Context: an optimization exercise on an open-source flow, tuned for small area and a short achievable clock period. The choices shown serve that exercise and are no tape-out recipe.
At most, simulation tests tie the RTL to the original design; equivalence was not proved.
Not every run is shown, and edits may drop behaviour that the tests do not exercise.
Function not checked in runs 2 to 9: the RTL went through the layout flow alone.

`design/flow/run.sh`:
```
#!/bin/bash
# synth_recipe.tcl (not shown) runs the flow's synth.tcl, then flattens the netlist and writes it again
# the make line also repeats each setting of config.mk as NAME=value (left out here)
make -C /OpenROAD-flow-scripts/flow DESIGN_CONFIG=/design/flow/config.mk WORK_HOME=/design/flow/orfs CLKGATE_MAP_FILE= SYNTH_SCRIPT=/design/flow/synth_recipe.tcl finish
```
`design/flow/config.mk`:
```
export PLATFORM = sky130hd
export DESIGN_NAME = bnn_layer
export DESIGN_NICKNAME = bnn_layer
export VERILOG_FILES = /design/flow/design.v
export SDC_FILE = /design/flow/constraint.sdc
export NUM_CORES = 4
export LEC_CHECK = 0
export CAP_MARGIN = 20
export CORE_MARGIN = 2
export CORE_UTILIZATION = 40
export SLEW_MARGIN = 20
```
`design/flow/constraint.sdc`:
```
create_clock -name core_clock -period 9.0 [get_ports {clk}]
set_input_delay 1.8000 -clock core_clock [delete_from_list [all_inputs] [get_ports {clk}]]
set_output_delay 1.8000 -clock core_clock [all_outputs]
set_load 0.01 [all_outputs]
```
`design/flow/design.v`:
```
`timescale 1ns / 1ps
module neuron_unit #(
    parameter N = 16                
)(
    input wire clk,                
    input wire rst,                
    input wire [N-1:0] inputs,     
    input wire [N-1:0] weights,    
    input wire [7:0] threshold,    
    input wire valid_in,           
    output reg out,                
    output reg valid_out,          
    output reg [7:0] debug_popcount  
);
    reg [N-1:0] xnor_result;
    integer i;
    reg [7:0] popcnt;
    always @(*) begin
        xnor_result = ~(inputs ^ weights);  
        popcnt = 0;
        for (i = 0; i < N; i = i + 1) begin
            popcnt = popcnt + xnor_result[i];
        end
    end
    always @(posedge clk or posedge rst) begin
        if (rst) begin
            out <= 1'b0;
            valid_out <= 1'b0;
            debug_popcount <= 8'd0;
        end else begin
            if (valid_in) begin
                out <= (popcnt >= threshold) ? 1'b1 : 1'b0;
                debug_popcount <= popcnt;
                valid_out <= 1'b1;
            end else begin
                valid_out <= 1'b0;
            end
        end
    end
endmodule
`timescale 1ns / 1ps
module bnn_layer #(
    parameter N = 32,          
    parameter NEURONS = 16     
)(
    input wire clk,
    input wire rst,
    input wire valid_in,                           
    input wire [N-1:0] input_vector,               
    input wire [NEURONS*N-1:0] weights_flat,       
    input wire [8*NEURONS-1:0] thresholds_flat,    
    output wire [NEURONS-1:0] output_vector,        
    output reg valid_out,                          
    output wire [8*NEURONS-1:0] debug_popcounts     
);
    wire [NEURONS-1:0] neuron_outputs;
    wire [7:0] popcount_outputs [0:NEURONS-1];  
    genvar i;
    generate
        for (i = 0; i < NEURONS; i = i + 1) begin : neuron_array
            wire [N-1:0] weight_i;
            wire [7:0] threshold_i;
            assign weight_i = weights_flat[(i+1)*N-1 -: N];
            assign threshold_i = thresholds_flat[(i+1)*8-1 -: 8];
            neuron_unit #(.N(N)) neuron_inst (
                .clk(clk),
                .rst(rst),
                .inputs(input_vector),
                .weights(weight_i),
                .threshold(threshold_i),
                .valid_in(valid_in),
                .out(neuron_outputs[i]),
                .valid_out(),  
                .debug_popcount(popcount_outputs[i])
            );
        end
    endgenerate
    assign output_vector = neuron_outputs;
    genvar j;
    generate
        for (j = 0; j < NEURONS; j = j + 1) begin : popcount_out
            assign debug_popcounts[(j+1)*8-1 -: 8] = popcount_outputs[j];
        end
    endgenerate
    always @(posedge clk or posedge rst) begin
        if (rst) begin
            valid_out <= 0;
        end else begin
            valid_out <= valid_in;
        end
    end
endmodule
```
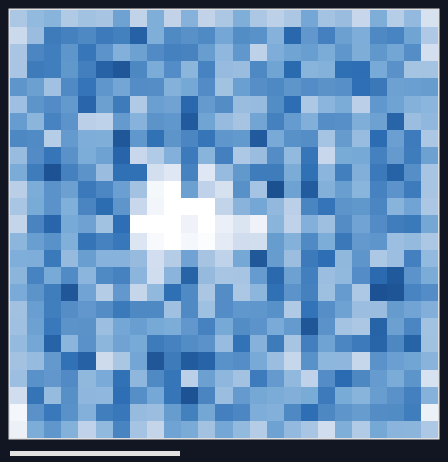
run_1/util_map.png
Bar = 100 µm. 25 x 25 tiles, from white (low) to dark blue (high), 0 to 100% covered.
tiles over 75% full: 6.7%
emptiest ninth of the die: center
nearly empty tiles: 1.4%
mean over tiles: 52%
fullest tile: 87%
final core occ: 0.5584
core area: 0.06036 mm²
Initial Util: 0.4051

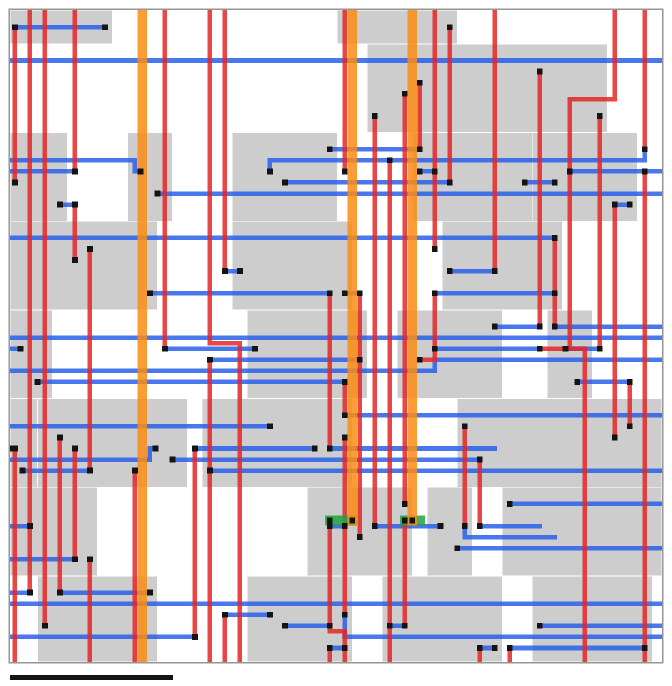
run_1/closeup.png
Bar = 5 µm. Region (116, 166) to (136, 186) µm. Cells in gray, sequential cells in the stronger gray; small squares are vias.
legend:
  M1:
    color: blue
  M3:
    color: green
  M4:
    color: orange
  M2:
    color: red
most frequent: clkdlybuf4s50_1 (8), inv_1 (6), xnor2_1 (5)
cells with their middle in the window: 26
sequential cells in the window: 0

==> reports/results.txt, run 1 <==
Status - complete, no violations
Fin. max-slew vios - 0
Fraction of area in registers - 0.08389
Total GRT Usage - 0.3114
Max_slew headroom - 0.3244
Slowest stage delay, CP - 0.61 ns
Post-Route WL - 98630 µm
Seq cells - 113
Via density - 4.888
FF-to-FF path depth - 2
CP Class - in2reg
Layout cells sized above 1 - 0.04608
Deepest clock path buffer count - 2
First-pass GRT wire length - 140900 µm
Number of flip-flops under the largest register name - 96
Routed len/inst - 24.50 µm
Nonclk inv count - 528
Hpwl dp - 86990 µm
CTS Root Cell - clkbuf_16
Register area - 0.002828 mm²
Worst setup SP type - primary input
Post-Place Cell Area - 0.03298 mm²
Worst flop-to-flop path startpoint - neuron_array[8].neuron_inst.debug_popcount[3]
Delay-heaviest family, CP - adder cells
Slew @ Worst Pin - 1.013 ns
Initial antenna violation count - 38
Met2 Usage GRT - 0.5330
GRT Max-Usage Layer - met2
Average instance area after synthesis - 9.942 µm²
Hold Buf Count CTS - 0
Top cell type's share of synthesized area - 0.3144
Top cells by count, synth - inv_1 (527), fa_1 (384), xor2_1 (339)
Layout Cells excl Fill - 4026
Adder-cell share of the synthesized area - 0.4291
RSZ-0062 raised after global routing - false
CLK BUF - 18
Die width - 251.2 µm
Seq/Total Area, Yosys - 0.1157
Number of synthesized flops with an enable pin - 0
Critical Path Start - input_vector[0]
Worst EP required - 9.34 ns
Iteration-0 DRC Markers - 1133
NonClk Buf Share - 0.2474
Crit path buf inv count - 5
GR Util met1 - 0.3961
Cell Area, Synth - 0.02445 mm²
CTS Sinks - 113
Max Clock Skew - 0 ns
Top cells by area, synth - fa_1 (31%), xor2_1 (12%), dfrtp_1 (12%)
WHS - 0.4867 ns
Multi-input logic portion of the cell area - 0.5590
Hold Path Class - reg2reg
P&R area growth vs syn - 37.87%
Most frequent cells in the layout - clkdlybuf4s50_1 (785), inv_1 (526), fa_1 (384), xor2_1 (339), ha_1 (224)
Fin area - 0.03371 mm²
Post-CTS sizing - 0
Yosys cell types - 34
ClkCell Share - 0.01927
Clock-pin slew on the worst setup and hold paths - 0.06 ns
FFs w/ async S/R, synth - 1.000
RR Endpoint - neuron_array[8].neuron_inst.debug_popcount[3]
Die footprint - 0.06311 mm²
CP endpoint - neuron_array[14].neuron_inst.out
Most frequent cell after synthesis - inv_1
Largest family of logic cells by synthesized area - adder cells
Worst skew pair latency - 0.44 ns
Minimum clock period - 8.426 ns
H-tree depth - 4
Wl on met1 - 40920 µm
#MultiIn Comb - 1712
Most frequent CP cell - fa_1
Post-Syn Instances - 2459
R2R Setup Slk - 8.11 ns
Multi-input logic area - 0.01884 mm²
Crit share post-route - 0.9362
Fill count - 5474
Setup_tns - 0 ns
Crit path max fanout - 16
Fin. Hold Viols - 0
Post-synthesis mux area share - 0.01597
Die Height - 251.2 µm
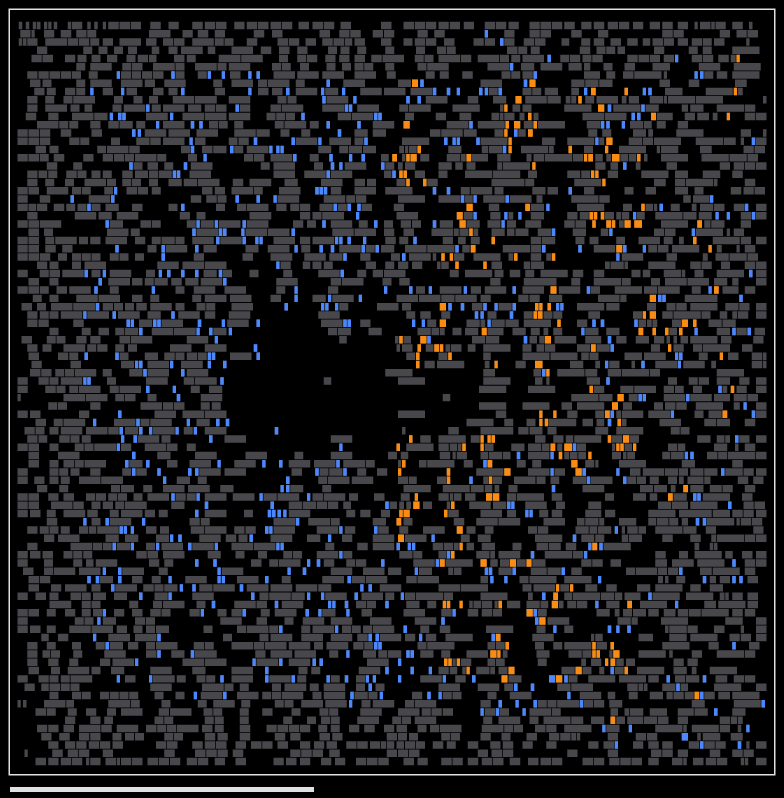
run_1/gates.png
Bar = 100 µm.
legend:
  nor cells:
    color: orange
    cells: 191
  inv cells:
    color: blue
    cells: 528
    where: widely spread

## Run 2: files that changed since run 1, shown whole
==> design/flow/design.v <==
module neuron_unit (
    input wire clk,
    input wire [31:0] inputs,
    input wire [31:0] weights,
    input wire [7:0] threshold,
    output reg out,
    output reg [5:0] popcount
);
    wire [31:0] x = ~(inputs ^ weights);
    wire [6:0] thr0 = {|threshold[7:6], threshold[5:0]};
    wire n1;
    wire n2;
    wire n3;
    wire n4;
    wire n5;
    wire n6;
    wire n7;
    wire n8;
    wire n9;
    wire n10;
    wire n11;
    wire n12;
    wire n13;
    wire n14;
    wire n15;
    wire n16;
    wire n17;
    wire n18;
    wire n19;
    wire n20;
    wire n21;
    wire n22;
    wire n23;
    wire n24;
    wire n25;
    wire n26;
    wire n27;
    wire n28;
    wire n29;
    wire n30;
    wire n31;
    wire n32;
    wire n33;
    wire n34;
    wire n35;
    wire n36;
    wire n37;
    wire n38;
    wire n39;
    wire n40;
    wire n41;
    wire n42;
    wire n43;
    wire n44;
    wire n45;
    wire n46;
    wire n47;
    wire n48;
    wire n49;
    wire n50;
    wire n51;
    wire n52;
    wire n53;
    wire n54;
    wire n55;
    wire n56;
    wire n57;
    wire n58;
    wire n59;
    wire n60;
    wire n61;
    wire n62;
    fa_cell un1 (.a(x[0]), .b(x[10]), .c(x[11]), .s(n1), .co(n2));
    fa_cell un3 (.a(x[12]), .b(x[13]), .c(x[14]), .s(n3), .co(n4));
    fa_cell un5 (.a(x[15]), .b(x[16]), .c(x[17]), .s(n5), .co(n6));
    fa_cell un7 (.a(x[18]), .b(x[19]), .c(x[1]), .s(n7), .co(n8));
    fa_cell un9 (.a(x[20]), .b(x[21]), .c(x[22]), .s(n9), .co(n10));
    fa_cell un11 (.a(x[23]), .b(x[24]), .c(x[25]), .s(n11), .co(n12));
    fa_cell un13 (.a(x[26]), .b(x[27]), .c(x[28]), .s(n13), .co(n14));
    fa_cell un15 (.a(x[29]), .b(x[2]), .c(x[30]), .s(n15), .co(n16));
    fa_cell un17 (.a(x[31]), .b(x[3]), .c(x[4]), .s(n17), .co(n18));
    fa_cell un19 (.a(x[5]), .b(x[6]), .c(x[7]), .s(n19), .co(n20));
    fa_cell un21 (.a(x[8]), .b(x[9]), .c(n1), .s(n21), .co(n22));
    fa_cell un23 (.a(n11), .b(n13), .c(n15), .s(n23), .co(n24));
    fa_cell un25 (.a(n17), .b(n19), .c(n3), .s(n25), .co(n26));
    fa_cell un27 (.a(n5), .b(n7), .c(n9), .s(n27), .co(n28));
    fa_cell un29 (.a(n21), .b(n23), .c(n25), .s(n29), .co(n30));
    ha_cell un31 (.a(n27), .b(n29), .s(n31), .co(n32));
    fa_cell un33 (.a(n10), .b(n12), .c(n14), .s(n33), .co(n34));
    fa_cell un35 (.a(n16), .b(n18), .c(n2), .s(n35), .co(n36));
    fa_cell un37 (.a(n20), .b(n4), .c(n6), .s(n37), .co(n38));
    fa_cell un39 (.a(n8), .b(n22), .c(n24), .s(n39), .co(n40));
    fa_cell un41 (.a(n26), .b(n28), .c(n33), .s(n41), .co(n42));
    fa_cell un43 (.a(n35), .b(n37), .c(n30), .s(n43), .co(n44));
    fa_cell un45 (.a(n39), .b(n41), .c(n32), .s(n45), .co(n46));
    ha_cell un47 (.a(n43), .b(n45), .s(n47), .co(n48));
    fa_cell un49 (.a(n34), .b(n36), .c(n38), .s(n49), .co(n50));
    fa_cell un51 (.a(n40), .b(n42), .c(n49), .s(n51), .co(n52));
    fa_cell un53 (.a(n44), .b(n51), .c(n46), .s(n53), .co(n54));
    ha_cell un55 (.a(n48), .b(n53), .s(n55), .co(n56));
    fa_cell un57 (.a(n50), .b(n52), .c(n54), .s(n57), .co(n58));
    ha_cell un59 (.a(n56), .b(n57), .s(n59), .co(n60));
    ha_cell un61 (.a(n58), .b(n60), .s(n61), .co(n62));
    wire [5:0] p = {n62, n61, n59, n55, n47, n31};
    wire [6:0] g;
    assign g[0] = 1'b1;
    genvar k;
    generate for (k = 0; k < 6; k = k + 1) begin : cmp
        assign g[k+1] = (p[k] & ~thr0[k]) | (p[k] & g[k]) | (~thr0[k] & g[k]);
    end endgenerate
    wire fire = ~thr0[6] & g[6];
    always @(posedge clk) begin
        out <= fire;
        popcount <= p;
    end
endmodule
module fa_cell (input wire a, input wire b, input wire c, output wire s, output wire co);
    assign s = a ^ b ^ c;
    assign co = (a & b) | (a & c) | (b & c);
endmodule
module ha_cell (input wire a, input wire b, output wire s, output wire co);
    assign s = a ^ b;
    assign co = a & b;
endmodule
module bnn_layer #(
    parameter N = 32,
    parameter NEURONS = 16
)(
    input wire clk,
    input wire rst,
    input wire valid_in,
    input wire [N-1:0] input_vector,
    input wire [NEURONS*N-1:0] weights_flat,
    input wire [8*NEURONS-1:0] thresholds_flat,
    output wire [NEURONS-1:0] output_vector,
    output wire valid_out,
    output wire [8*NEURONS-1:0] debug_popcounts
);
    genvar i;
    generate
        for (i = 0; i < NEURONS; i = i + 1) begin : neuron_array
            wire [5:0] pc;
            neuron_unit neuron_inst (
                .clk(clk),
                .inputs(input_vector),
                .weights(weights_flat[32*i +: 32]),
                .threshold(thresholds_flat[8*i +: 8]),
                .out(output_vector[i]),
                .popcount(pc)
            );
            assign debug_popcounts[8*i +: 8] = {2'b00, pc};
        end
    endgenerate
    reg vld;
    always @(posedge clk or posedge rst) begin
        if (rst) vld <= 1'b0;
        else vld <= valid_in;
    end
    assign valid_out = vld;
endmodule
==> design/flow/config.mk <==
export PLATFORM = sky130hd
export DESIGN_NAME = bnn_layer
export DESIGN_NICKNAME = bnn_layer
export VERILOG_FILES = /design/flow/design.v
export SDC_FILE = /design/flow/constraint.sdc
export NUM_CORES = 4
export LEC_CHECK = 0
export CAP_MARGIN = 20
export CORE_MARGIN = 2
export CORE_UTILIZATION = 40
export SLEW_MARGIN = 20
export SYNTH_HIERARCHICAL = 1
export SYNTH_MINIMUM_KEEP_SIZE = 0
==> reports/results.txt, run 2 <==
Status - did not finish
Stop stage - I/O pin placement
Err - [ERROR PPL-0024] Number of IO pins (820) exceeds maximum number of available positions (776). Increase the die perimeter from 865.22um to 1115.20um.
Initial Util - 0.4068 (+0.001774)
Yosys Warn Count - 8
Average instance area after synthesis - 12.78 µm² (+29%)
FF+latch count, synth - 113
Most frequent cell after synthesis - xnor2_1
Top cell type's share of synthesized area - 0.4619 (+0.1475)
Post-Syn Instances - 1411 (-43%)
Cell Area, Synth - 0.01803 mm² (-26%)
Adder-cell share of the synthesized area - 0.5174 (+0.08835)
Synth Flop Type - dfxtp_1
Largest family of logic cells by synthesized area - adder cells
Simple-gate area share of the yosys netlist - 0.02554
Yosys cell types - 18 (-47%)
Complex-gate fraction of the synthesized area - 0.05552
# rows - 77
Top cells by count, synth - xnor2_1 (512), fa_1 (416), dfxtp_1 (112)
Seq/Total Area, Yosys - 0.1257 (+0.01009)
Area leader, netlist - fa_1
Xor and xnor area share after synthesis - 0.2487
Die Height - 216.3 µm (-14%)
Die width - 216.3 µm (-14%)
Post-synthesis mux area share - 0 (-0.01597)
FFs w/ async S/R, synth - 0.008850 (-0.9912)
Top cells by area, synth - fa_1 (46%), xnor2_1 (25%), dfxtp_1 (12%)
Number of synthesized flops with an enable pin - 0 (unchanged)
## Run 3: what changed since run 2
--- a/design/flow/config.mk
+++ b/design/flow/config.mk
@@ -7,6 +7,6 @@
 export LEC_CHECK = 0
 export CAP_MARGIN = 20
-export CORE_MARGIN = 2
-export CORE_UTILIZATION = 40
+export CORE_AREA = 2 2 288 288
+export DIE_AREA = 0 0 290 290
 export SLEW_MARGIN = 20
 export SYNTH_HIERARCHICAL = 1
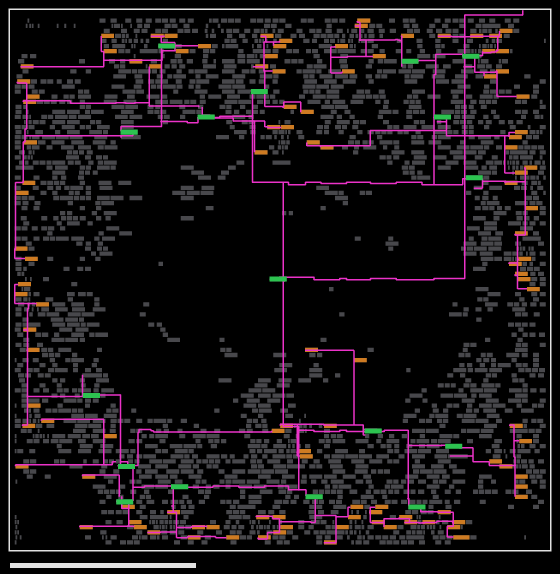
run_3/clock_wires.png
Bar = 100 µm.
legend:
  flip-flops:
    color: orange
    count: 113
  clock wires:
    color: magenta
    length: 3290 µm
  clock-net drivers:
    color: green
    count: 17
flops lie: widely spread
routed clock nets: 18

==> reports/results.txt, run 3 <==
Simple-gate area share of the yosys netlist - 0.02554 (unchanged)
Synth Flop Type - dfxtp_1
# setup viols final - 0
Iteration-0 DRC Markers - 831
Xor and xnor area share after synthesis - 0.2487 (unchanged)
Average instance area after synthesis - 12.78 µm² (unchanged)
Seq/Total Area, Yosys - 0.1257 (unchanged)
Post-route DRC - 0
Most frequent cell after synthesis - xnor2_1
Yosys cell types - 18 (unchanged)
Yosys Warn Count - 8 (unchanged)
Largest reg by FF count - neuron_array.neuron_inst.popcount
Post-Route WL - 98910 µm
Clock-pin slew on the worst setup and hold paths - 0.06 ns
Metal2 WL - 48290 µm
Post-Syn Instances - 1411 (unchanged)
FFs w/ async S/R, synth - 0.008850 (unchanged)
CTS tree - built
Multi-input logic area - 0.01539 mm²
Complex-gate fraction of the synthesized area - 0.05552 (unchanged)
Initial Util - 0.2231 (-0.1837)
Crit path max fanout - 16
GRT Max-Usage Layer - met2
Layout Cells excl Fill - 3314
Top cells by count, synth - xnor2_1 (512), fa_1 (416), dfxtp_1 (112)
Top cells by area, synth - fa_1 (46%), xnor2_1 (25%), dfxtp_1 (12%)
Number of synthesized flops with an enable pin - 0 (unchanged)
Adder-cell share of the synthesized area - 0.5174 (unchanged)
Hold Buf Count CTS - 0
Cell Area, Synth - 0.01803 mm² (unchanged)
Core area - 0.08081 mm²
# rows - 104 (+35%)
Top cell type's share of synthesized area - 0.4619 (unchanged)
Largest family of logic cells by synthesized area - adder cells
IO Port Bufs - 787
Die width - 290 µm (+34%)
Status - complete, no violations
FF+latch count, synth - 113 (unchanged)
Fill count - 8032
Area leader, netlist - fa_1
Die Height - 290 µm (+34%)
Post-synthesis mux area share - 0 (unchanged)
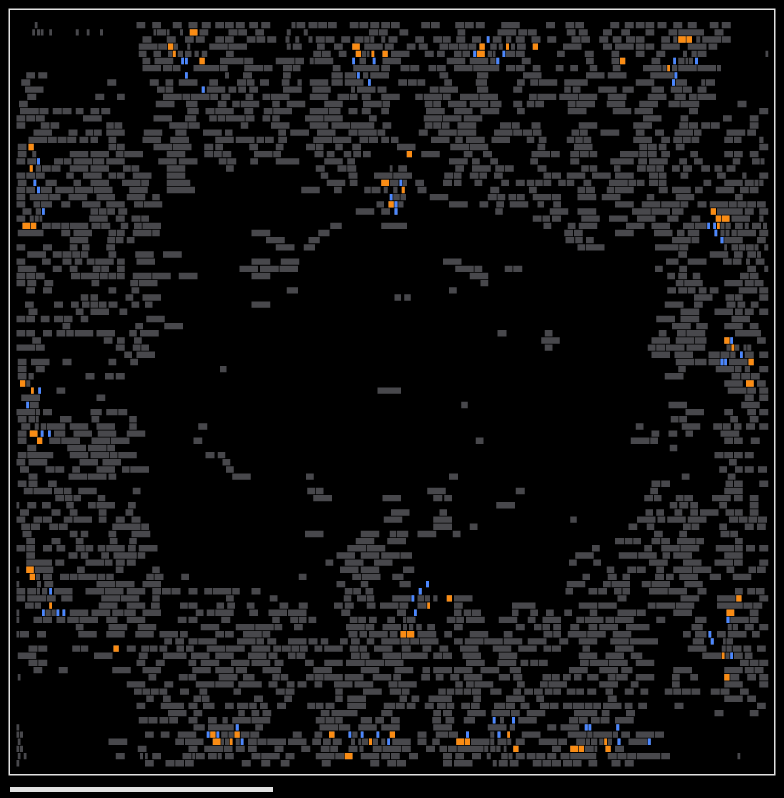
run_3/gates.png
Bar = 100 µm.
legend:
  nor cells:
    color: orange
    cells: 64
    where: widely spread
  inv cells:
    color: blue
    cells: 65
    where: widely spread

run_3/ff_map.png
Bar = 100 µm. Other sequential cells in the stronger gray, the rest of the logic in the fainter gray.
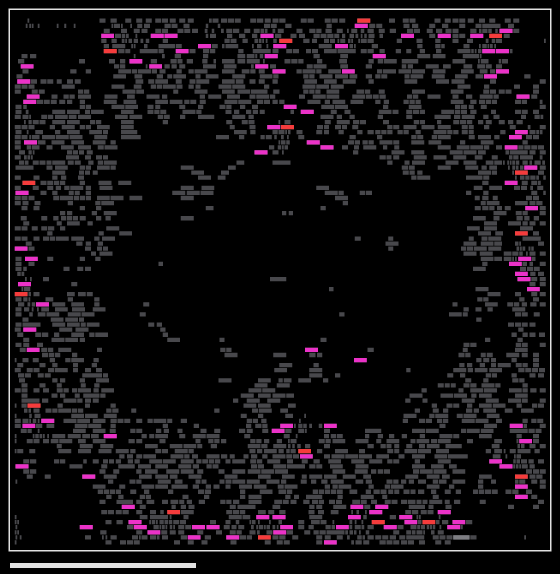

## Run 4: what changed since run 3
==> design/flow/flow/run.sh (new file) <==
#!/bin/bash
# Own layout flow: the standard flow (standard synthesis unchanged), with the
# port buffers made from the smallest buffer cell instead of the resizer's default.
set -euo pipefail
export BUFFER_PORTS_ARGS="-buffer_cell sky130_fd_sc_hd__buf_1"
bash standard.sh finish > flow_standard.log 2>&1 || { tail -50 flow_standard.log; exit 1; }
tail -5 flow_standard.log
==> design/flow/standard.sh (new file) <==
#!/bin/bash
# synth_recipe.tcl (not shown) runs the flow's synth.tcl, then flattens the netlist and writes it again
# the make line also repeats each setting of config.mk as NAME=value (left out here)
make -C /OpenROAD-flow-scripts/flow DESIGN_CONFIG=/design/flow/config.mk WORK_HOME=/design/flow/orfs CLKGATE_MAP_FILE= SYNTH_SCRIPT=/design/flow/synth_recipe.tcl "${@:-finish}"
removed: design/flow/run.sh
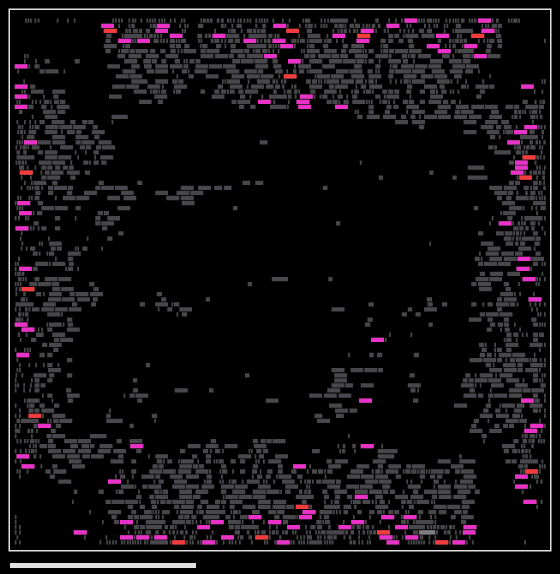
run_4/ff_map.png
Bar = 100 µm. Other sequential cells in the stronger gray, the rest of the logic in the fainter gray.
legend:
  `neuron_array.neuron_inst.popcount`:
    color: magenta
    flops: 96
    where: widely spread
  `neuron_array.neuron_inst.out`:
    color: red
    flops: 16
    where: widely spread
not colored: 1
fraction of area in registers: 0.09831
final core occ: 0.2854
register area: 0.002267 mm²

==> reports/results.txt, run 4 <==
Cell Area, Synth - 0.01803 mm² (unchanged)
TritonCTS Buffers - 17
ClkCell Share - 0.02756
Core area - 0.08081 mm² (unchanged)
FMAX - 0.1451 GHz
Largest reg by FF count - neuron_array.neuron_inst.popcount
Xor and xnor area share after synthesis - 0.2487 (unchanged)
Worst slack at placement - 1.457 ns
Multi-input logic area - 0.01539 mm² (unchanged)
CP max-delay cell - fa_1
Complex-gate fraction of the synthesized area - 0.05552 (unchanged)
Leading cell kind - multi-input combinational cells
Status - complete, no violations
Vias in the first global route - 16370
Yosys cell types - 18 (unchanged)
Largest family of logic cells by synthesized area - adder cells
Die Height - 290 µm (unchanged)
Initial antenna violation count - 17
Simple-gate area share of the yosys netlist - 0.02554 (unchanged)
Top cells by count, synth - xnor2_1 (512), fa_1 (416), dfxtp_1 (112)
Top cell type's share of synthesized area - 0.4619 (unchanged)
Metal2 WL - 44140 µm (-8.6%)
Seq/Total Area, Yosys - 0.1257 (unchanged)
Post-synthesis mux area share - 0 (unchanged)
Layout Cells excl Fill - 3321 (+0.21%)
Area leader, netlist - fa_1
Initial Util - 0.2231 (unchanged)
#MultiIn Comb - 1232
Die width - 290 µm (unchanged)
Post-Place Cell Area - 0.02240 mm²
Crit path max fanout - 12 (-4)
Clock-pin slew on the worst setup and hold paths - 0.07 ns (about the same)
GR Util met1 - 0.2715
Yosys Warn Count - 8 (unchanged)
Deepest clock path buffer count - 2
Number of flip-flops under the largest register name - 96
Top Ports - 820
IO Port Bufs - 787 (unchanged)
Fill count - 8537 (+6.3%)
Hold Buf Count CTS - 0 (unchanged)
Number of synthesized flops with an enable pin - 0 (unchanged)
Post-Route WL - 92710 µm (-6.3%)
FF+latch count, synth - 113 (unchanged)
Post-route DRC - 0 (unchanged)
Top cells by area, synth - fa_1 (46%), xnor2_1 (25%), dfxtp_1 (12%)
CTS tree - built
Congestion Overflow GR - 0
Max Cap Viol - 0
Most frequent cell after synthesis - xnor2_1
Critical Path End Type - flip-flop
Routed len/inst - 27.92 µm
Adder-cell share of the synthesized area - 0.5174 (unchanged)
GRT Max-Usage Layer - met2
FFs w/ async S/R, synth - 0.008850 (unchanged)
Iteration-0 DRC Markers - 984 (+18%)
Average instance area after synthesis - 12.78 µm² (unchanged)
# setup viols final - 0 (unchanged)
Synth Flop Type - dfxtp_1
Post-Syn Instances - 1411 (unchanged)
Setup ws final - 2.109 ns
# rows - 104 (unchanged)
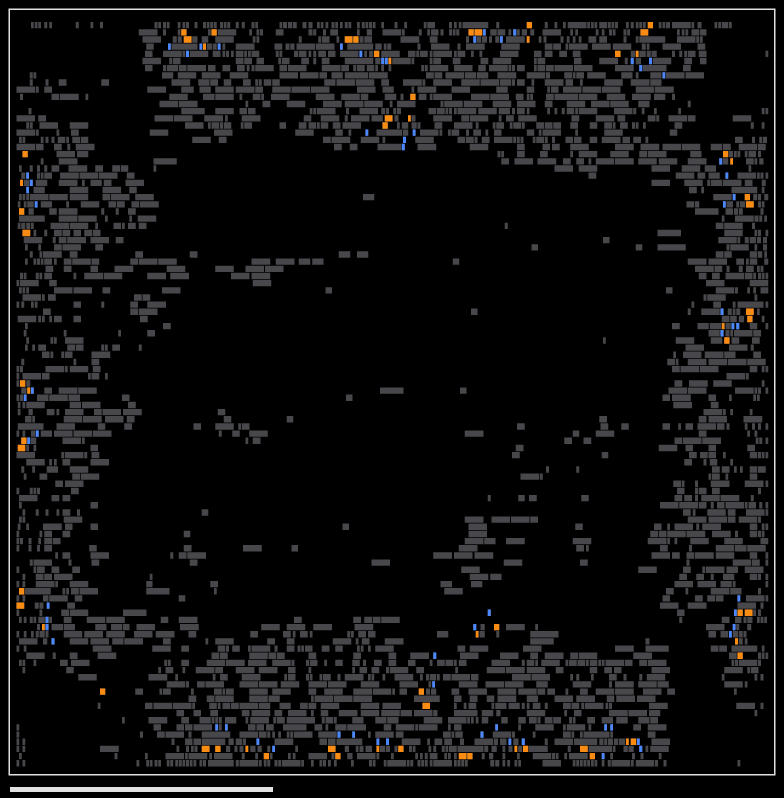
run_4/gates.png
Bar = 100 µm.
legend:
  inv cells:
    color: blue
    cells: 65
    where: widely spread
  nor cells:
    color: orange
    cells: 64
    where: widely spread

run_4/chip.png
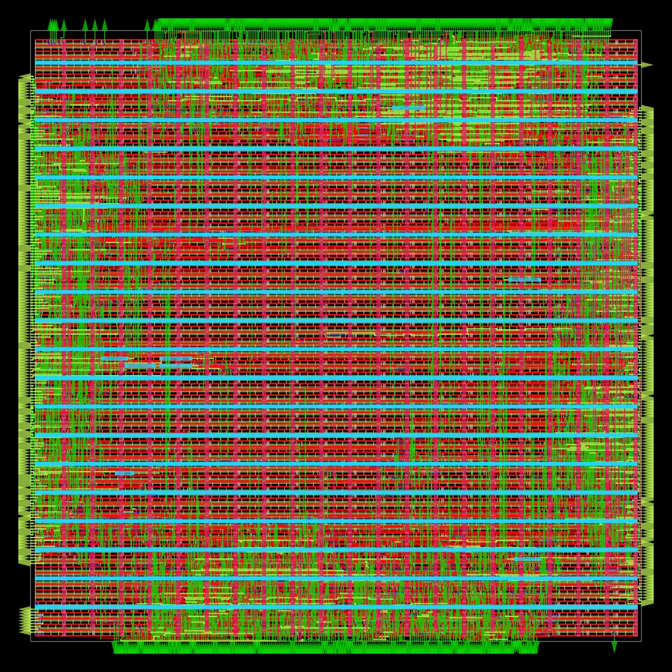

## Run 5: what changed since run 4
--- a/design/flow/design.v
+++ b/design/flow/design.v
@@ -4,6 +4,6 @@
     input wire [31:0] weights,
     input wire [7:0] threshold,
-    output reg out,
-    output reg [5:0] popcount
+    output wire out,
+    output wire [5:0] popcount
 );
     wire [31:0] x = ~(inputs ^ weights);
@@ -71,4 +71,12 @@
     wire n61;
     wire n62;
+    reg r0_n31;
+    reg r0_n47;
+    reg r0_n48;
+    reg r0_n53;
+    reg r0_n50;
+    reg r0_n52;
+    reg r0_n54;
+    reg [6:0] r0_thr;
     fa_cell un1 (.a(x[0]), .b(x[10]), .c(x[11]), .s(n1), .co(n2));
     fa_cell un3 (.a(x[12]), .b(x[13]), .c(x[14]), .s(n3), .co(n4));
@@ -98,20 +106,28 @@
     fa_cell un51 (.a(n40), .b(n42), .c(n49), .s(n51), .co(n52));
     fa_cell un53 (.a(n44), .b(n51), .c(n46), .s(n53), .co(n54));
-    ha_cell un55 (.a(n48), .b(n53), .s(n55), .co(n56));
-    fa_cell un57 (.a(n50), .b(n52), .c(n54), .s(n57), .co(n58));
+    ha_cell un55 (.a(r0_n48), .b(r0_n53), .s(n55), .co(n56));
+    fa_cell un57 (.a(r0_n50), .b(r0_n52), .c(r0_n54), .s(n57), .co(n58));
     ha_cell un59 (.a(n56), .b(n57), .s(n59), .co(n60));
     ha_cell un61 (.a(n58), .b(n60), .s(n61), .co(n62));
-    wire [5:0] p = {n62, n61, n59, n55, n47, n31};
+    always @(posedge clk) begin
+        r0_n31 <= n31;
+        r0_n47 <= n47;
+        r0_n48 <= n48;
+        r0_n53 <= n53;
+        r0_n50 <= n50;
+        r0_n52 <= n52;
+        r0_n54 <= n54;
+        r0_thr <= thr0;
+    end
+    wire [5:0] p = {n62, n61, n59, n55, r0_n47, r0_n31};
     wire [6:0] g;
     assign g[0] = 1'b1;
     genvar k;
     generate for (k = 0; k < 6; k = k + 1) begin : cmp
-        assign g[k+1] = (p[k] & ~thr0[k]) | (p[k] & g[k]) | (~thr0[k] & g[k]);
+        assign g[k+1] = (p[k] & ~r0_thr[k]) | (p[k] & g[k]) | (~r0_thr[k] & g[k]);
     end endgenerate
-    wire fire = ~thr0[6] & g[6];
-    always @(posedge clk) begin
-        out <= fire;
-        popcount <= p;
-    end
+    wire fire = ~r0_thr[6] & g[6];
+    assign out = fire;
+    assign popcount = p;
 endmodule
 module fa_cell (input wire a, input wire b, input wire c, output wire s, output wire co);
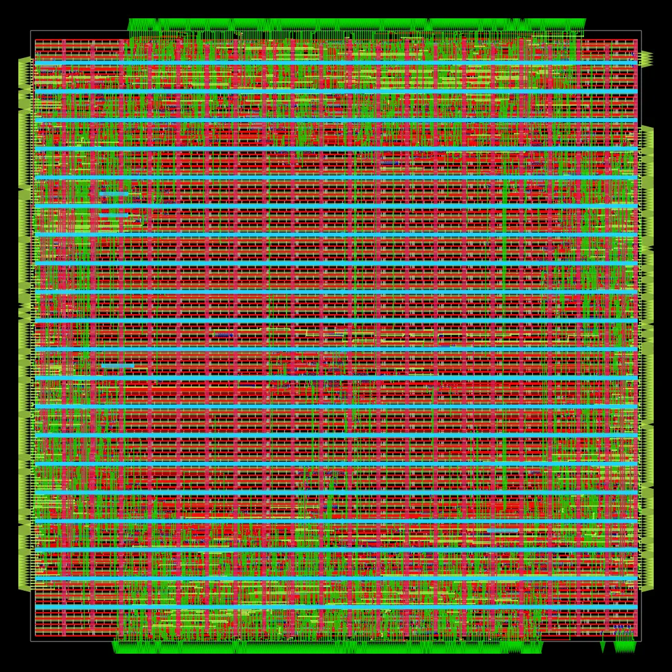
run_5/chip.png
Die Height: 290 µm
Layout Cells excl Fill: 3438
fin area: 0.02572 mm²
final core occ: 0.3183
die footprint: 0.08410 mm²

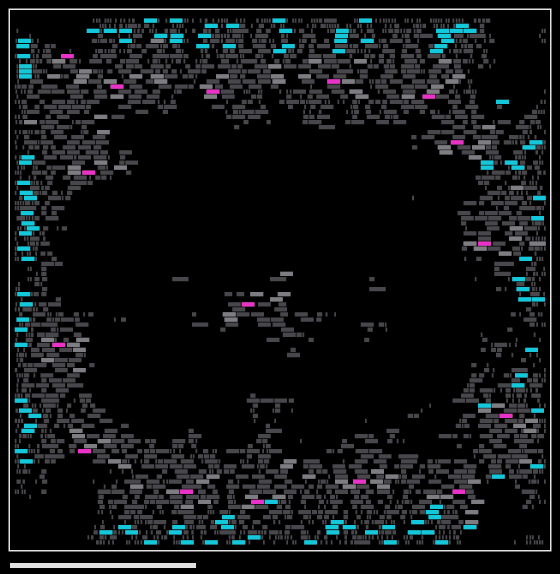
run_5/ff_map.png
Bar = 100 µm. Other sequential cells in the stronger gray, the rest of the logic in the fainter gray.
legend:
  `neuron_array.neuron_inst.r0_n54`:
    color: magenta
    flops: 16
    where: widely spread
  `neuron_array.neuron_inst.r0_thr`:
    color: cyan
    flops: 112
    where: widely spread

==> reports/results.txt, run 5 <==
Status - complete, no violations
Top cells by count, synth - xnor2_1 (512), fa_1 (416), dfxtp_1 (224)
Met3 global-route usage - 0.04412
Most frequent cell after synthesis - xnor2_1
Post-synthesis mux area share - 0 (unchanged)
Top Ports - 820 (unchanged)
Iteration-0 DRC Markers - 919 (-6.6%)
Die width - 290 µm (unchanged)
Number of synthesized flops with an enable pin - 0 (unchanged)
Post-route DRC - 0 (unchanged)
FFs w/ async S/R, synth - 0.004444 (-0.004405)
Fin. max-slew vios - 0
#MultiIn Comb - 1200 (-2.6%)
Top cells by area, synth - fa_1 (40%), dfxtp_1 (21%), xnor2_1 (21%)
CTS tree - built
Synth Flop Type - dfxtp_1
Simple-gate area share of the yosys netlist - 0.01340 (-0.01214)
Largest reg by FF count - neuron_array.neuron_inst.r0_thr
Slew @ Worst Pin - 1.208 ns
Adder-cell share of the synthesized area - 0.4547 (-0.06271)
Crit share post-route - 0.5696
Routed len/inst - 26.30 µm (-5.8%)
Delay-heaviest family, CP - adder cells
Top Layer Used - met5
Congestion Overflow GR - 0 (unchanged)
Largest net degree at the start of global routing - 17
Area leader, netlist - fa_1
Post-Place Cell Area - 0.02456 mm² (+9.6%)
Critical Path Start - input_vector[28]
Via density - 4.408
Post-CTS setup buffer count - 0
Met3 Wirelength - 6842 µm
Yosys cell types - 17 (-1)
# setup viols final - 0 (unchanged)
Crit path max fanout - 16 (+4)
Routed vias - 15150
WHS - 1.061 ns
Max Cap Viol - 0 (unchanged)
Largest family of logic cells by synthesized area - adder cells
Met2 Usage GRT - 0.3587
Worst setup SP type - primary input
Fraction of area in registers - 0.1753 (+0.07701)
TritonCTS Buffers - 31 (+14)
Complex-gate fraction of the synthesized area - 0.04116 (-0.01435)
Yosys Warn Count - 8 (unchanged)
Hold Buf Count CTS - 0 (unchanged)
Cell Area, Synth - 0.02091 mm² (+16%)
Xor and xnor area share after synthesis - 0.2144 (-0.03429)
NonClk Buf Share - 0.1240
Post-Route WL - 90420 µm (-2.5%)
Total GRT Usage - 0.2134
Setup ws final - 3.873 ns (+1.764 ns)
Crit path buf inv count - 1
H-tree depth - 1
Core area - 0.08081 mm² (unchanged)
Fill count - 8384 (-1.8%)
FF+latch count, synth - 225 (+99%)
Multi-input logic area - 0.01525 mm² (-0.91%)
Most frequent CP cell - fa_1
P&R area growth vs syn - 22.99%
Initial antenna violation count - 12 (-5)
Clock-pin slew on the worst setup and hold paths - 0.06 ns (about the same)
IO Port Bufs - 787 (unchanged)
ClkCell Share - 0.04363 (+0.01607)
Multi-input logic portion of the cell area - 0.5931
Register area - 0.004509 mm² (+99%)
GRT Max-Usage Layer - met2
Worst Path Arrival - 5.63 ns
Vias in the first global route - 17080 (+4.4%)
Nets@finish - 3520
First-pass GRT wire length - 125300 µm
Seq/Total Area, Yosys - 0.2156 (+0.08988)
Worst EP required - 9.51 ns
FMAX - 0.1951 GHz (+34%)
Worst slack at placement - 3.263 ns (+1.807 ns)
Hpwl dp - 70400 µm
Top cell type's share of synthesized area - 0.3982 (-0.06367)
Post-CTS sizing - 0
GR Util met1 - 0.2671 (-0.004362)
Setup_tns - 0 ns
Post-Syn Instances - 1603 (+14%)
Metal2 WL - 43200 µm (-2.1%)
Max_slew headroom - 0.1949
Critical Path End Type - flip-flop
Initial Util - 0.2588 (+0.03567)
Deepest clock path buffer count - 3 (+1)
Leading cell kind - multi-input combinational cells
# rows - 104 (unchanged)
Average instance area after synthesis - 13.05 µm² (+2.1%)
CP max-delay cell - clkbuf_2
Number of flip-flops under the largest register name - 112 (+17%)
run_5/util_map.png
Bar = 100 µm. 29 x 29 tiles, from white (low) to dark blue (high), 0 to 100% covered.
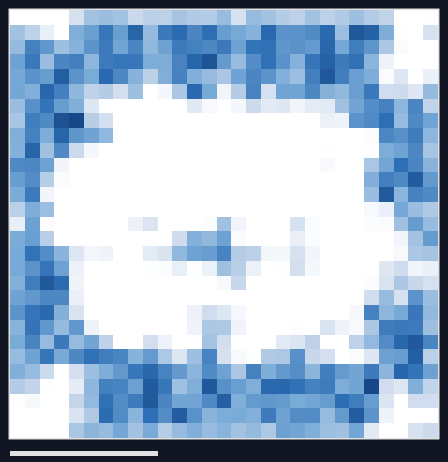

## Run 6: what changed since run 5
--- a/design/flow/design.v
+++ b/design/flow/design.v
@@ -72,10 +72,12 @@
     wire n62;
     reg r0_n31;
+    reg r0_n39;
+    reg r0_n41;
+    reg r0_n32;
+    reg r0_n43;
+    reg r0_n44;
     reg r0_n47;
+    reg r0_n46;
     reg r0_n48;
-    reg r0_n53;
-    reg r0_n50;
-    reg r0_n52;
-    reg r0_n54;
     reg [6:0] r0_thr;
     fa_cell un1 (.a(x[0]), .b(x[10]), .c(x[11]), .s(n1), .co(n2));
@@ -101,24 +103,26 @@
     fa_cell un41 (.a(n26), .b(n28), .c(n33), .s(n41), .co(n42));
     fa_cell un43 (.a(n35), .b(n37), .c(n30), .s(n43), .co(n44));
-    fa_cell un45 (.a(n39), .b(n41), .c(n32), .s(n45), .co(n46));
-    ha_cell un47 (.a(n43), .b(n45), .s(n47), .co(n48));
-    fa_cell un49 (.a(n34), .b(n36), .c(n38), .s(n49), .co(n50));
-    fa_cell un51 (.a(n40), .b(n42), .c(n49), .s(n51), .co(n52));
-    fa_cell un53 (.a(n44), .b(n51), .c(n46), .s(n53), .co(n54));
-    ha_cell un55 (.a(r0_n48), .b(r0_n53), .s(n55), .co(n56));
-    fa_cell un57 (.a(r0_n50), .b(r0_n52), .c(r0_n54), .s(n57), .co(n58));
+    fa_cell un45 (.a(n34), .b(n36), .c(n38), .s(n45), .co(n46));
+    fa_cell un47 (.a(n40), .b(n42), .c(n45), .s(n47), .co(n48));
+    fa_cell un49 (.a(r0_n32), .b(r0_n39), .c(r0_n41), .s(n49), .co(n50));
+    ha_cell un51 (.a(r0_n43), .b(n49), .s(n51), .co(n52));
+    fa_cell un53 (.a(r0_n44), .b(r0_n47), .c(n50), .s(n53), .co(n54));
+    ha_cell un55 (.a(n52), .b(n53), .s(n55), .co(n56));
+    fa_cell un57 (.a(r0_n46), .b(r0_n48), .c(n54), .s(n57), .co(n58));
     ha_cell un59 (.a(n56), .b(n57), .s(n59), .co(n60));
     ha_cell un61 (.a(n58), .b(n60), .s(n61), .co(n62));
     always @(posedge clk) begin
         r0_n31 <= n31;
+        r0_n39 <= n39;
+        r0_n41 <= n41;
+        r0_n32 <= n32;
+        r0_n43 <= n43;
+        r0_n44 <= n44;
         r0_n47 <= n47;
+        r0_n46 <= n46;
         r0_n48 <= n48;
-        r0_n53 <= n53;
-        r0_n50 <= n50;
-        r0_n52 <= n52;
-        r0_n54 <= n54;
         r0_thr <= thr0;
     end
-    wire [5:0] p = {n62, n61, n59, n55, r0_n47, r0_n31};
+    wire [5:0] p = {n62, n61, n59, n55, n51, r0_n31};
     wire [6:0] g;
     assign g[0] = 1'b1;
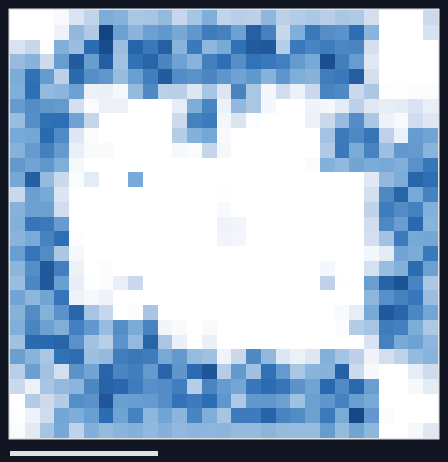
run_6/util_map.png
Bar = 100 µm. 29 x 29 tiles, from white (low) to dark blue (high), 0 to 100% covered.
tiles over 75% full: 6.3%
fullest tile: 92%
nearly empty tiles: 34%
emptiest ninth of the die: center
densest ninth of the die: lower left

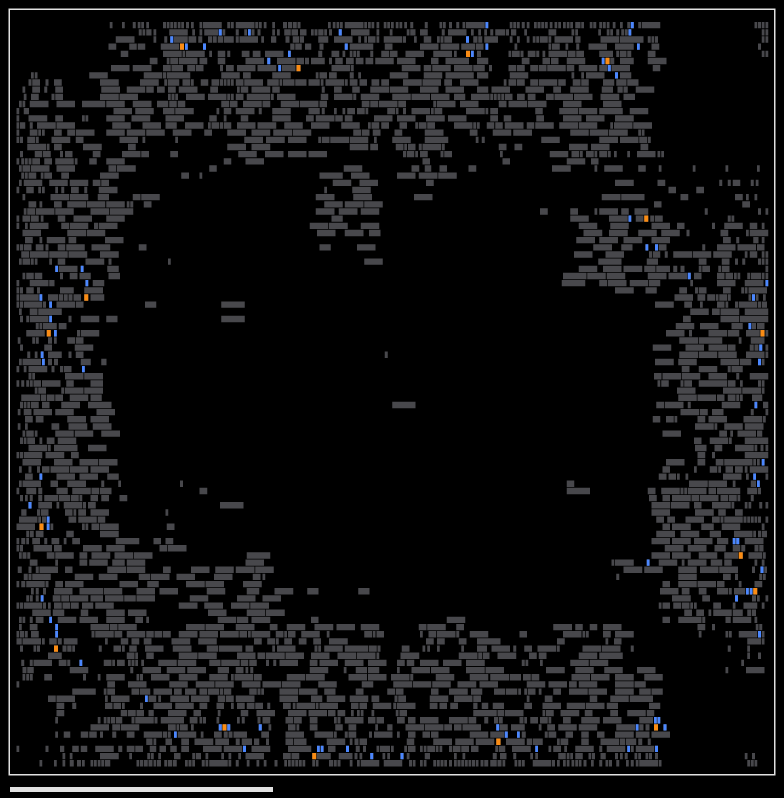
run_6/gates.png
Bar = 100 µm.
legend:
  nor cells:
    color: orange
    cells: 16
    where: widely spread
  inv cells:
    color: blue
    cells: 81
    where: widely spread
multi-input logic portion of the cell area: 0.5749
most common cell after layout, fill and taps aside: buf_1

==> reports/results.txt, run 6 <==
Total GRT Usage - 0.2148 (+0.001340)
Die Height - 290 µm (unchanged)
Post-Syn Instances - 1635 (+2.0%)
Seq/Total Area, Yosys - 0.2389 (+0.02331)
Routed vias - 15440 (+1.9%)
Largest reg by FF count - neuron_array.neuron_inst.r0_thr
Top cell type's share of synthesized area - 0.3864 (-0.01184)
Fin area - 0.02653 mm² (+3.2%)
Deepest clock path buffer count - 3 (unchanged)
Top Ports - 820 (unchanged)
FF+latch count, synth - 257 (+14%)
P&R area growth vs syn - 23.10% (about the same)
First-pass GRT wire length - 126000 µm (+0.61%)
Adder-cell share of the synthesized area - 0.4412 (-0.01352)
Delay-heaviest family, CP - adder cells
NonClk Buf Share - 0.1204 (-0.003606)
Xor and xnor area share after synthesis - 0.2081 (-0.006373)
Hpwl dp - 71800 µm (+2.0%)
Clock-pin slew on the worst setup and hold paths - 0.06 ns (about the same)
Register area - 0.005150 mm² (+14%)
FFs w/ async S/R, synth - 0.003891 (-0.0005534)
Yosys Warn Count - 8 (unchanged)
Fill count - 8210 (-2.1%)
Worst setup SP type - flip-flop
Slew @ Worst Pin - 1.203 ns (-0.004695 ns)
Post-route DRC - 0 (unchanged)
Die width - 290 µm (unchanged)
Die footprint - 0.08410 mm² (unchanged)
Critical Path Start - neuron_array[15].neuron_inst.r0_n32
Via density - 4.435 (+0.61%)
Post-synthesis mux area share - 0 (unchanged)
Crit share post-route - 0.6080 (+0.03836)
# setup viols final - 0 (unchanged)
Top cells by area, synth - fa_1 (39%), dfxtp_1 (24%), xnor2_1 (21%)
Largest family of logic cells by synthesized area - adder cells
Max Cap Viol - 0 (unchanged)
Top Layer Used - met5
GR Util met1 - 0.2635 (-0.003641)
Area leader, netlist - fa_1
Most frequent cell after synthesis - xnor2_1
Layout Cells excl Fill - 3482 (+1.3%)
IO Port Bufs - 787 (unchanged)
Iteration-0 DRC Markers - 992 (+7.9%)
Met3 Wirelength - 7023 µm (+2.6%)
Complex-gate fraction of the synthesized area - 0.03994 (-0.001223)
Number of synthesized flops with an enable pin - 0 (unchanged)
Average instance area after synthesis - 13.18 µm² (+1.0%)
Setup_tns - 0 ns (unchanged)
Met3 global-route usage - 0.04841 (+0.004289)
Worst EP required - 7.20 ns (-2.31 ns)
Critical Path End Type - output port
# rows - 104 (unchanged)
Initial antenna violation count - 12 (unchanged)
Nets@finish - 3560 (+1.1%)
H-tree depth - 2 (+1)
Cell Area, Synth - 0.02155 mm² (+3.1%)
Setup ws final - 3.528 ns (-0.3452 ns)
Worst Path Arrival - 3.67 ns (-1.96 ns)
Met2 Usage GRT - 0.3521 (-0.006625)
CTS tree - built
Post-CTS sizing - 0 (unchanged)
Largest net degree at the start of global routing - 17 (unchanged)
Number of flip-flops under the largest register name - 112 (unchanged)
Fraction of area in registers - 0.1941 (+0.01878)
Multi-input logic area - 0.01525 mm² (unchanged)
Status - complete, no violations
Routed len/inst - 26.18 µm (-0.46%)
ClkCell Share - 0.04867 (+0.005031)
Post-CTS setup buffer count - 0 (unchanged)
Leading cell kind - multi-input combinational cells
Most frequent CP cell - fa_1
Final core occ - 0.3283 (+0.01005)
Simple-gate area share of the yosys netlist - 0.01300 (-0.0003983)
TritonCTS Buffers - 37 (+19%)
Max_slew headroom - 0.1980 (+0.003130)
WHS - 1.139 ns (+0.07773 ns)
Yosys cell types - 17 (unchanged)
Crit path max fanout - 2 (-14)
Vias in the first global route - 17510 (+2.5%)
Post-Route WL - 91150 µm (+0.81%)
Hold Buf Count CTS - 0 (unchanged)
Worst slack at placement - 3.924 ns (+0.6602 ns)
Post-Place Cell Area - 0.02523 mm² (+2.7%)
run_6/clock_wires.png
Bar = 100 µm.
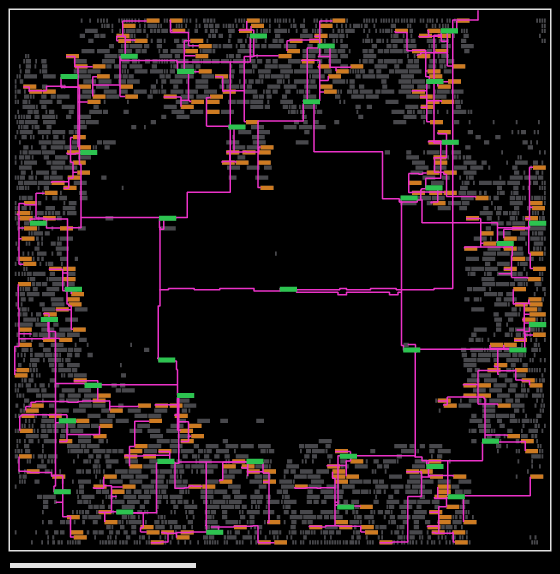

## Run 7: what changed since run 6
--- a/design/flow/design.v
+++ b/design/flow/design.v
@@ -72,12 +72,11 @@
     wire n62;
     reg r0_n31;
-    reg r0_n39;
-    reg r0_n41;
-    reg r0_n32;
     reg r0_n43;
+    reg r0_n45;
     reg r0_n44;
-    reg r0_n47;
+    reg r0_n49;
     reg r0_n46;
     reg r0_n48;
+    reg r0_n50;
     reg [6:0] r0_thr;
     fa_cell un1 (.a(x[0]), .b(x[10]), .c(x[11]), .s(n1), .co(n2));
@@ -103,23 +102,22 @@
     fa_cell un41 (.a(n26), .b(n28), .c(n33), .s(n41), .co(n42));
     fa_cell un43 (.a(n35), .b(n37), .c(n30), .s(n43), .co(n44));
-    fa_cell un45 (.a(n34), .b(n36), .c(n38), .s(n45), .co(n46));
-    fa_cell un47 (.a(n40), .b(n42), .c(n45), .s(n47), .co(n48));
-    fa_cell un49 (.a(r0_n32), .b(r0_n39), .c(r0_n41), .s(n49), .co(n50));
-    ha_cell un51 (.a(r0_n43), .b(n49), .s(n51), .co(n52));
-    fa_cell un53 (.a(r0_n44), .b(r0_n47), .c(n50), .s(n53), .co(n54));
+    fa_cell un45 (.a(n39), .b(n41), .c(n32), .s(n45), .co(n46));
+    fa_cell un47 (.a(n34), .b(n36), .c(n38), .s(n47), .co(n48));
+    fa_cell un49 (.a(n40), .b(n42), .c(n47), .s(n49), .co(n50));
+    ha_cell un51 (.a(r0_n43), .b(r0_n45), .s(n51), .co(n52));
+    fa_cell un53 (.a(r0_n44), .b(r0_n46), .c(r0_n49), .s(n53), .co(n54));
     ha_cell un55 (.a(n52), .b(n53), .s(n55), .co(n56));
-    fa_cell un57 (.a(r0_n46), .b(r0_n48), .c(n54), .s(n57), .co(n58));
+    fa_cell un57 (.a(r0_n48), .b(r0_n50), .c(n54), .s(n57), .co(n58));
     ha_cell un59 (.a(n56), .b(n57), .s(n59), .co(n60));
     ha_cell un61 (.a(n58), .b(n60), .s(n61), .co(n62));
     always @(posedge clk) begin
         r0_n31 <= n31;
-        r0_n39 <= n39;
-        r0_n41 <= n41;
-        r0_n32 <= n32;
         r0_n43 <= n43;
+        r0_n45 <= n45;
         r0_n44 <= n44;
-        r0_n47 <= n47;
+        r0_n49 <= n49;
         r0_n46 <= n46;
         r0_n48 <= n48;
+        r0_n50 <= n50;
         r0_thr <= thr0;
     end
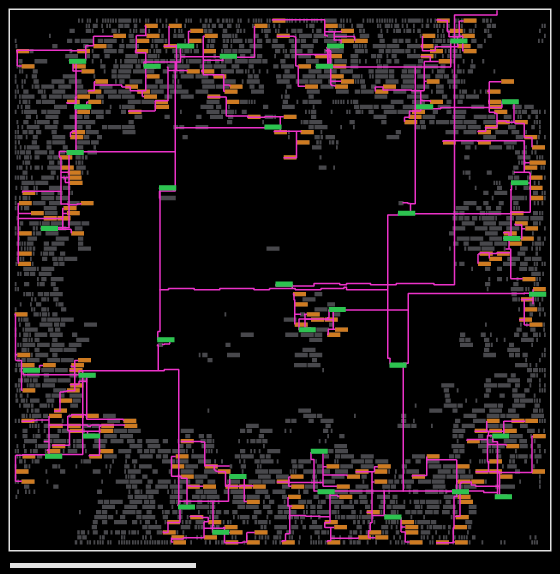
run_7/clock_wires.png
Bar = 100 µm.
legend:
  clock wires:
    color: magenta
    length: 4600 µm
  clock-net drivers:
    color: green
    count: 36
  flip-flops:
    color: orange
    count: 241
flops lie: widely spread

==> reports/results.txt, run 7 <==
Worst EP required - 7.20 ns (about the same)
Cell Area, Synth - 0.02123 mm² (-1.5%)
Layout Cells excl Fill - 3470 (-0.34%)
Worst slack at placement - 3.792 ns (-0.1312 ns)
Setup ws final - 3.971 ns (+0.4435 ns)
Met3 global-route usage - 0.05231 (+0.003906)
Die width - 290 µm (unchanged)
Simple-gate area share of the yosys netlist - 0.01320 (+0.0001962)
Worst Path Arrival - 3.23 ns (-0.44 ns)
Via density - 4.385 (-1.1%)
IO Port Bufs - 787 (unchanged)
Post-Syn Instances - 1619 (-0.98%)
Top cells by area, synth - fa_1 (39%), dfxtp_1 (23%), xnor2_1 (21%)
Adder-cell share of the synthesized area - 0.4478 (+0.006656)
Post-route DRC - 0 (unchanged)
Hold Buf Count CTS - 0 (unchanged)
Die footprint - 0.08410 mm² (unchanged)
Average instance area after synthesis - 13.11 µm² (-0.51%)
Multi-input logic portion of the cell area - 0.5832 (+0.008249)
Status - complete, no violations
H-tree depth - 2 (unchanged)
# setup viols final - 0 (unchanged)
Iteration-0 DRC Markers - 744 (-25%)
NonClk Buf Share - 0.1214 (+0.0009620)
Number of flip-flops under the largest register name - 112 (unchanged)
P&R area growth vs syn - 23.19% (about the same)
# rows - 104 (unchanged)
Seq/Total Area, Yosys - 0.2275 (-0.01148)
Yosys Warn Count - 8 (unchanged)
Initial antenna violation count - 13 (+1)
Critical Path End Type - output port
Post-synthesis mux area share - 0 (unchanged)
First-pass GRT wire length - 125500 µm (-0.40%)
ClkCell Share - 0.04735 (-0.001311)
Post-CTS sizing - 0 (unchanged)
Top Layer Used - met5
Leading cell kind - multi-input combinational cells
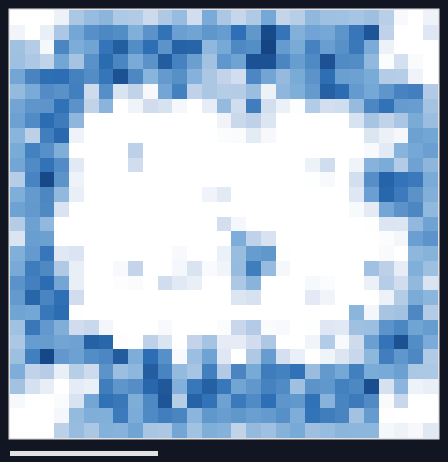
run_7/util_map.png
Bar = 100 µm. 29 x 29 tiles, from white (low) to dark blue (high), 0 to 100% covered.
densest ninth of the die: upper left
fullest tile: 92%
tiles over 75% full: 4.5%
emptiest ninth of the die: center
nearly empty tiles: 33%
core area: 0.08081 mm²
Initial Util: 0.2628
final core occ: 0.3237

run_7/chip.png
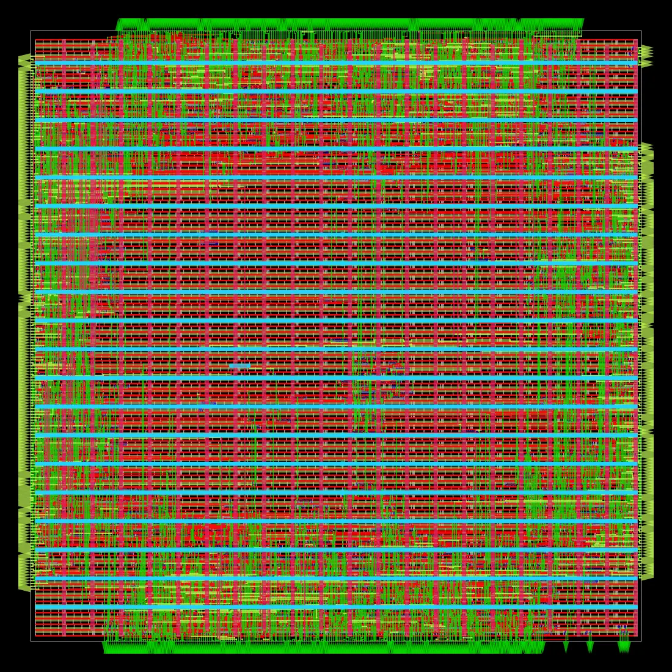

## Run 8: what changed since run 7
--- a/design/flow/design.v
+++ b/design/flow/design.v
@@ -71,12 +71,15 @@
     wire n61;
     wire n62;
-    reg r0_n31;
-    reg r0_n43;
-    reg r0_n45;
-    reg r0_n44;
-    reg r0_n49;
-    reg r0_n46;
-    reg r0_n48;
-    reg r0_n50;
+    reg r0_n27;
+    reg r0_n29;
+    reg r0_n33;
+    reg r0_n35;
+    reg r0_n30;
+    reg r0_n37;
+    reg r0_n39;
+    reg r0_n38;
+    reg r0_n40;
+    reg r0_n41;
+    reg r0_n42;
     reg [6:0] r0_thr;
     fa_cell un1 (.a(x[0]), .b(x[10]), .c(x[11]), .s(n1), .co(n2));
@@ -95,32 +98,35 @@
     fa_cell un27 (.a(n5), .b(n7), .c(n9), .s(n27), .co(n28));
     fa_cell un29 (.a(n21), .b(n23), .c(n25), .s(n29), .co(n30));
-    ha_cell un31 (.a(n27), .b(n29), .s(n31), .co(n32));
-    fa_cell un33 (.a(n10), .b(n12), .c(n14), .s(n33), .co(n34));
-    fa_cell un35 (.a(n16), .b(n18), .c(n2), .s(n35), .co(n36));
-    fa_cell un37 (.a(n20), .b(n4), .c(n6), .s(n37), .co(n38));
-    fa_cell un39 (.a(n8), .b(n22), .c(n24), .s(n39), .co(n40));
-    fa_cell un41 (.a(n26), .b(n28), .c(n33), .s(n41), .co(n42));
-    fa_cell un43 (.a(n35), .b(n37), .c(n30), .s(n43), .co(n44));
-    fa_cell un45 (.a(n39), .b(n41), .c(n32), .s(n45), .co(n46));
-    fa_cell un47 (.a(n34), .b(n36), .c(n38), .s(n47), .co(n48));
-    fa_cell un49 (.a(n40), .b(n42), .c(n47), .s(n49), .co(n50));
-    ha_cell un51 (.a(r0_n43), .b(r0_n45), .s(n51), .co(n52));
-    fa_cell un53 (.a(r0_n44), .b(r0_n46), .c(r0_n49), .s(n53), .co(n54));
-    ha_cell un55 (.a(n52), .b(n53), .s(n55), .co(n56));
-    fa_cell un57 (.a(r0_n48), .b(r0_n50), .c(n54), .s(n57), .co(n58));
+    fa_cell un31 (.a(n10), .b(n12), .c(n14), .s(n31), .co(n32));
+    fa_cell un33 (.a(n16), .b(n18), .c(n2), .s(n33), .co(n34));
+    fa_cell un35 (.a(n20), .b(n4), .c(n6), .s(n35), .co(n36));
+    fa_cell un37 (.a(n8), .b(n22), .c(n24), .s(n37), .co(n38));
+    fa_cell un39 (.a(n26), .b(n28), .c(n31), .s(n39), .co(n40));
+    fa_cell un41 (.a(n32), .b(n34), .c(n36), .s(n41), .co(n42));
+    ha_cell un43 (.a(r0_n27), .b(r0_n29), .s(n43), .co(n44));
+    fa_cell un45 (.a(r0_n30), .b(r0_n33), .c(r0_n35), .s(n45), .co(n46));
+    fa_cell un47 (.a(r0_n37), .b(r0_n39), .c(n44), .s(n47), .co(n48));
+    ha_cell un49 (.a(n45), .b(n47), .s(n49), .co(n50));
+    fa_cell un51 (.a(r0_n38), .b(r0_n40), .c(r0_n41), .s(n51), .co(n52));
+    fa_cell un53 (.a(n46), .b(n51), .c(n48), .s(n53), .co(n54));
+    ha_cell un55 (.a(n50), .b(n53), .s(n55), .co(n56));
+    fa_cell un57 (.a(r0_n42), .b(n52), .c(n54), .s(n57), .co(n58));
     ha_cell un59 (.a(n56), .b(n57), .s(n59), .co(n60));
     ha_cell un61 (.a(n58), .b(n60), .s(n61), .co(n62));
     always @(posedge clk) begin
-        r0_n31 <= n31;
-        r0_n43 <= n43;
-        r0_n45 <= n45;
-        r0_n44 <= n44;
-        r0_n49 <= n49;
-        r0_n46 <= n46;
-        r0_n48 <= n48;
-        r0_n50 <= n50;
+        r0_n27 <= n27;
+        r0_n29 <= n29;
+        r0_n33 <= n33;
+        r0_n35 <= n35;
+        r0_n30 <= n30;
+        r0_n37 <= n37;
+        r0_n39 <= n39;
+        r0_n38 <= n38;
+        r0_n40 <= n40;
+        r0_n41 <= n41;
+        r0_n42 <= n42;
         r0_thr <= thr0;
     end
-    wire [5:0] p = {n62, n61, n59, n55, n51, r0_n31};
+    wire [5:0] p = {n62, n61, n59, n55, n49, n43};
     wire [6:0] g;
     assign g[0] = 1'b1;
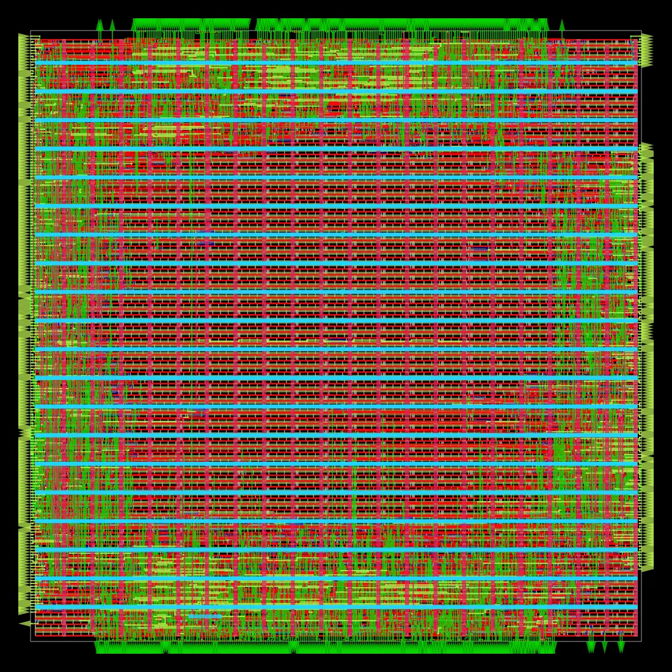
run_8/chip.png
Layout Cells excl Fill: 3516
# rows: 104
fin area: 0.02723 mm²

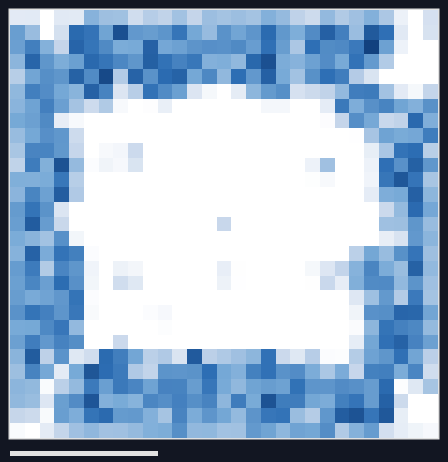
run_8/util_map.png
Bar = 100 µm. 29 x 29 tiles, from white (low) to dark blue (high), 0 to 100% covered.
emptiest ninth of the die: center
fullest tile: 93%
mean over tiles: 31%

==> reports/results.txt, run 8 <==
Hold Buf Count CTS - 0 (unchanged)
Post-CTS sizing - 0 (unchanged)
Slew @ Worst Pin - 0.7124 ns
Post-route DRC - 0 (unchanged)
TritonCTS Buffers - 38
Number of flip-flops under the largest register name - 112 (unchanged)
Status - complete, no violations
Simple-gate area share of the yosys netlist - 0.01263 (-0.0005715)
Initial Util - 0.2747 (+0.01189)
Adder-cell share of the synthesized area - 0.4285 (-0.01939)
Die footprint - 0.08410 mm² (unchanged)
Critical Path End Type - output port
Top Ports - 820
Metal2 WL - 42040 µm
Multi-input logic portion of the cell area - 0.5601 (-0.02304)
Post-Syn Instances - 1667 (+3.0%)
Routed vias - 15560
Post-synthesis mux area share - 0 (unchanged)
Initial DRT Pass Iterations - 5
Setup ws final - 3.459 ns (-0.5122 ns)
Initial antenna violation count - 3 (-10)
Top cells by area, synth - fa_1 (38%), dfxtp_1 (26%), xnor2_1 (20%)
CTS Sinks - 289
IO Port Bufs - 787 (unchanged)
First-pass GRT wire length - 120600 µm (-4.0%)
NonClk Buf Share - 0.1188 (-0.002589)
P&R area growth vs syn - 22.71%
Yosys cell types - 17
Average instance area after synthesis - 13.31 µm² (+1.5%)
Seq/Total Area, Yosys - 0.2609 (+0.03345)
Met3 global-route usage - 0.04320 (-0.009115)
Cell Area, Synth - 0.02219 mm² (+4.5%)
ClkCell Share - 0.04852 (+0.001161)
Via density - 4.426 (+0.92%)
FF+latch count, synth - 289
Core area - 0.08081 mm² (unchanged)
Leading cell kind - multi-input combinational cells
# setup viols final - 0 (unchanged)
Total placed cells including tap cells - 3449
Worst Path Arrival - 3.74 ns (+0.51 ns)
Worst slack at placement - 4.082 ns (+0.2900 ns)
Top Layer Used - met5
Delay-heaviest family, CP - adder cells
Yosys Warn Count - 8 (unchanged)
Final core occ - 0.3370 (+0.01332)
Worst EP required - 7.20 ns (about the same)
Layout cells sized above 1 - 0.07617
Iteration-0 DRC Markers - 977 (+31%)
Max Cap Viol - 0
run_8/gates.png
Bar = 100 µm.
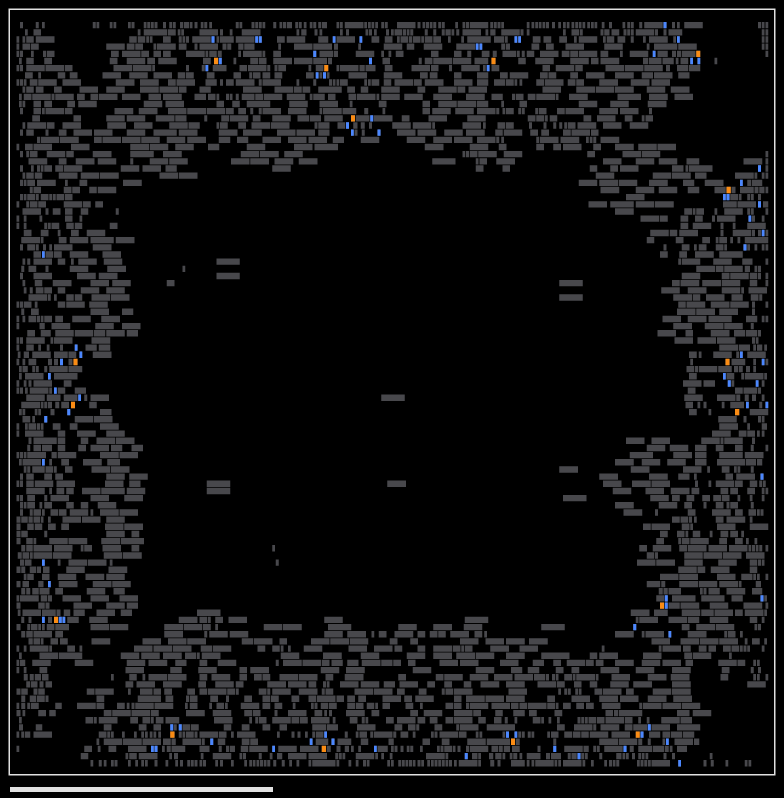

## Run 9: what changed since run 8
--- a/design/flow/design.v
+++ b/design/flow/design.v
@@ -4,6 +4,6 @@
     input wire [31:0] weights,
     input wire [7:0] threshold,
-    output wire out,
-    output wire [5:0] popcount
+    output reg out,
+    output reg [5:0] popcount
 );
     wire [31:0] x = ~(inputs ^ weights);
@@ -129,17 +129,16 @@
     end
     wire [5:0] p = {n62, n61, n59, n55, n49, n43};
-    wire [6:0] g;
-    assign g[0] = 1'b1;
-    genvar k;
-    generate for (k = 0; k < 6; k = k + 1) begin : cmp
-        assign g[k+1] = (p[k] & ~r0_thr[k]) | (p[k] & g[k]) | (~r0_thr[k] & g[k]);
-    end endgenerate
-    wire fire = ~r0_thr[6] & g[6];
-    assign out = fire;
-    assign popcount = p;
+    wire fire = ~r0_thr[6] & (p >= r0_thr[5:0]);
+    always @(posedge clk) begin
+        out <= fire;
+        popcount <= p;
+    end
 endmodule
 module fa_cell (input wire a, input wire b, input wire c, output wire s, output wire co);
     assign s = a ^ b ^ c;
     assign co = (a & b) | (a & c) | (b & c);
+endmodule
+module maj_cell (input wire a, input wire b, input wire c, output wire y);
+    assign y = (a & b) | (a & c) | (b & c);
 endmodule
 module ha_cell (input wire a, input wire b, output wire s, output wire co);
@@ -176,9 +175,9 @@
         end
     endgenerate
-    reg vld;
+    reg [1:0] vld;
     always @(posedge clk or posedge rst) begin
-        if (rst) vld <= 1'b0;
-        else vld <= valid_in;
+        if (rst) vld <= 2'd0;
+        else vld <= {vld[0:0], valid_in};
     end
-    assign valid_out = vld;
+    assign valid_out = vld[1];
 endmodule
--- a/design/flow/flow/run.sh
+++ b/design/flow/flow/run.sh
@@ -4,4 +4,5 @@
 set -euo pipefail
 export BUFFER_PORTS_ARGS="-buffer_cell sky130_fd_sc_hd__buf_1"
+export SETUP_SLACK_MARGIN=5.6
 bash standard.sh finish > flow_standard.log 2>&1 || { tail -50 flow_standard.log; exit 1; }
 tail -5 flow_standard.log
--- a/design/flow/config.mk
+++ b/design/flow/config.mk
@@ -7,6 +7,6 @@
 export LEC_CHECK = 0
 export CAP_MARGIN = 20
-export CORE_AREA = 2 2 288 288
-export DIE_AREA = 0 0 290 290
+export CORE_AREA = 2 2 253 253
+export DIE_AREA = 0 0 255 255
 export SLEW_MARGIN = 20
 export SYNTH_HIERARCHICAL = 1
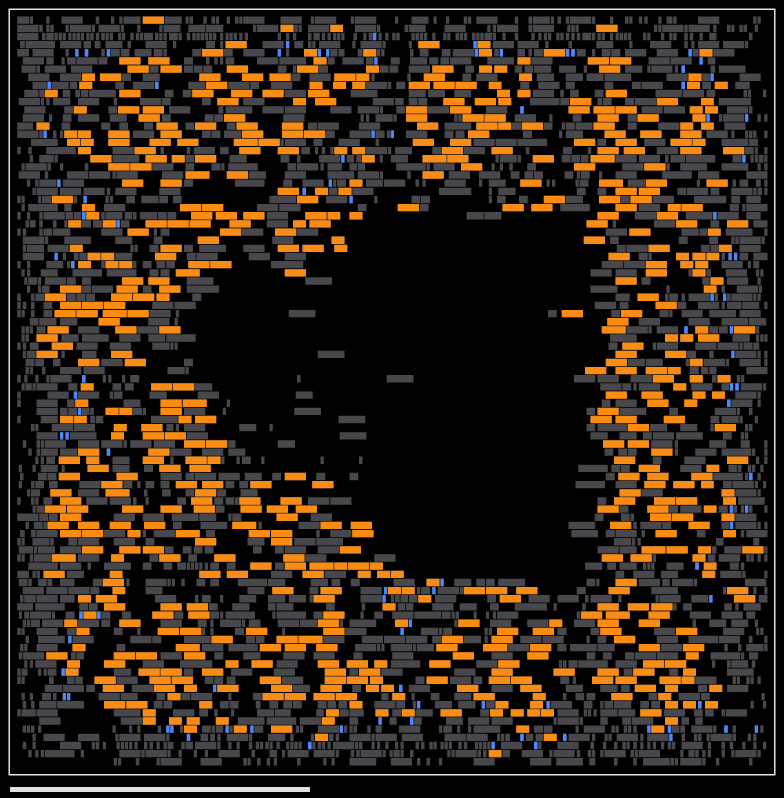
run_9/gates.png
Bar = 100 µm.
legend:
  inv cells:
    color: blue
    cells: 97
    where: widely spread
  fa/ha/maj cells:
    color: orange
    cells: 592
    where: widely spread
multi-input logic portion of the cell area: 0.5389
Layout Cells excl Fill: 3526

==> reports/results.txt, run 9 <==
Status - complete, no violations
Initial antenna violation count - 20 (+17)
Worst EP required - 9.45 ns (+2.25 ns)
WHS Path Cells - 0
GRT Max-Usage Layer - met2
Hold Buf Count CTS - 0 (unchanged)
Delay-heaviest family, CP - adder cells
Initial DRT Pass Iterations - 5 (unchanged)
IO Port Bufs - 787 (unchanged)
P&R area growth vs syn - 33.31%
Top Layer Used - met5
Post-synthesis mux area share - 0 (unchanged)
Hpwl dp - 73610 µm
Complex-gate fraction of the synthesized area - 0.02370
Fin area - 0.03266 mm² (+20%)
Via density - 4.826 (+9.1%)
Nonclk inv count - 97
Layout cells sized above 1 - 0.1312 (+0.05498)
Crit share post-route - 0.3827
Simple-gate area share of the yosys netlist - 0.009805 (-0.002823)
Final Wtd Congestion - 0.9100
Routed vias - 17020 (+9.4%)
Post-Syn Instances - 1748 (+4.9%)
First-pass GRT wire length - 129800 µm (+7.6%)
Core area - 0.06274 mm² (-22%)
Max Cap Viol - 0 (unchanged)
Leading cell kind - multi-input combinational cells
CTS Sinks - 402 (+39%)
GR Util met1 - 0.3438
Metal2 WL - 47700 µm (+13%)
Non-clk bufs - 829
# setup viols final - 0 (unchanged)
Top cells by area, synth - fa_1 (34%), dfxtp_1 (33%), xnor2_1 (18%)
Die footprint - 0.06503 mm² (-23%)
Average instance area after synthesis - 14.02 µm² (+5.3%)
Seq/Total Area, Yosys - 0.3289 (+0.06796)
ClkCell Share - 0.05018 (+0.001666)
NonClk Buf Share - 0.1192 (+0.0004474)
Critical Path End Type - flip-flop
Worst Path Arrival - 3.89 ns (+0.15 ns)
Iteration-0 DRC Markers - 1078 (+10%)
Number of flip-flops under the largest register name - 112 (unchanged)
FMAX - 0.2903 GHz
Post-route DRC - 0 (unchanged)
Initial Util - 0.3905 (+0.1159)
Post-Route WL - 98170 µm
Setup ws final - 5.555 ns (+2.096 ns)
Largest family of logic cells by synthesized area - adder cells
Yosys Warn Count - 8 (unchanged)
# rows - 92 (-12%)
Worst setup SP type - primary input
Met3 global-route usage - 0.07505 (+0.03185)
Worst slack at placement - 4.369 ns (+0.2867 ns)
Final core occ - 0.5206 (+0.1836)
TritonCTS Buffers - 48 (+26%)
Total placed cells including tap cells - 3395 (-1.6%)
Top Ports - 820 (unchanged)
Post-CTS sizing - 83 (+83)
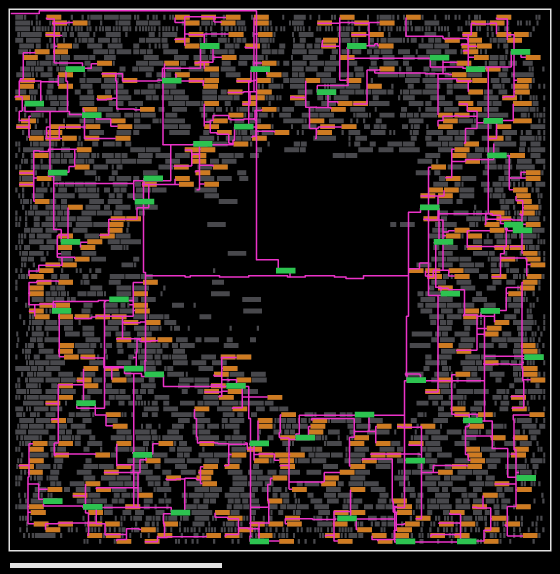
run_9/clock_wires.png
Bar = 100 µm.
legend:
  clock wires:
    color: magenta
    length: 5840 µm
  flip-flops:
    color: orange
    count: 402
  clock-net drivers:
    color: green
    count: 48
routed clock nets: 49
flops lie: widely spread

run_9/ff_map.png
Bar = 100 µm. Other sequential cells in the stronger gray, the rest of the logic in the fainter gray.
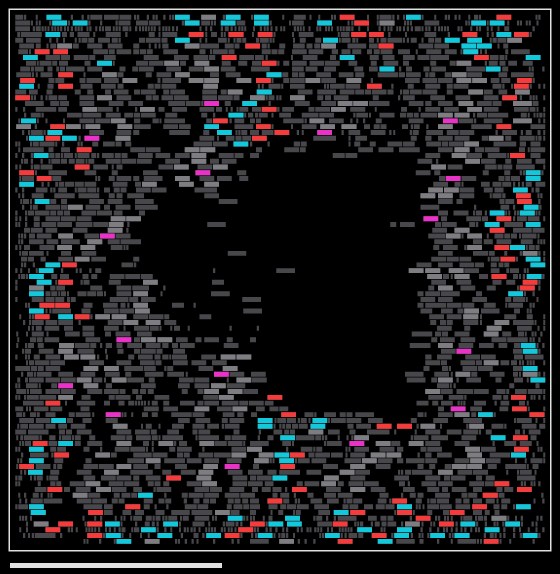

## Run 10: files that changed since run 9, shown whole
==> design/flow/design.v <==
module neuron_unit (
    input wire clk,
    input wire [31:0] inputs,
    input wire [31:0] weights,
    input wire [7:0] threshold,
    output reg out,
    output reg [5:0] popcount
);
    wire [31:0] x = ~(inputs ^ weights);
    wire [6:0] thr0 = {|threshold[7:6], threshold[5:0]};
    wire n1;
    wire n2;
    wire n3;
    wire n4;
    wire n5;
    wire n6;
    wire n7;
    wire n8;
    wire n9;
    wire n10;
    wire n11;
    wire n12;
    wire n13;
    wire n14;
    wire n15;
    wire n16;
    wire n17;
    wire n18;
    wire n19;
    wire n20;
    wire n21;
    wire n22;
    wire n23;
    wire n24;
    wire n25;
    wire n26;
    wire n27;
    wire n28;
    wire n29;
    wire n30;
    wire n31;
    wire n32;
    wire n33;
    wire n34;
    wire n35;
    wire n36;
    wire n37;
    wire n38;
    wire n39;
    wire n40;
    wire n41;
    wire n42;
    wire n43;
    wire n44;
    wire n45;
    wire n46;
    wire n47;
    wire n48;
    wire n49;
    wire n50;
    wire n51;
    wire n52;
    wire n53;
    wire n54;
    wire n55;
    wire n56;
    wire n57;
    wire n58;
    wire n59;
    wire n60;
    wire n61;
    wire n62;
    reg r0_n21;
    reg r0_n23;
    reg r0_n25;
    reg r0_n27;
    reg r0_n8;
    reg r0_n22;
    reg r0_n24;
    reg r0_n26;
    reg r0_n28;
    reg r0_n29;
    reg r0_n31;
    reg r0_n33;
    reg r0_n30;
    reg r0_n32;
    reg r0_n34;
    reg [6:0] r0_thr;
    fa_cell un1 (.a(x[0]), .b(x[10]), .c(x[11]), .s(n1), .co(n2));
    fa_cell un3 (.a(x[12]), .b(x[13]), .c(x[14]), .s(n3), .co(n4));
    fa_cell un5 (.a(x[15]), .b(x[16]), .c(x[17]), .s(n5), .co(n6));
    fa_cell un7 (.a(x[18]), .b(x[19]), .c(x[1]), .s(n7), .co(n8));
    fa_cell un9 (.a(x[20]), .b(x[21]), .c(x[22]), .s(n9), .co(n10));
    fa_cell un11 (.a(x[23]), .b(x[24]), .c(x[25]), .s(n11), .co(n12));
    fa_cell un13 (.a(x[26]), .b(x[27]), .c(x[28]), .s(n13), .co(n14));
    fa_cell un15 (.a(x[29]), .b(x[2]), .c(x[30]), .s(n15), .co(n16));
    fa_cell un17 (.a(x[31]), .b(x[3]), .c(x[4]), .s(n17), .co(n18));
    fa_cell un19 (.a(x[5]), .b(x[6]), .c(x[7]), .s(n19), .co(n20));
    fa_cell un21 (.a(x[8]), .b(x[9]), .c(n1), .s(n21), .co(n22));
    fa_cell un23 (.a(n11), .b(n13), .c(n15), .s(n23), .co(n24));
    fa_cell un25 (.a(n17), .b(n19), .c(n3), .s(n25), .co(n26));
    fa_cell un27 (.a(n5), .b(n7), .c(n9), .s(n27), .co(n28));
    fa_cell un29 (.a(n10), .b(n12), .c(n14), .s(n29), .co(n30));
    fa_cell un31 (.a(n16), .b(n18), .c(n2), .s(n31), .co(n32));
    fa_cell un33 (.a(n20), .b(n4), .c(n6), .s(n33), .co(n34));
    fa_cell un35 (.a(r0_n21), .b(r0_n23), .c(r0_n25), .s(n35), .co(n36));
    ha_cell un37 (.a(r0_n27), .b(n35), .s(n37), .co(n38));
    fa_cell un39 (.a(r0_n22), .b(r0_n24), .c(r0_n26), .s(n39), .co(n40));
    fa_cell un41 (.a(r0_n28), .b(r0_n29), .c(r0_n31), .s(n41), .co(n42));
    fa_cell un43 (.a(r0_n33), .b(r0_n8), .c(n36), .s(n43), .co(n44));
    fa_cell un45 (.a(n39), .b(n41), .c(n38), .s(n45), .co(n46));
    ha_cell un47 (.a(n43), .b(n45), .s(n47), .co(n48));
    fa_cell un49 (.a(r0_n30), .b(r0_n32), .c(r0_n34), .s(n49), .co(n50));
    fa_cell un51 (.a(n40), .b(n42), .c(n49), .s(n51), .co(n52));
    fa_cell un53 (.a(n44), .b(n51), .c(n46), .s(n53), .co(n54));
    ha_cell un55 (.a(n48), .b(n53), .s(n55), .co(n56));
    fa_cell un57 (.a(n50), .b(n52), .c(n54), .s(n57), .co(n58));
    ha_cell un59 (.a(n56), .b(n57), .s(n59), .co(n60));
    ha_cell un61 (.a(n58), .b(n60), .s(n61), .co(n62));
    always @(posedge clk) begin
        r0_n21 <= n21;
        r0_n23 <= n23;
        r0_n25 <= n25;
        r0_n27 <= n27;
        r0_n8 <= n8;
        r0_n22 <= n22;
        r0_n24 <= n24;
        r0_n26 <= n26;
        r0_n28 <= n28;
        r0_n29 <= n29;
        r0_n31 <= n31;
        r0_n33 <= n33;
        r0_n30 <= n30;
        r0_n32 <= n32;
        r0_n34 <= n34;
        r0_thr <= thr0;
    end
    wire [5:0] p = {n62, n61, n59, n55, n47, n37};
    wire [6:0] g;
    assign g[0] = 1'b1;
    genvar k;
    generate for (k = 0; k < 6; k = k + 1) begin : cmp
        assign g[k+1] = (p[k] & ~r0_thr[k]) | (p[k] & g[k]) | (~r0_thr[k] & g[k]);
    end endgenerate
    wire fire = ~r0_thr[6] & g[6];
    always @(posedge clk) begin
        out <= fire;
        popcount <= p;
    end
endmodule
module fa_cell (input wire a, input wire b, input wire c, output wire s, output wire co);
    assign s = a ^ b ^ c;
    assign co = (a & b) | (a & c) | (b & c);
endmodule
module ha_cell (input wire a, input wire b, output wire s, output wire co);
    assign s = a ^ b;
    assign co = a & b;
endmodule
module bnn_layer #(
    parameter N = 32,
    parameter NEURONS = 16
)(
    input wire clk,
    input wire rst,
    input wire valid_in,
    input wire [N-1:0] input_vector,
    input wire [NEURONS*N-1:0] weights_flat,
    input wire [8*NEURONS-1:0] thresholds_flat,
    output wire [NEURONS-1:0] output_vector,
    output wire valid_out,
    output wire [8*NEURONS-1:0] debug_popcounts
);
    genvar i;
    generate
        for (i = 0; i < NEURONS; i = i + 1) begin : neuron_array
            wire [5:0] pc;
            neuron_unit neuron_inst (
                .clk(clk),
                .inputs(input_vector),
                .weights(weights_flat[32*i +: 32]),
                .threshold(thresholds_flat[8*i +: 8]),
                .out(output_vector[i]),
                .popcount(pc)
            );
            assign debug_popcounts[8*i +: 8] = {2'b00, pc};
        end
    endgenerate
    reg [1:0] vld;
    always @(posedge clk or posedge rst) begin
        if (rst) vld <= 2'd0;
        else vld <= {vld[0:0], valid_in};
    end
    assign valid_out = vld[1];
endmodule
==> design/flow/flow/run.sh <==
#!/bin/bash
# Own layout flow: the standard flow (standard synthesis unchanged), with the
# port buffers made from the smallest buffer cell instead of the resizer's default.
set -euo pipefail
export BUFFER_PORTS_ARGS="-buffer_cell sky130_fd_sc_hd__buf_1"
bash standard.sh finish > flow_standard.log 2>&1 || { tail -50 flow_standard.log; exit 1; }
tail -5 flow_standard.log
==> design/flow/config.mk <==
export PLATFORM = sky130hd
export DESIGN_NAME = bnn_layer
export DESIGN_NICKNAME = bnn_layer
export VERILOG_FILES = /design/flow/design.v
export SDC_FILE = /design/flow/constraint.sdc
export NUM_CORES = 4
export LEC_CHECK = 0
export CAP_MARGIN = 20
export CORE_AREA = 2 2 288 288
export DIE_AREA = 0 0 290 290
export SLEW_MARGIN = 20
export SYNTH_HIERARCHICAL = 1
export SYNTH_MINIMUM_KEEP_SIZE = 0
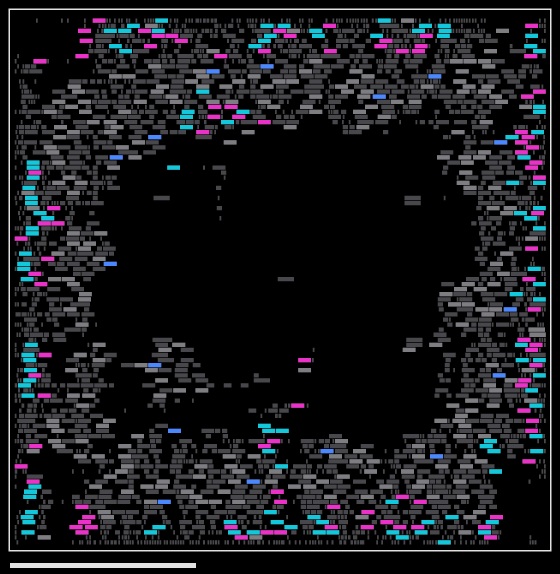
run_10/ff_map.png
Bar = 100 µm. Other sequential cells in the stronger gray, the rest of the logic in the fainter gray.
legend:
  `neuron_array.neuron_inst.popcount`:
    color: magenta
    flops: 96
    where: widely spread
  `neuron_array.neuron_inst.r0_thr`:
    color: cyan
    flops: 112
    where: widely spread
  `neuron_array.neuron_inst.r0_n25`:
    color: blue
    flops: 16
    where: widely spread
fraction of area in registers: 0.2974
register area: 0.009339 mm²
final core occ: 0.3886

==> reports/results.txt, run 10 <==
Post-synthesis mux area share - 0 (unchanged)
Max Cap Viol - 0 (unchanged)
Largest family of logic cells by synthesized area - adder cells
Top Layer Used - met5
Multi-input logic portion of the cell area - 0.4858 (-0.05311)
FMAX - 0.2793 GHz (-3.8%)
CTS Sinks - 466 (+16%)
IO Port Bufs - 787 (unchanged)
Initial Util - 0.3096 (-0.08090)
TritonCTS Buffers - 55 (+15%)
Post-CTS sizing - 0 (-100%)
# setup viols final - 0 (unchanged)
Setup ws final - 5.419 ns (-0.1361 ns)
ClkCell Share - 0.06491 (+0.01473)
Via density - 4.398 (-8.9%)
Worst setup SP type - flip-flop
Critical Path End Type - flip-flop
Worst slack at placement - 4.838 ns (+0.4685 ns)
Simple-gate area share of the yosys netlist - 0.01120 (+0.001396)
Iteration-0 DRC Markers - 858 (-20%)
GRT Max-Usage Layer - met2
Worst EP required - 9.52 ns (+0.07 ns)
Metal2 WL - 45550 µm (-4.5%)
NonClk Buf Share - 0.09910 (-0.02012)
Delay-heaviest family, CP - adder cells
Hpwl dp - 71560 µm (-2.8%)
Top cells by area, synth - dfxtp_1 (37%), fa_1 (33%), xnor2_1 (18%)
GR Util met1 - 0.2633 (-0.08053)
P&R area growth vs syn - 25.50%
Post-Syn Instances - 1748 (unchanged)
Met3 global-route usage - 0.05093 (-0.02412)
Average instance area after synthesis - 14.31 µm² (+2.1%)
Total placed cells including tap cells - 3606 (+6.2%)
Number of flip-flops under the largest register name - 112 (unchanged)
Post-route DRC - 0 (unchanged)
Final Wtd Congestion - 0.8653 (-4.9%)
Nonclk inv count - 81 (-16%)
Yosys Warn Count - 8 (unchanged)
Leading cell kind - multi-input combinational cells
WHS Path Cells - 0 (unchanged)
Complex-gate fraction of the synthesized area - 0.03440 (+0.01071)
First-pass GRT wire length - 128500 µm (-0.99%)
Die footprint - 0.08410 mm² (+29%)
Initial antenna violation count - 16 (-20%)
Initial DRT Pass Iterations - 5 (unchanged)
Hold Buf Count CTS - 0 (unchanged)
Status - complete, no violations
Non-clk bufs - 800 (-3.5%)
Seq/Total Area, Yosys - 0.3732 (+0.04436)
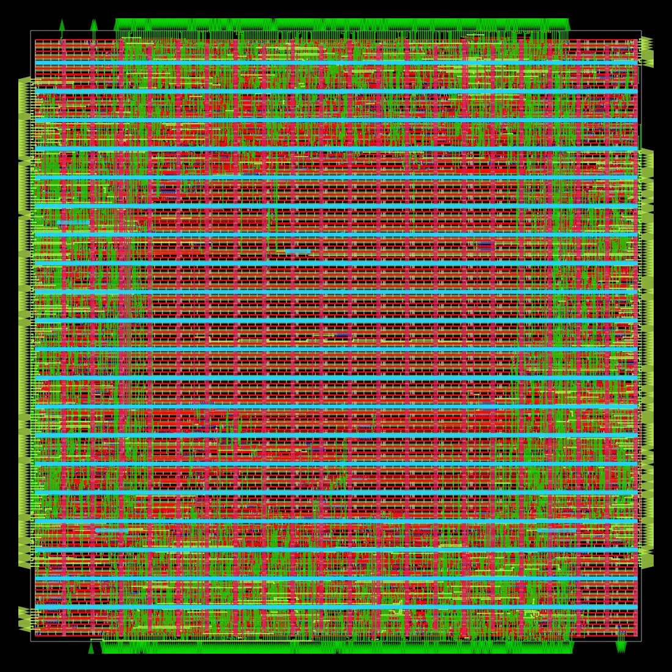
run_10/chip.png
Layout Cells excl Fill: 3721
fin area: 0.03140 mm²
Top Ports: 820
Post-Route WL: 91980 µm
die width: 290 µm

run_10/gates.png
Bar = 100 µm.
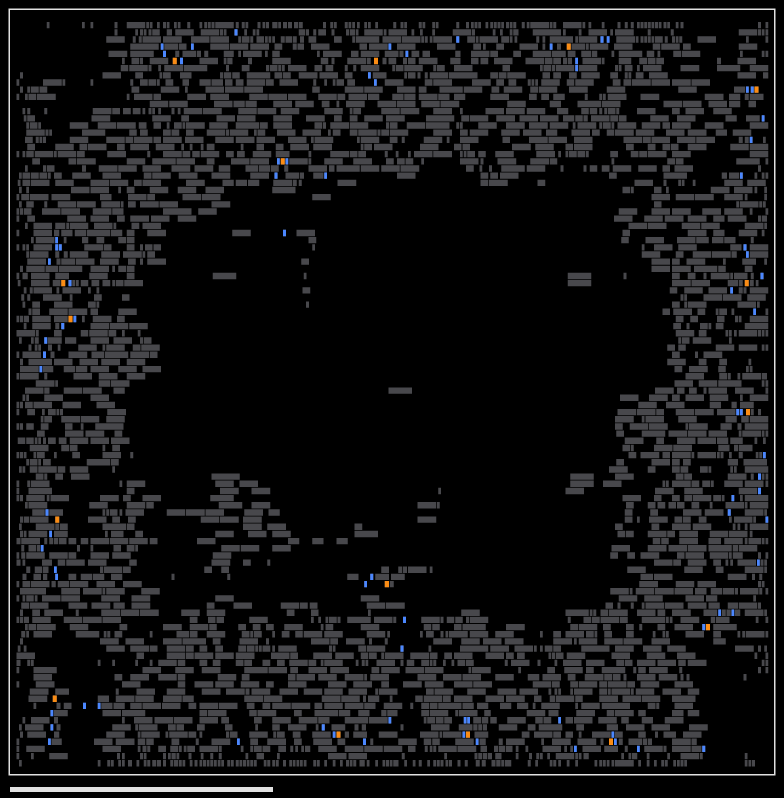

## Run 11: what changed since run 10
--- a/design/flow/flow/run.sh
+++ b/design/flow/flow/run.sh
@@ -4,4 +4,5 @@
 set -euo pipefail
 export BUFFER_PORTS_ARGS="-buffer_cell sky130_fd_sc_hd__buf_1"
+export SETUP_SLACK_MARGIN=5.6
 bash standard.sh finish > flow_standard.log 2>&1 || { tail -50 flow_standard.log; exit 1; }
 tail -5 flow_standard.log
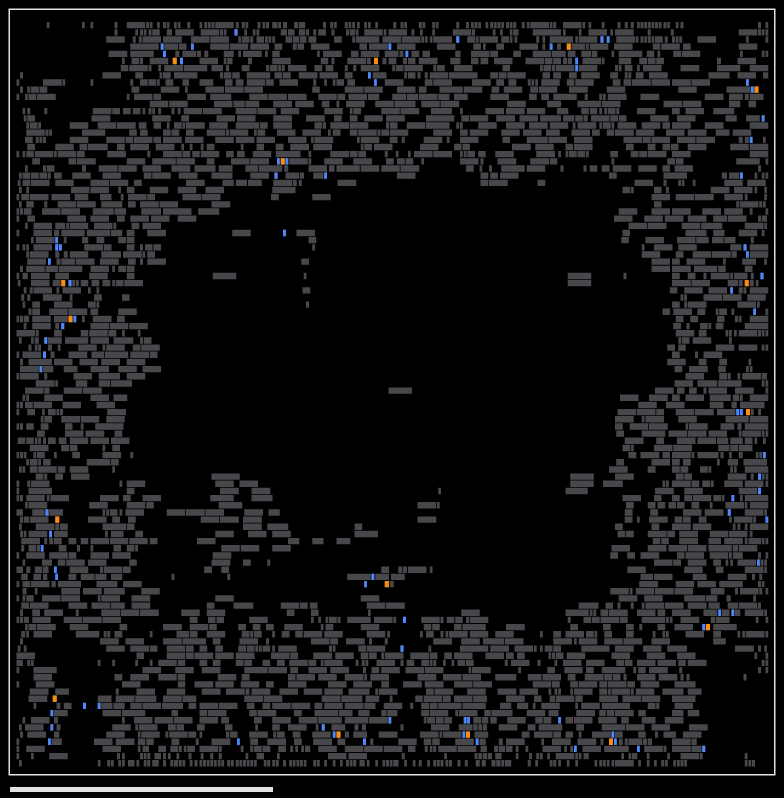
run_11/gates.png
Bar = 100 µm.
legend:
  inv cells:
    color: blue
    cells: 81
    where: widely spread
  nor cells:
    color: orange
    cells: 16
    where: widely spread
Layout Cells excl Fill: 3720
multi-input logic portion of the cell area: 0.4912

==> reports/results.txt, run 11 <==
Status - complete, no violations
Simple-gate area share of the yosys netlist - 0.01120 (unchanged)
Metal2 WL - 46170 µm (+1.4%)
Seq/Total Area, Yosys - 0.3732 (unchanged)
Initial DRT Pass Iterations - 5 (unchanged)
Met3 Wirelength - 6460 µm
Slew @ Worst Pin - 1.084 ns
Fin area - 0.03180 mm² (+1.3%)
Fraction of area in registers - 0.2942 (-0.003225)
Yosys cell types - 17
# setup viols final - 0 (unchanged)
Non-clk bufs - 801 (+0.13%)
Seq cells - 466
Vias in the first global route - 18370
GRT Max-Usage Layer - met2
Wl on met1 - 36570 µm
P&R area growth vs syn - 27.08%
Post-Syn Instances - 1748 (unchanged)
Post-CTS sizing - 52 (+52)
Yosys Warn Count - 8 (unchanged)
Largest net degree at the start of global routing - 17
Top Ports - 820 (unchanged)
Number of flip-flops under the largest register name - 112 (unchanged)
Top cells by area, synth - dfxtp_1 (37%), fa_1 (33%), xnor2_1 (18%)
Leading cell kind - multi-input combinational cells
Final Wtd Congestion - 0.8653 (unchanged)
CTS Sinks - 466 (unchanged)
Nonclk inv count - 81 (unchanged)
Max Cap Viol - 0 (unchanged)
Total placed cells including tap cells - 3606 (unchanged)
Die footprint - 0.08410 mm² (unchanged)
Met3 global-route usage - 0.04841 (-0.002528)
Top Layer Used - met5
GR Util met1 - 0.2650 (+0.001737)
Delay-heaviest family, CP - adder cells
Iteration-0 DRC Markers - 882 (+2.8%)
Post-Route WL - 92310 µm (+0.37%)
Post-route DRC - 0 (unchanged)
Setup ws final - 5.603 ns (+0.1841 ns)
Crit share post-route - 0.3774
First-pass GRT wire length - 128800 µm (+0.20%)
Worst setup SP type - primary input
IO Port Bufs - 787 (unchanged)
Hpwl dp - 71560 µm (unchanged)
TritonCTS Buffers - 55 (unchanged)
Initial antenna violation count - 13 (-3)
Initial Util - 0.3096 (unchanged)
Complex-gate fraction of the synthesized area - 0.03440 (unchanged)
FMAX - 0.2944 GHz (+5.4%)
NonClk Buf Share - 0.09857 (-0.0005234)
Post-synthesis mux area share - 0 (unchanged)
Clock-pin slew on the worst setup and hold paths - 0.06 ns
ClkCell Share - 0.06410 (-0.0008069)
Average instance area after synthesis - 14.31 µm² (unchanged)
Worst slack at placement - 4.838 ns (unchanged)
Critical path cell sequence - buf_2 -> xnor2_1 -> fa_1 -> fa_1
Largest family of logic cells by synthesized area - adder cells
Die width - 290 µm (unchanged)
Critical Path End Type - flip-flop
Via density - 4.414 (+0.36%)
Worst EP required - 9.47 ns (-0.05 ns)
Hold Buf Count CTS - 0 (unchanged)
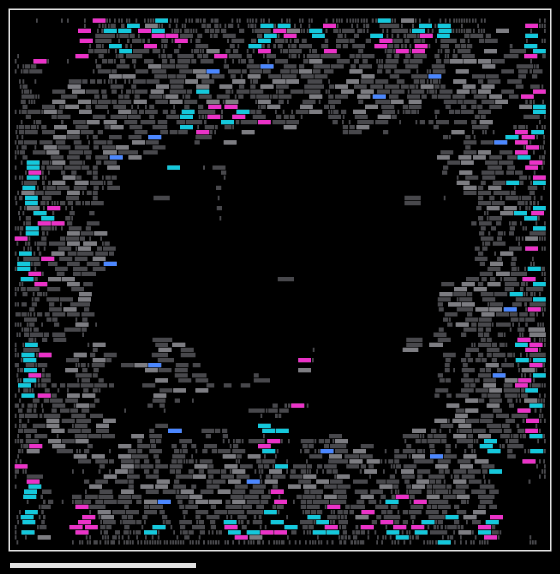
run_11/ff_map.png
Bar = 100 µm. Other sequential cells in the stronger gray, the rest of the logic in the fainter gray.
legend:
  `neuron_array.neuron_inst.r0_n25`:
    color: blue
    flops: 16
    where: widely spread
  `neuron_array.neuron_inst.r0_thr`:
    color: cyan
    flops: 112
    where: widely spread
  `neuron_array.neuron_inst.popcount`:
    color: magenta
    flops: 96
    where: widely spread
not colored: 242
final core occ: 0.3935
register area: 0.009354 mm²

run_11/clock_wires.png
Bar = 100 µm.
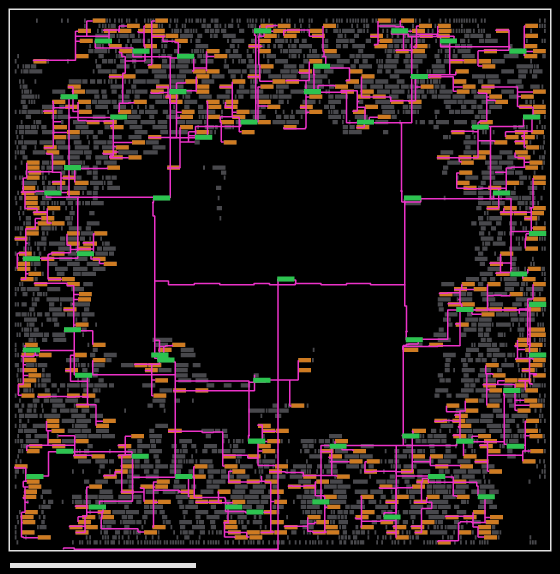

## Run 12: what changed since run 11
--- a/design/flow/flow/run.sh
+++ b/design/flow/flow/run.sh
@@ -4,5 +4,5 @@
 set -euo pipefail
 export BUFFER_PORTS_ARGS="-buffer_cell sky130_fd_sc_hd__buf_1"
-export SETUP_SLACK_MARGIN=5.6
+export SETUP_SLACK_MARGIN=6.0
 bash standard.sh finish > flow_standard.log 2>&1 || { tail -50 flow_standard.log; exit 1; }
 tail -5 flow_standard.log
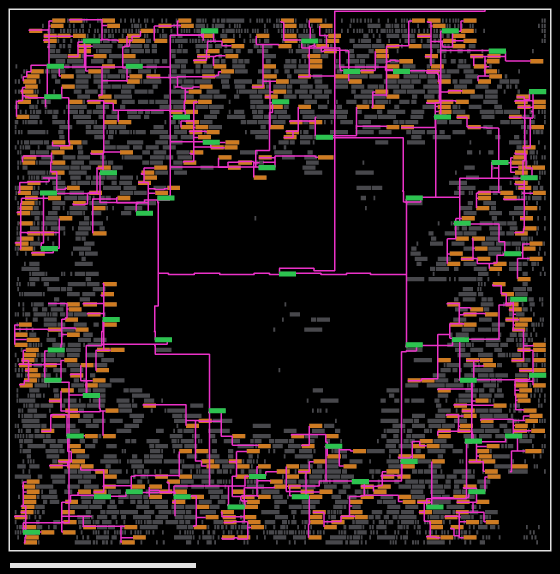
run_12/clock_wires.png
Bar = 100 µm.
legend:
  clock-net drivers:
    color: green
    count: 54
  flip-flops:
    color: orange
    count: 466
  clock wires:
    color: magenta
    length: 6700 µm
flops lie: widely spread

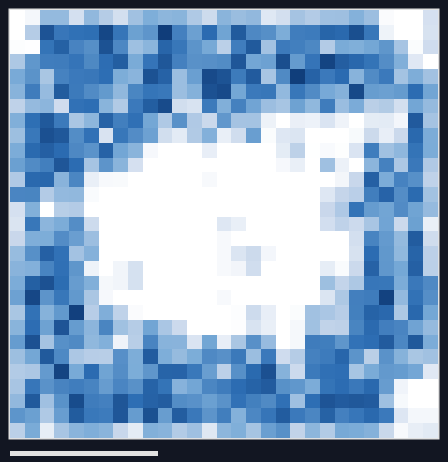
run_12/util_map.png
Bar = 100 µm. 29 x 29 tiles, from white (low) to dark blue (high), 0 to 100% covered.
nearly empty tiles: 21%
mean over tiles: 40%
tiles over 75% full: 13%
emptiest ninth of the die: center
fullest tile: 95%

==> reports/results.txt, run 12 <==
Status - complete, no violations
P&R area growth vs syn - 39.60%
Simple-gate area share of the yosys netlist - 0.01120 (unchanged)
Via density - 4.531 (+2.7%)
Register area - 0.009364 mm² (+0.11%)
Largest family of logic cells by synthesized area - adder cells
Non-clk bufs - 831 (+3.7%)
GR Util met1 - 0.2754 (+0.01043)
Final Wtd Congestion - 0.9481 (+9.6%)
Die footprint - 0.08410 mm² (unchanged)
Delay-heaviest family, CP - adder cells
Top Ports - 820 (unchanged)
Critical Path End Type - flip-flop
TritonCTS Buffers - 54 (-1.8%)
Complex-gate fraction of the synthesized area - 0.03440 (unchanged)
Leading cell kind - multi-input combinational cells
FMAX - 0.2912 GHz (-1.1%)
First-pass GRT wire length - 138200 µm (+7.4%)
Top Layer Used - met5
Met3 Wirelength - 6636 µm (+2.7%)
Layout Cells excl Fill - 3749 (+0.78%)
Average instance area after synthesis - 14.31 µm² (unchanged)
ClkCell Share - 0.05491 (-0.009189)
Worst setup SP type - flip-flop
NonClk Buf Share - 0.1055 (+0.006955)
# setup viols final - 0 (unchanged)
Initial DRT Pass Iterations - 5 (unchanged)
Clock-pin slew on the worst setup and hold paths - 0.06 ns (about the same)
Max Cap Viol - 0 (unchanged)
Top cells by area, synth - dfxtp_1 (37%), fa_1 (33%), xnor2_1 (18%)
Seq cells - 466 (unchanged)
Slew @ Worst Pin - 0.6130 ns (-0.4712 ns)
Hpwl dp - 75060 µm (+4.9%)
Post-CTS sizing - 96 (+85%)
Nonclk inv count - 81 (unchanged)
Iteration-0 DRC Markers - 751 (-15%)
Post-route DRC - 0 (unchanged)
Multi-input logic portion of the cell area - 0.5235 (+0.03235)
Post-Syn Instances - 1748 (unchanged)
Post-Route WL - 97480 µm (+5.6%)
Die width - 290 µm (unchanged)
CTS Sinks - 466 (unchanged)
IO Port Bufs - 787 (unchanged)
Worst slack at placement - 4.856 ns (+0.01891 ns)
Largest net degree at the start of global routing - 17 (unchanged)
run_12/chip.png
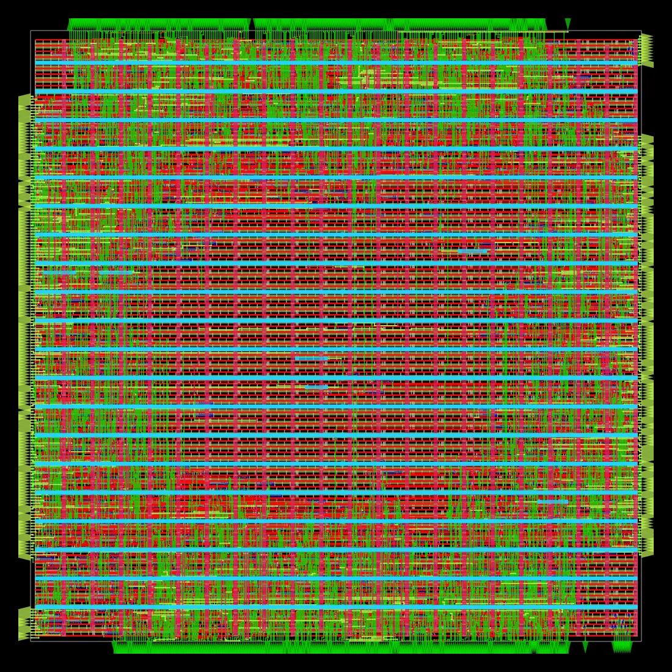

## Run 13: what changed since run 12
--- a/design/flow/flow/run.sh
+++ b/design/flow/flow/run.sh
@@ -4,5 +4,5 @@
 set -euo pipefail
 export BUFFER_PORTS_ARGS="-buffer_cell sky130_fd_sc_hd__buf_1"
-export SETUP_SLACK_MARGIN=6.0
+export SETUP_SLACK_MARGIN=5.6
 bash standard.sh finish > flow_standard.log 2>&1 || { tail -50 flow_standard.log; exit 1; }
 tail -5 flow_standard.log
--- a/design/flow/config.mk
+++ b/design/flow/config.mk
@@ -8,4 +8,5 @@
 export CAP_MARGIN = 20
 export CORE_AREA = 2 2 288 288
+export CTS_BUF_LIST = sky130_fd_sc_hd__clkbuf_4 sky130_fd_sc_hd__clkbuf_8
 export DIE_AREA = 0 0 290 290
 export SLEW_MARGIN = 20
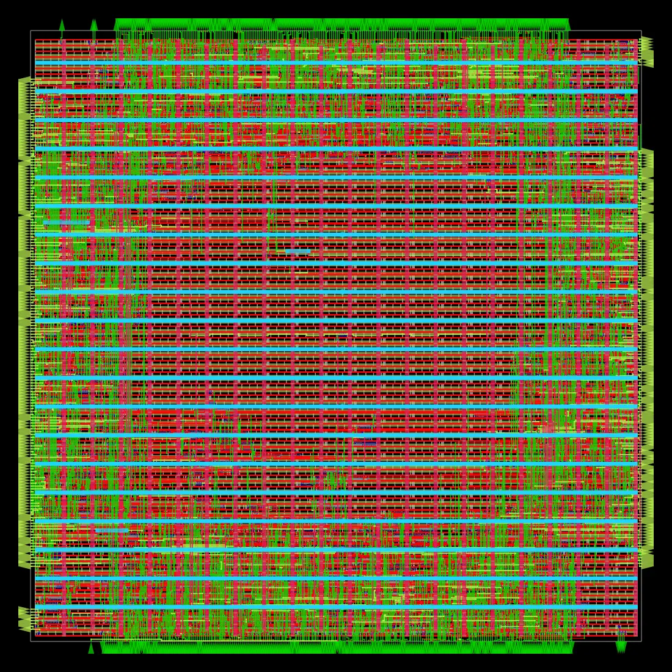
run_13/chip.png
Post-Route WL: 93310 µm
final core occ: 0.3925
fin area: 0.03172 mm²
Layout Cells excl Fill: 3769

==> reports/results.txt, run 13 <==
Hpwl dp - 71560 µm (-4.7%)
Status - complete, no violations
Complex-gate fraction of the synthesized area - 0.03440 (unchanged)
NonClk Buf Share - 0.09913 (-0.006399)
Worst setup SP type - primary input
Top cells by area, synth - dfxtp_1 (37%), fa_1 (33%), xnor2_1 (18%)
Seq cells - 466 (unchanged)
Met3 Wirelength - 6977 µm (+5.1%)
Post-route DRC - 0 (unchanged)
Worst slack at placement - 4.838 ns (-0.01891 ns)
Setup ws final - 5.538 ns
Top Ports - 820 (unchanged)
Post-CTS sizing - 41 (-57%)
Top Layer Used - met5
First-pass GRT wire length - 129600 µm (-6.2%)
Multi-input logic portion of the cell area - 0.4927 (-0.03083)
Post-Syn Instances - 1748 (unchanged)
FMAX - 0.2888 GHz (-0.82%)
Average instance area after synthesis - 14.31 µm² (unchanged)
Initial antenna violation count - 11
Non-clk bufs - 804 (-3.2%)
Crit path buf inv count - 1
GR Util met1 - 0.2638 (-0.01161)
Largest family of logic cells by synthesized area - adder cells
Register area - 0.009359 mm² (about the same)
Hold Path Class - reg2reg
Die width - 290 µm (unchanged)
Slew @ Worst Pin - 1.181 ns (+0.5681 ns)
FF+latch count, synth - 466
Simple-gate area share of the yosys netlist - 0.01120 (unchanged)
TritonCTS Buffers - 87 (+61%)
ClkCell Share - 0.06118 (+0.006268)
Iteration-0 DRC Markers - 863 (+15%)
Delay-heaviest family, CP - adder cells
CTS Sinks - 466 (unchanged)
# setup viols final - 0 (unchanged)
IO Port Bufs - 787 (unchanged)
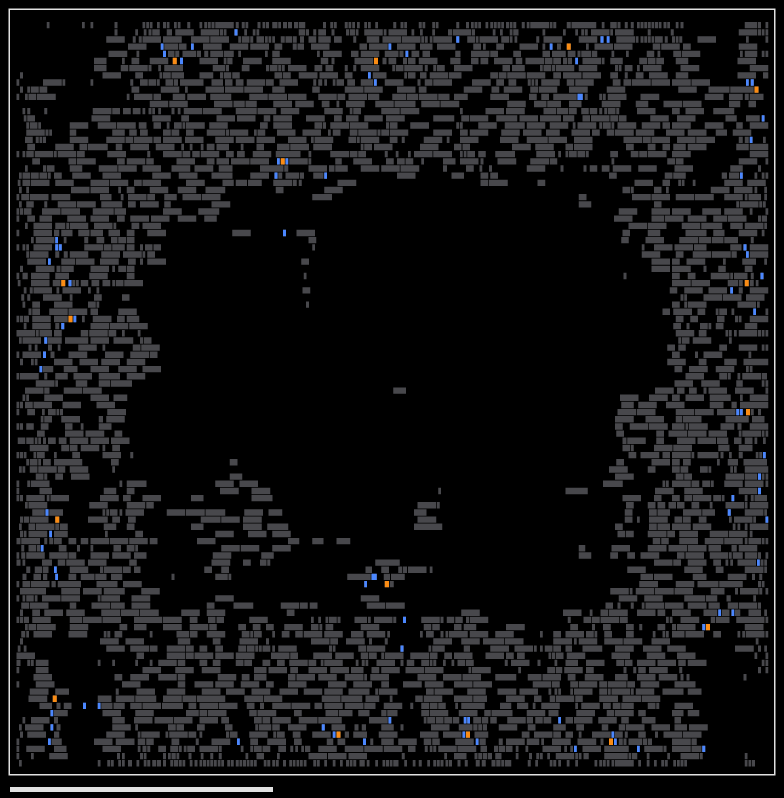
run_13/gates.png
Bar = 100 µm.
legend:
  nor cells:
    color: orange
    cells: 16
    where: widely spread
  inv cells:
    color: blue
    cells: 81
    where: widely spread

run_13/ff_map.png
Bar = 100 µm. Other sequential cells in the stronger gray, the rest of the logic in the fainter gray.
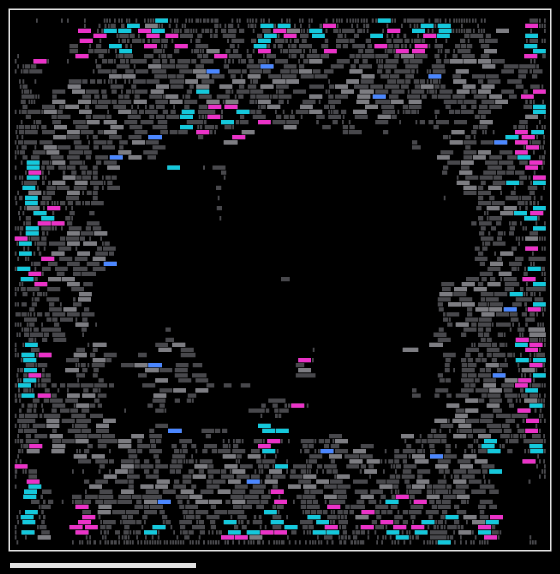

## Run 14: what changed since run 13
--- a/design/flow/config.mk
+++ b/design/flow/config.mk
@@ -7,7 +7,6 @@
 export LEC_CHECK = 0
 export CAP_MARGIN = 20
-export CORE_AREA = 2 2 288 288
-export CTS_BUF_LIST = sky130_fd_sc_hd__clkbuf_4 sky130_fd_sc_hd__clkbuf_8
-export DIE_AREA = 0 0 290 290
+export CORE_AREA = 2 2 253 253
+export DIE_AREA = 0 0 255 255
 export SLEW_MARGIN = 20
 export SYNTH_HIERARCHICAL = 1
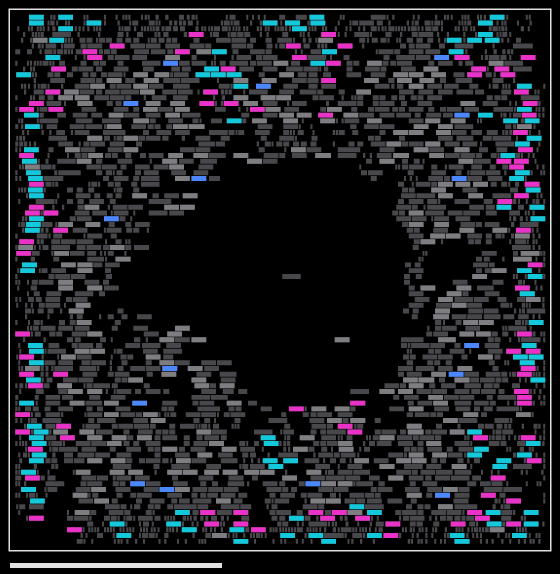
run_14/ff_map.png
Bar = 100 µm. Other sequential cells in the stronger gray, the rest of the logic in the fainter gray.
legend:
  `neuron_array.neuron_inst.popcount`:
    color: magenta
    flops: 96
    where: widely spread
  `neuron_array.neuron_inst.r0_thr`:
    color: cyan
    flops: 112
    where: widely spread
  `neuron_array.neuron_inst.r0_n25`:
    color: blue
    flops: 16
    where: widely spread
not colored: 242
final core occ: 0.5000
register area: 0.009351 mm²
fraction of area in registers: 0.2981

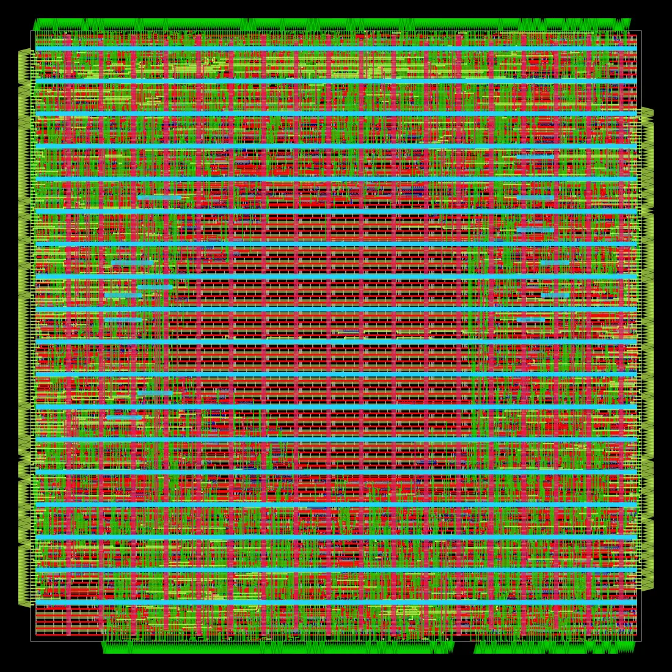
run_14/chip.png
# rows: 92
Layout Cells excl Fill: 3497

==> reports/results.txt, run 14 <==
NonClk Buf Share - 0.09768 (-0.001446)
ClkCell Share - 0.06103 (-0.0001541)
WHS - 0.3685 ns
Largest family of logic cells by synthesized area - adder cells
Critical Path End Type - flip-flop
CTS Sinks - 466 (unchanged)
Total placed cells including tap cells - 3383
Hpwl dp - 71980 µm (+0.58%)
Initial DRT Pass Iterations - 5
Crit path buf inv count - 1 (unchanged)
Delay-heaviest family, CP - adder cells
Total GRT Usage - 0.2820
TritonCTS Buffers - 53 (-39%)
Post-route DRC - 0 (unchanged)
Diodes inserted - 15
Post-CTS sizing - 37 (-9.8%)
First-pass GRT wire length - 127800 µm (-1.4%)
Leading cell kind - multi-input combinational cells
Status - complete, no violations
Slew @ Worst Pin - 1.176 ns (-0.005074 ns)
Iteration-0 DRC Markers - 1093 (+27%)
FFs w/ async S/R, synth - 0.004292
# setup viols final - 0 (unchanged)
Simple-gate area share of the yosys netlist - 0.01120 (unchanged)
Fin area - 0.03137 mm² (-1.1%)
Multi-input logic area - 0.01564 mm²
Max Cap Viol - 0
Post-Syn Instances - 1748 (unchanged)
Fin. max-slew vios - 0
Top Ports - 820 (unchanged)
Worst slack at placement - 4.852 ns (+0.01469 ns)
Top Layer Used - met5
Met3 Wirelength - 7672 µm (+10%)
Non-clk bufs - 793 (-1.4%)
Final Wtd Congestion - 0.9313
Post-Route WL - 92960 µm (-0.38%)
Top cells by area, synth - dfxtp_1 (37%), fa_1 (33%), xnor2_1 (18%)
Worst setup SP type - primary input
Complex-gate fraction of the synthesized area - 0.03440 (unchanged)
Die width - 255 µm (-12%)
IO Port Bufs - 787 (unchanged)
Hold Path Class - reg2reg
Seq cells - 466 (unchanged)
FF+latch count, synth - 466 (unchanged)
Initial antenna violation count - 21 (+10)
Area leader, netlist - dfxtp_1
Multi-input logic portion of the cell area - 0.4985 (+0.005860)
Setup ws final - 5.581 ns (+0.04352 ns)
Average instance area after synthesis - 14.31 µm² (unchanged)
FMAX - 0.2925 GHz (+1.3%)
GR Util met1 - 0.3363 (+0.07245)
run_14/gates.png
Bar = 100 µm.
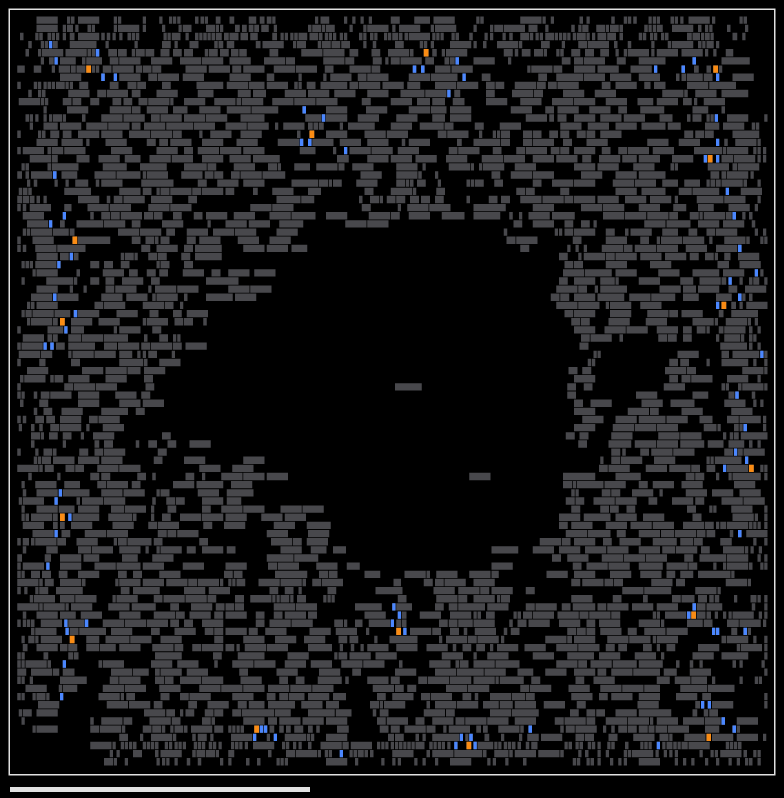

## Run 15: what changed since run 14
--- a/design/flow/config.mk
+++ b/design/flow/config.mk
@@ -8,4 +8,6 @@
 export CAP_MARGIN = 20
 export CORE_AREA = 2 2 253 253
+export CTS_CLUSTER_DIAMETER = 60
+export CTS_CLUSTER_SIZE = 30
 export DIE_AREA = 0 0 255 255
 export SLEW_MARGIN = 20
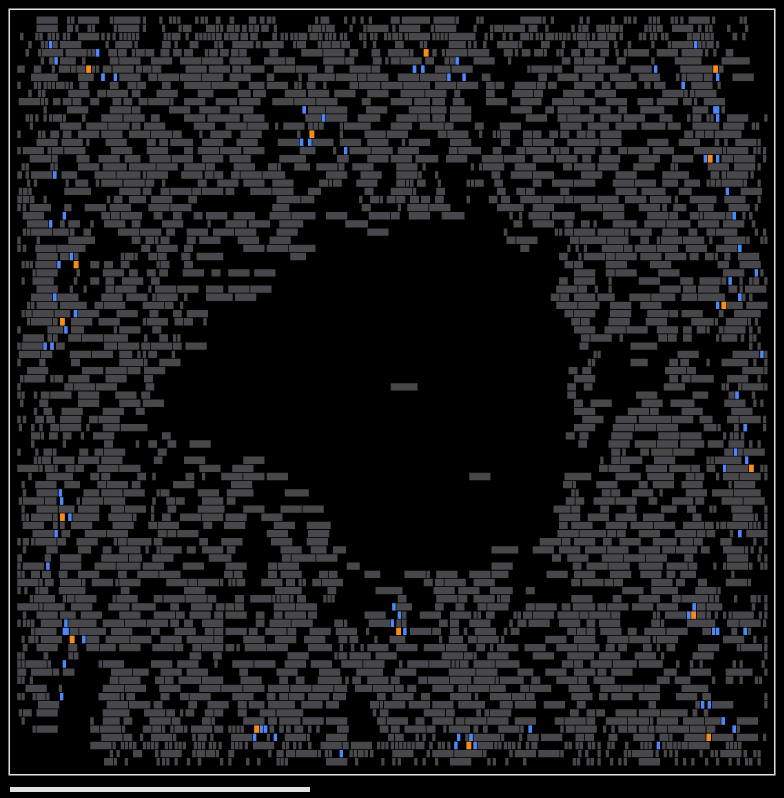
run_15/gates.png
Bar = 100 µm.
legend:
  inv cells:
    color: blue
    cells: 81
    where: widely spread
  nor cells:
    color: orange
    cells: 16
    where: widely spread
multi-input logic portion of the cell area: 0.5035
Layout Cells excl Fill: 3485

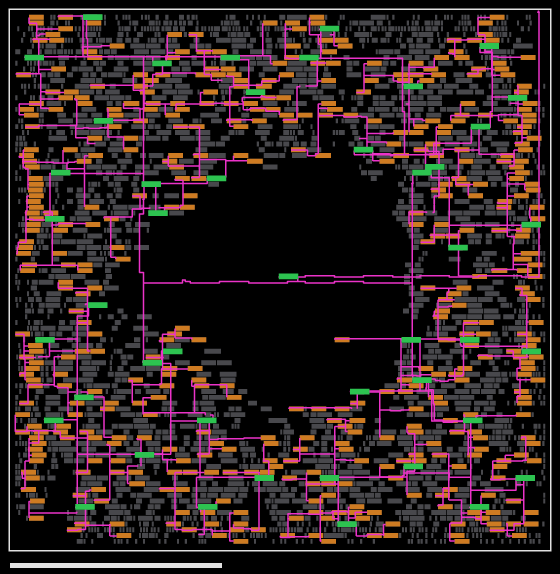
run_15/clock_wires.png
Bar = 100 µm.
legend:
  clock-net drivers:
    color: green
    count: 45
  clock wires:
    color: magenta
    length: 6150 µm
  flip-flops:
    color: orange
    count: 466
flops lie: widely spread
routed clock nets: 46

==> reports/results.txt, run 15 <==
Top cells by area, synth - dfxtp_1 (37%), fa_1 (33%), xnor2_1 (18%)
CP endpoint - neuron_array[4].neuron_inst.r0_n25
Fill count - 5685
Seq cells - 466 (unchanged)
#MultiIn Comb - 1200
Delay-heaviest family, CP - adder cells
Leading cell kind - multi-input combinational cells
Setup ws final - 5.542 ns (-0.03922 ns)
Hold path startpoint - vld[0]
Yosys Warn Count - 8
Post-route antenna net violation count - 0
Via density - 4.822
Simple-gate area share of the yosys netlist - 0.01120 (unchanged)
Worst slack at placement - 4.852 ns (unchanged)
Top cells by count, synth - xnor2_1 (512), dfxtp_1 (464), fa_1 (416)
Yosys cell types - 17
Biggest regs - neuron_array.neuron_inst.r0_thr x112, neuron_array.neuron_inst.popcount x96
Crit path buf inv count - 1 (unchanged)
Post-CTS sizing - 41 (+11%)
Nonclk inv count - 81
Complex-gate fraction of the synthesized area - 0.03440 (unchanged)
Worst setup SP type - primary input
Register area - 0.009363 mm² (+0.12%)
Initial antenna violation count - 23 (+9.5%)
Worst flop-to-flop path startpoint - neuron_array[0].neuron_inst.r0_n25
CTS Sinks - 466 (unchanged)
Core area - 0.06274 mm²
Total GRT Usage - 0.2821 (about the same)
Initial DRT Pass Iterations - 6 (+1)
Crit path max fanout - 16
Slew @ Worst Pin - 1.128 ns (-0.04801 ns)
Post-Place Cell Area - 0.02897 mm²
FMAX - 0.2892 GHz (-1.1%)
Total placed cells including tap cells - 3383 (unchanged)
# rows - 92 (unchanged)
FF-to-FF path depth - 11
RSZ-0062 raised after global routing - true
Final Wtd Congestion - 0.9313 (unchanged)
Met3 global-route usage - 0.07943
NonClk Buf Share - 0.09840 (+0.0007180)
Minimum clock period - 3.458 ns
First-pass GRT wire length - 127700 µm (about the same)
Met2 Usage GRT - 0.4825
Average instance area after synthesis - 14.31 µm² (unchanged)
Top Layer Used - met5
Clock-pin slew on the worst setup and hold paths - 0.07 ns
FF+latch count, synth - 466 (unchanged)
Area leader, netlist - dfxtp_1
Iteration-0 DRC Markers - 1184 (+8.3%)
Fin. max-slew vios - 0 (unchanged)
Final core occ - 0.4964 (-0.003650)
R2R Setup Slk - 5.59 ns
# setup viols final - 0 (unchanged)
WHS Endpoint - vld[1]
Largest family of logic cells by synthesized area - adder cells
Critical path cell sequence - clkbuf_2 -> xnor2_1 -> fa_1 -> fa_1
GR Util met1 - 0.3356 (-0.0006420)
Max Cap Viol - 0 (unchanged)
Non-clk bufs - 793 (unchanged)
Status - complete, no violations
Initial Util - 0.3988
Multi-input logic area - 0.01568 mm² (+0.26%)
Number of synthesized flops with an enable pin - 0
Most frequent cell after synthesis - xnor2_1
ClkCell Share - 0.05203 (-0.008994)
Critical Path End Type - flip-flop
Hpwl dp - 71980 µm (unchanged)
Post-route DRC - 0 (unchanged)
Hold Path Class - reg2reg
Post-Syn Instances - 1748 (unchanged)
Routed len/inst - 26.67 µm
Fraction of area in registers - 0.3007 (+0.002553)
Post-Route WL - 92950 µm (about the same)
Cell Area, Synth - 0.02502 mm²
Top cell type's share of synthesized area - 0.3712
IO Port Bufs - 787 (unchanged)
Congestion Overflow GR - 0
FFs w/ async S/R, synth - 0.004292 (unchanged)
Die width - 255 µm (unchanged)
Die Height - 255 µm
TritonCTS Buffers - 45 (-15%)
WHS Path Cells - 0
CP max-delay cell - clkbuf_2
Max_slew headroom - 0.2479
Most common cell after layout, fill and taps aside - buf_1
WHS - 0.3705 ns (+0.001979 ns)
Top Ports - 820 (unchanged)
Diodes inserted - 18 (+3)
Met3 Wirelength - 7859 µm (+2.4%)
P&R area growth vs syn - 24.45%
Slowest stage delay, CP - 0.81 ns
Fin area - 0.03114 mm² (-0.73%)

[afterwards: timing with drivers on the ports]
The flow's constraints put no driver on any port. The routed layouts listed below were extracted and timed again, unchanged, in two steps. Step 1 (the two cells are an assumption about what drives the block):
set clk [get_ports {clk}]
set_driving_cell -lib_cell sky130_fd_sc_hd__clkbuf_16 $clk
set_driving_cell -lib_cell sky130_fd_sc_hd__buf_2 [delete_from_list [all_inputs] $clk]
Step 2 adds t to the input delays and takes it off the output delays; t is the mean of the earliest and latest rising clock arrival at the registers after step 1. Input paths then give back, and output paths get back, about the clock's delay inside the block. Slacks: no drivers / after step 1 / after step 2; pairs: no drivers / after step 1.
run	t, ns	setup WS [ns]	worst setup path at the end	latest minus earliest clock arrival (ns)	worst slew at a driven data input, ns
run 1	0.492	0.574 / 0.565 / 0.073	input to register	0.012 / 0.012	0.14
run 3	0.572	2.242 / 2.273 / 1.701	input to register	0.021 / 0.021	0.16
run 4	0.569	2.109 / 2.144 / 1.575	input to register	0.018 / 0.019	0.14
run 5	0.677	3.873 / 3.916 / 3.239	input to register	0.030 / 0.030	0.14
run 6	0.609	3.528 / 3.466 / 3.927	input to register	0.032 / 0.033	0.15
run 7	0.613	3.971 / 3.901 / 3.714	input to register	0.028 / 0.027	0.17
run 8	0.607	3.459 / 3.394 / 4.001	register to output	0.020 / 0.020	0.12
run 9	0.634	5.555 / 5.573 / 4.939	input to register	0.034 / 0.034	0.15
run 10	0.649	5.419 / 5.419 / 4.857	input to register	0.018 / 0.019	0.17
run 11	0.651	5.603 / 5.619 / 4.977	input to register	0.018 / 0.017	0.14
run 12	0.649	5.566 / 5.566 / 5.367	input to register	0.016 / 0.016	0.14
run 13	0.719	5.538 / 5.573 / 4.854	input to register	0.044 / 0.044	0.16
run 14	0.647	5.581 / 5.586 / 4.978	input to register	0.012 / 0.013	0.11
run 15	0.639	5.542 / 5.585 / 4.946	input to register	0.024 / 0.024	0.12
After both steps every run listed still meets setup and hold. For run 13, which loses most, drivers alone change the setup slack by +0.035 ns; drivers and shift together by -0.684 ns.
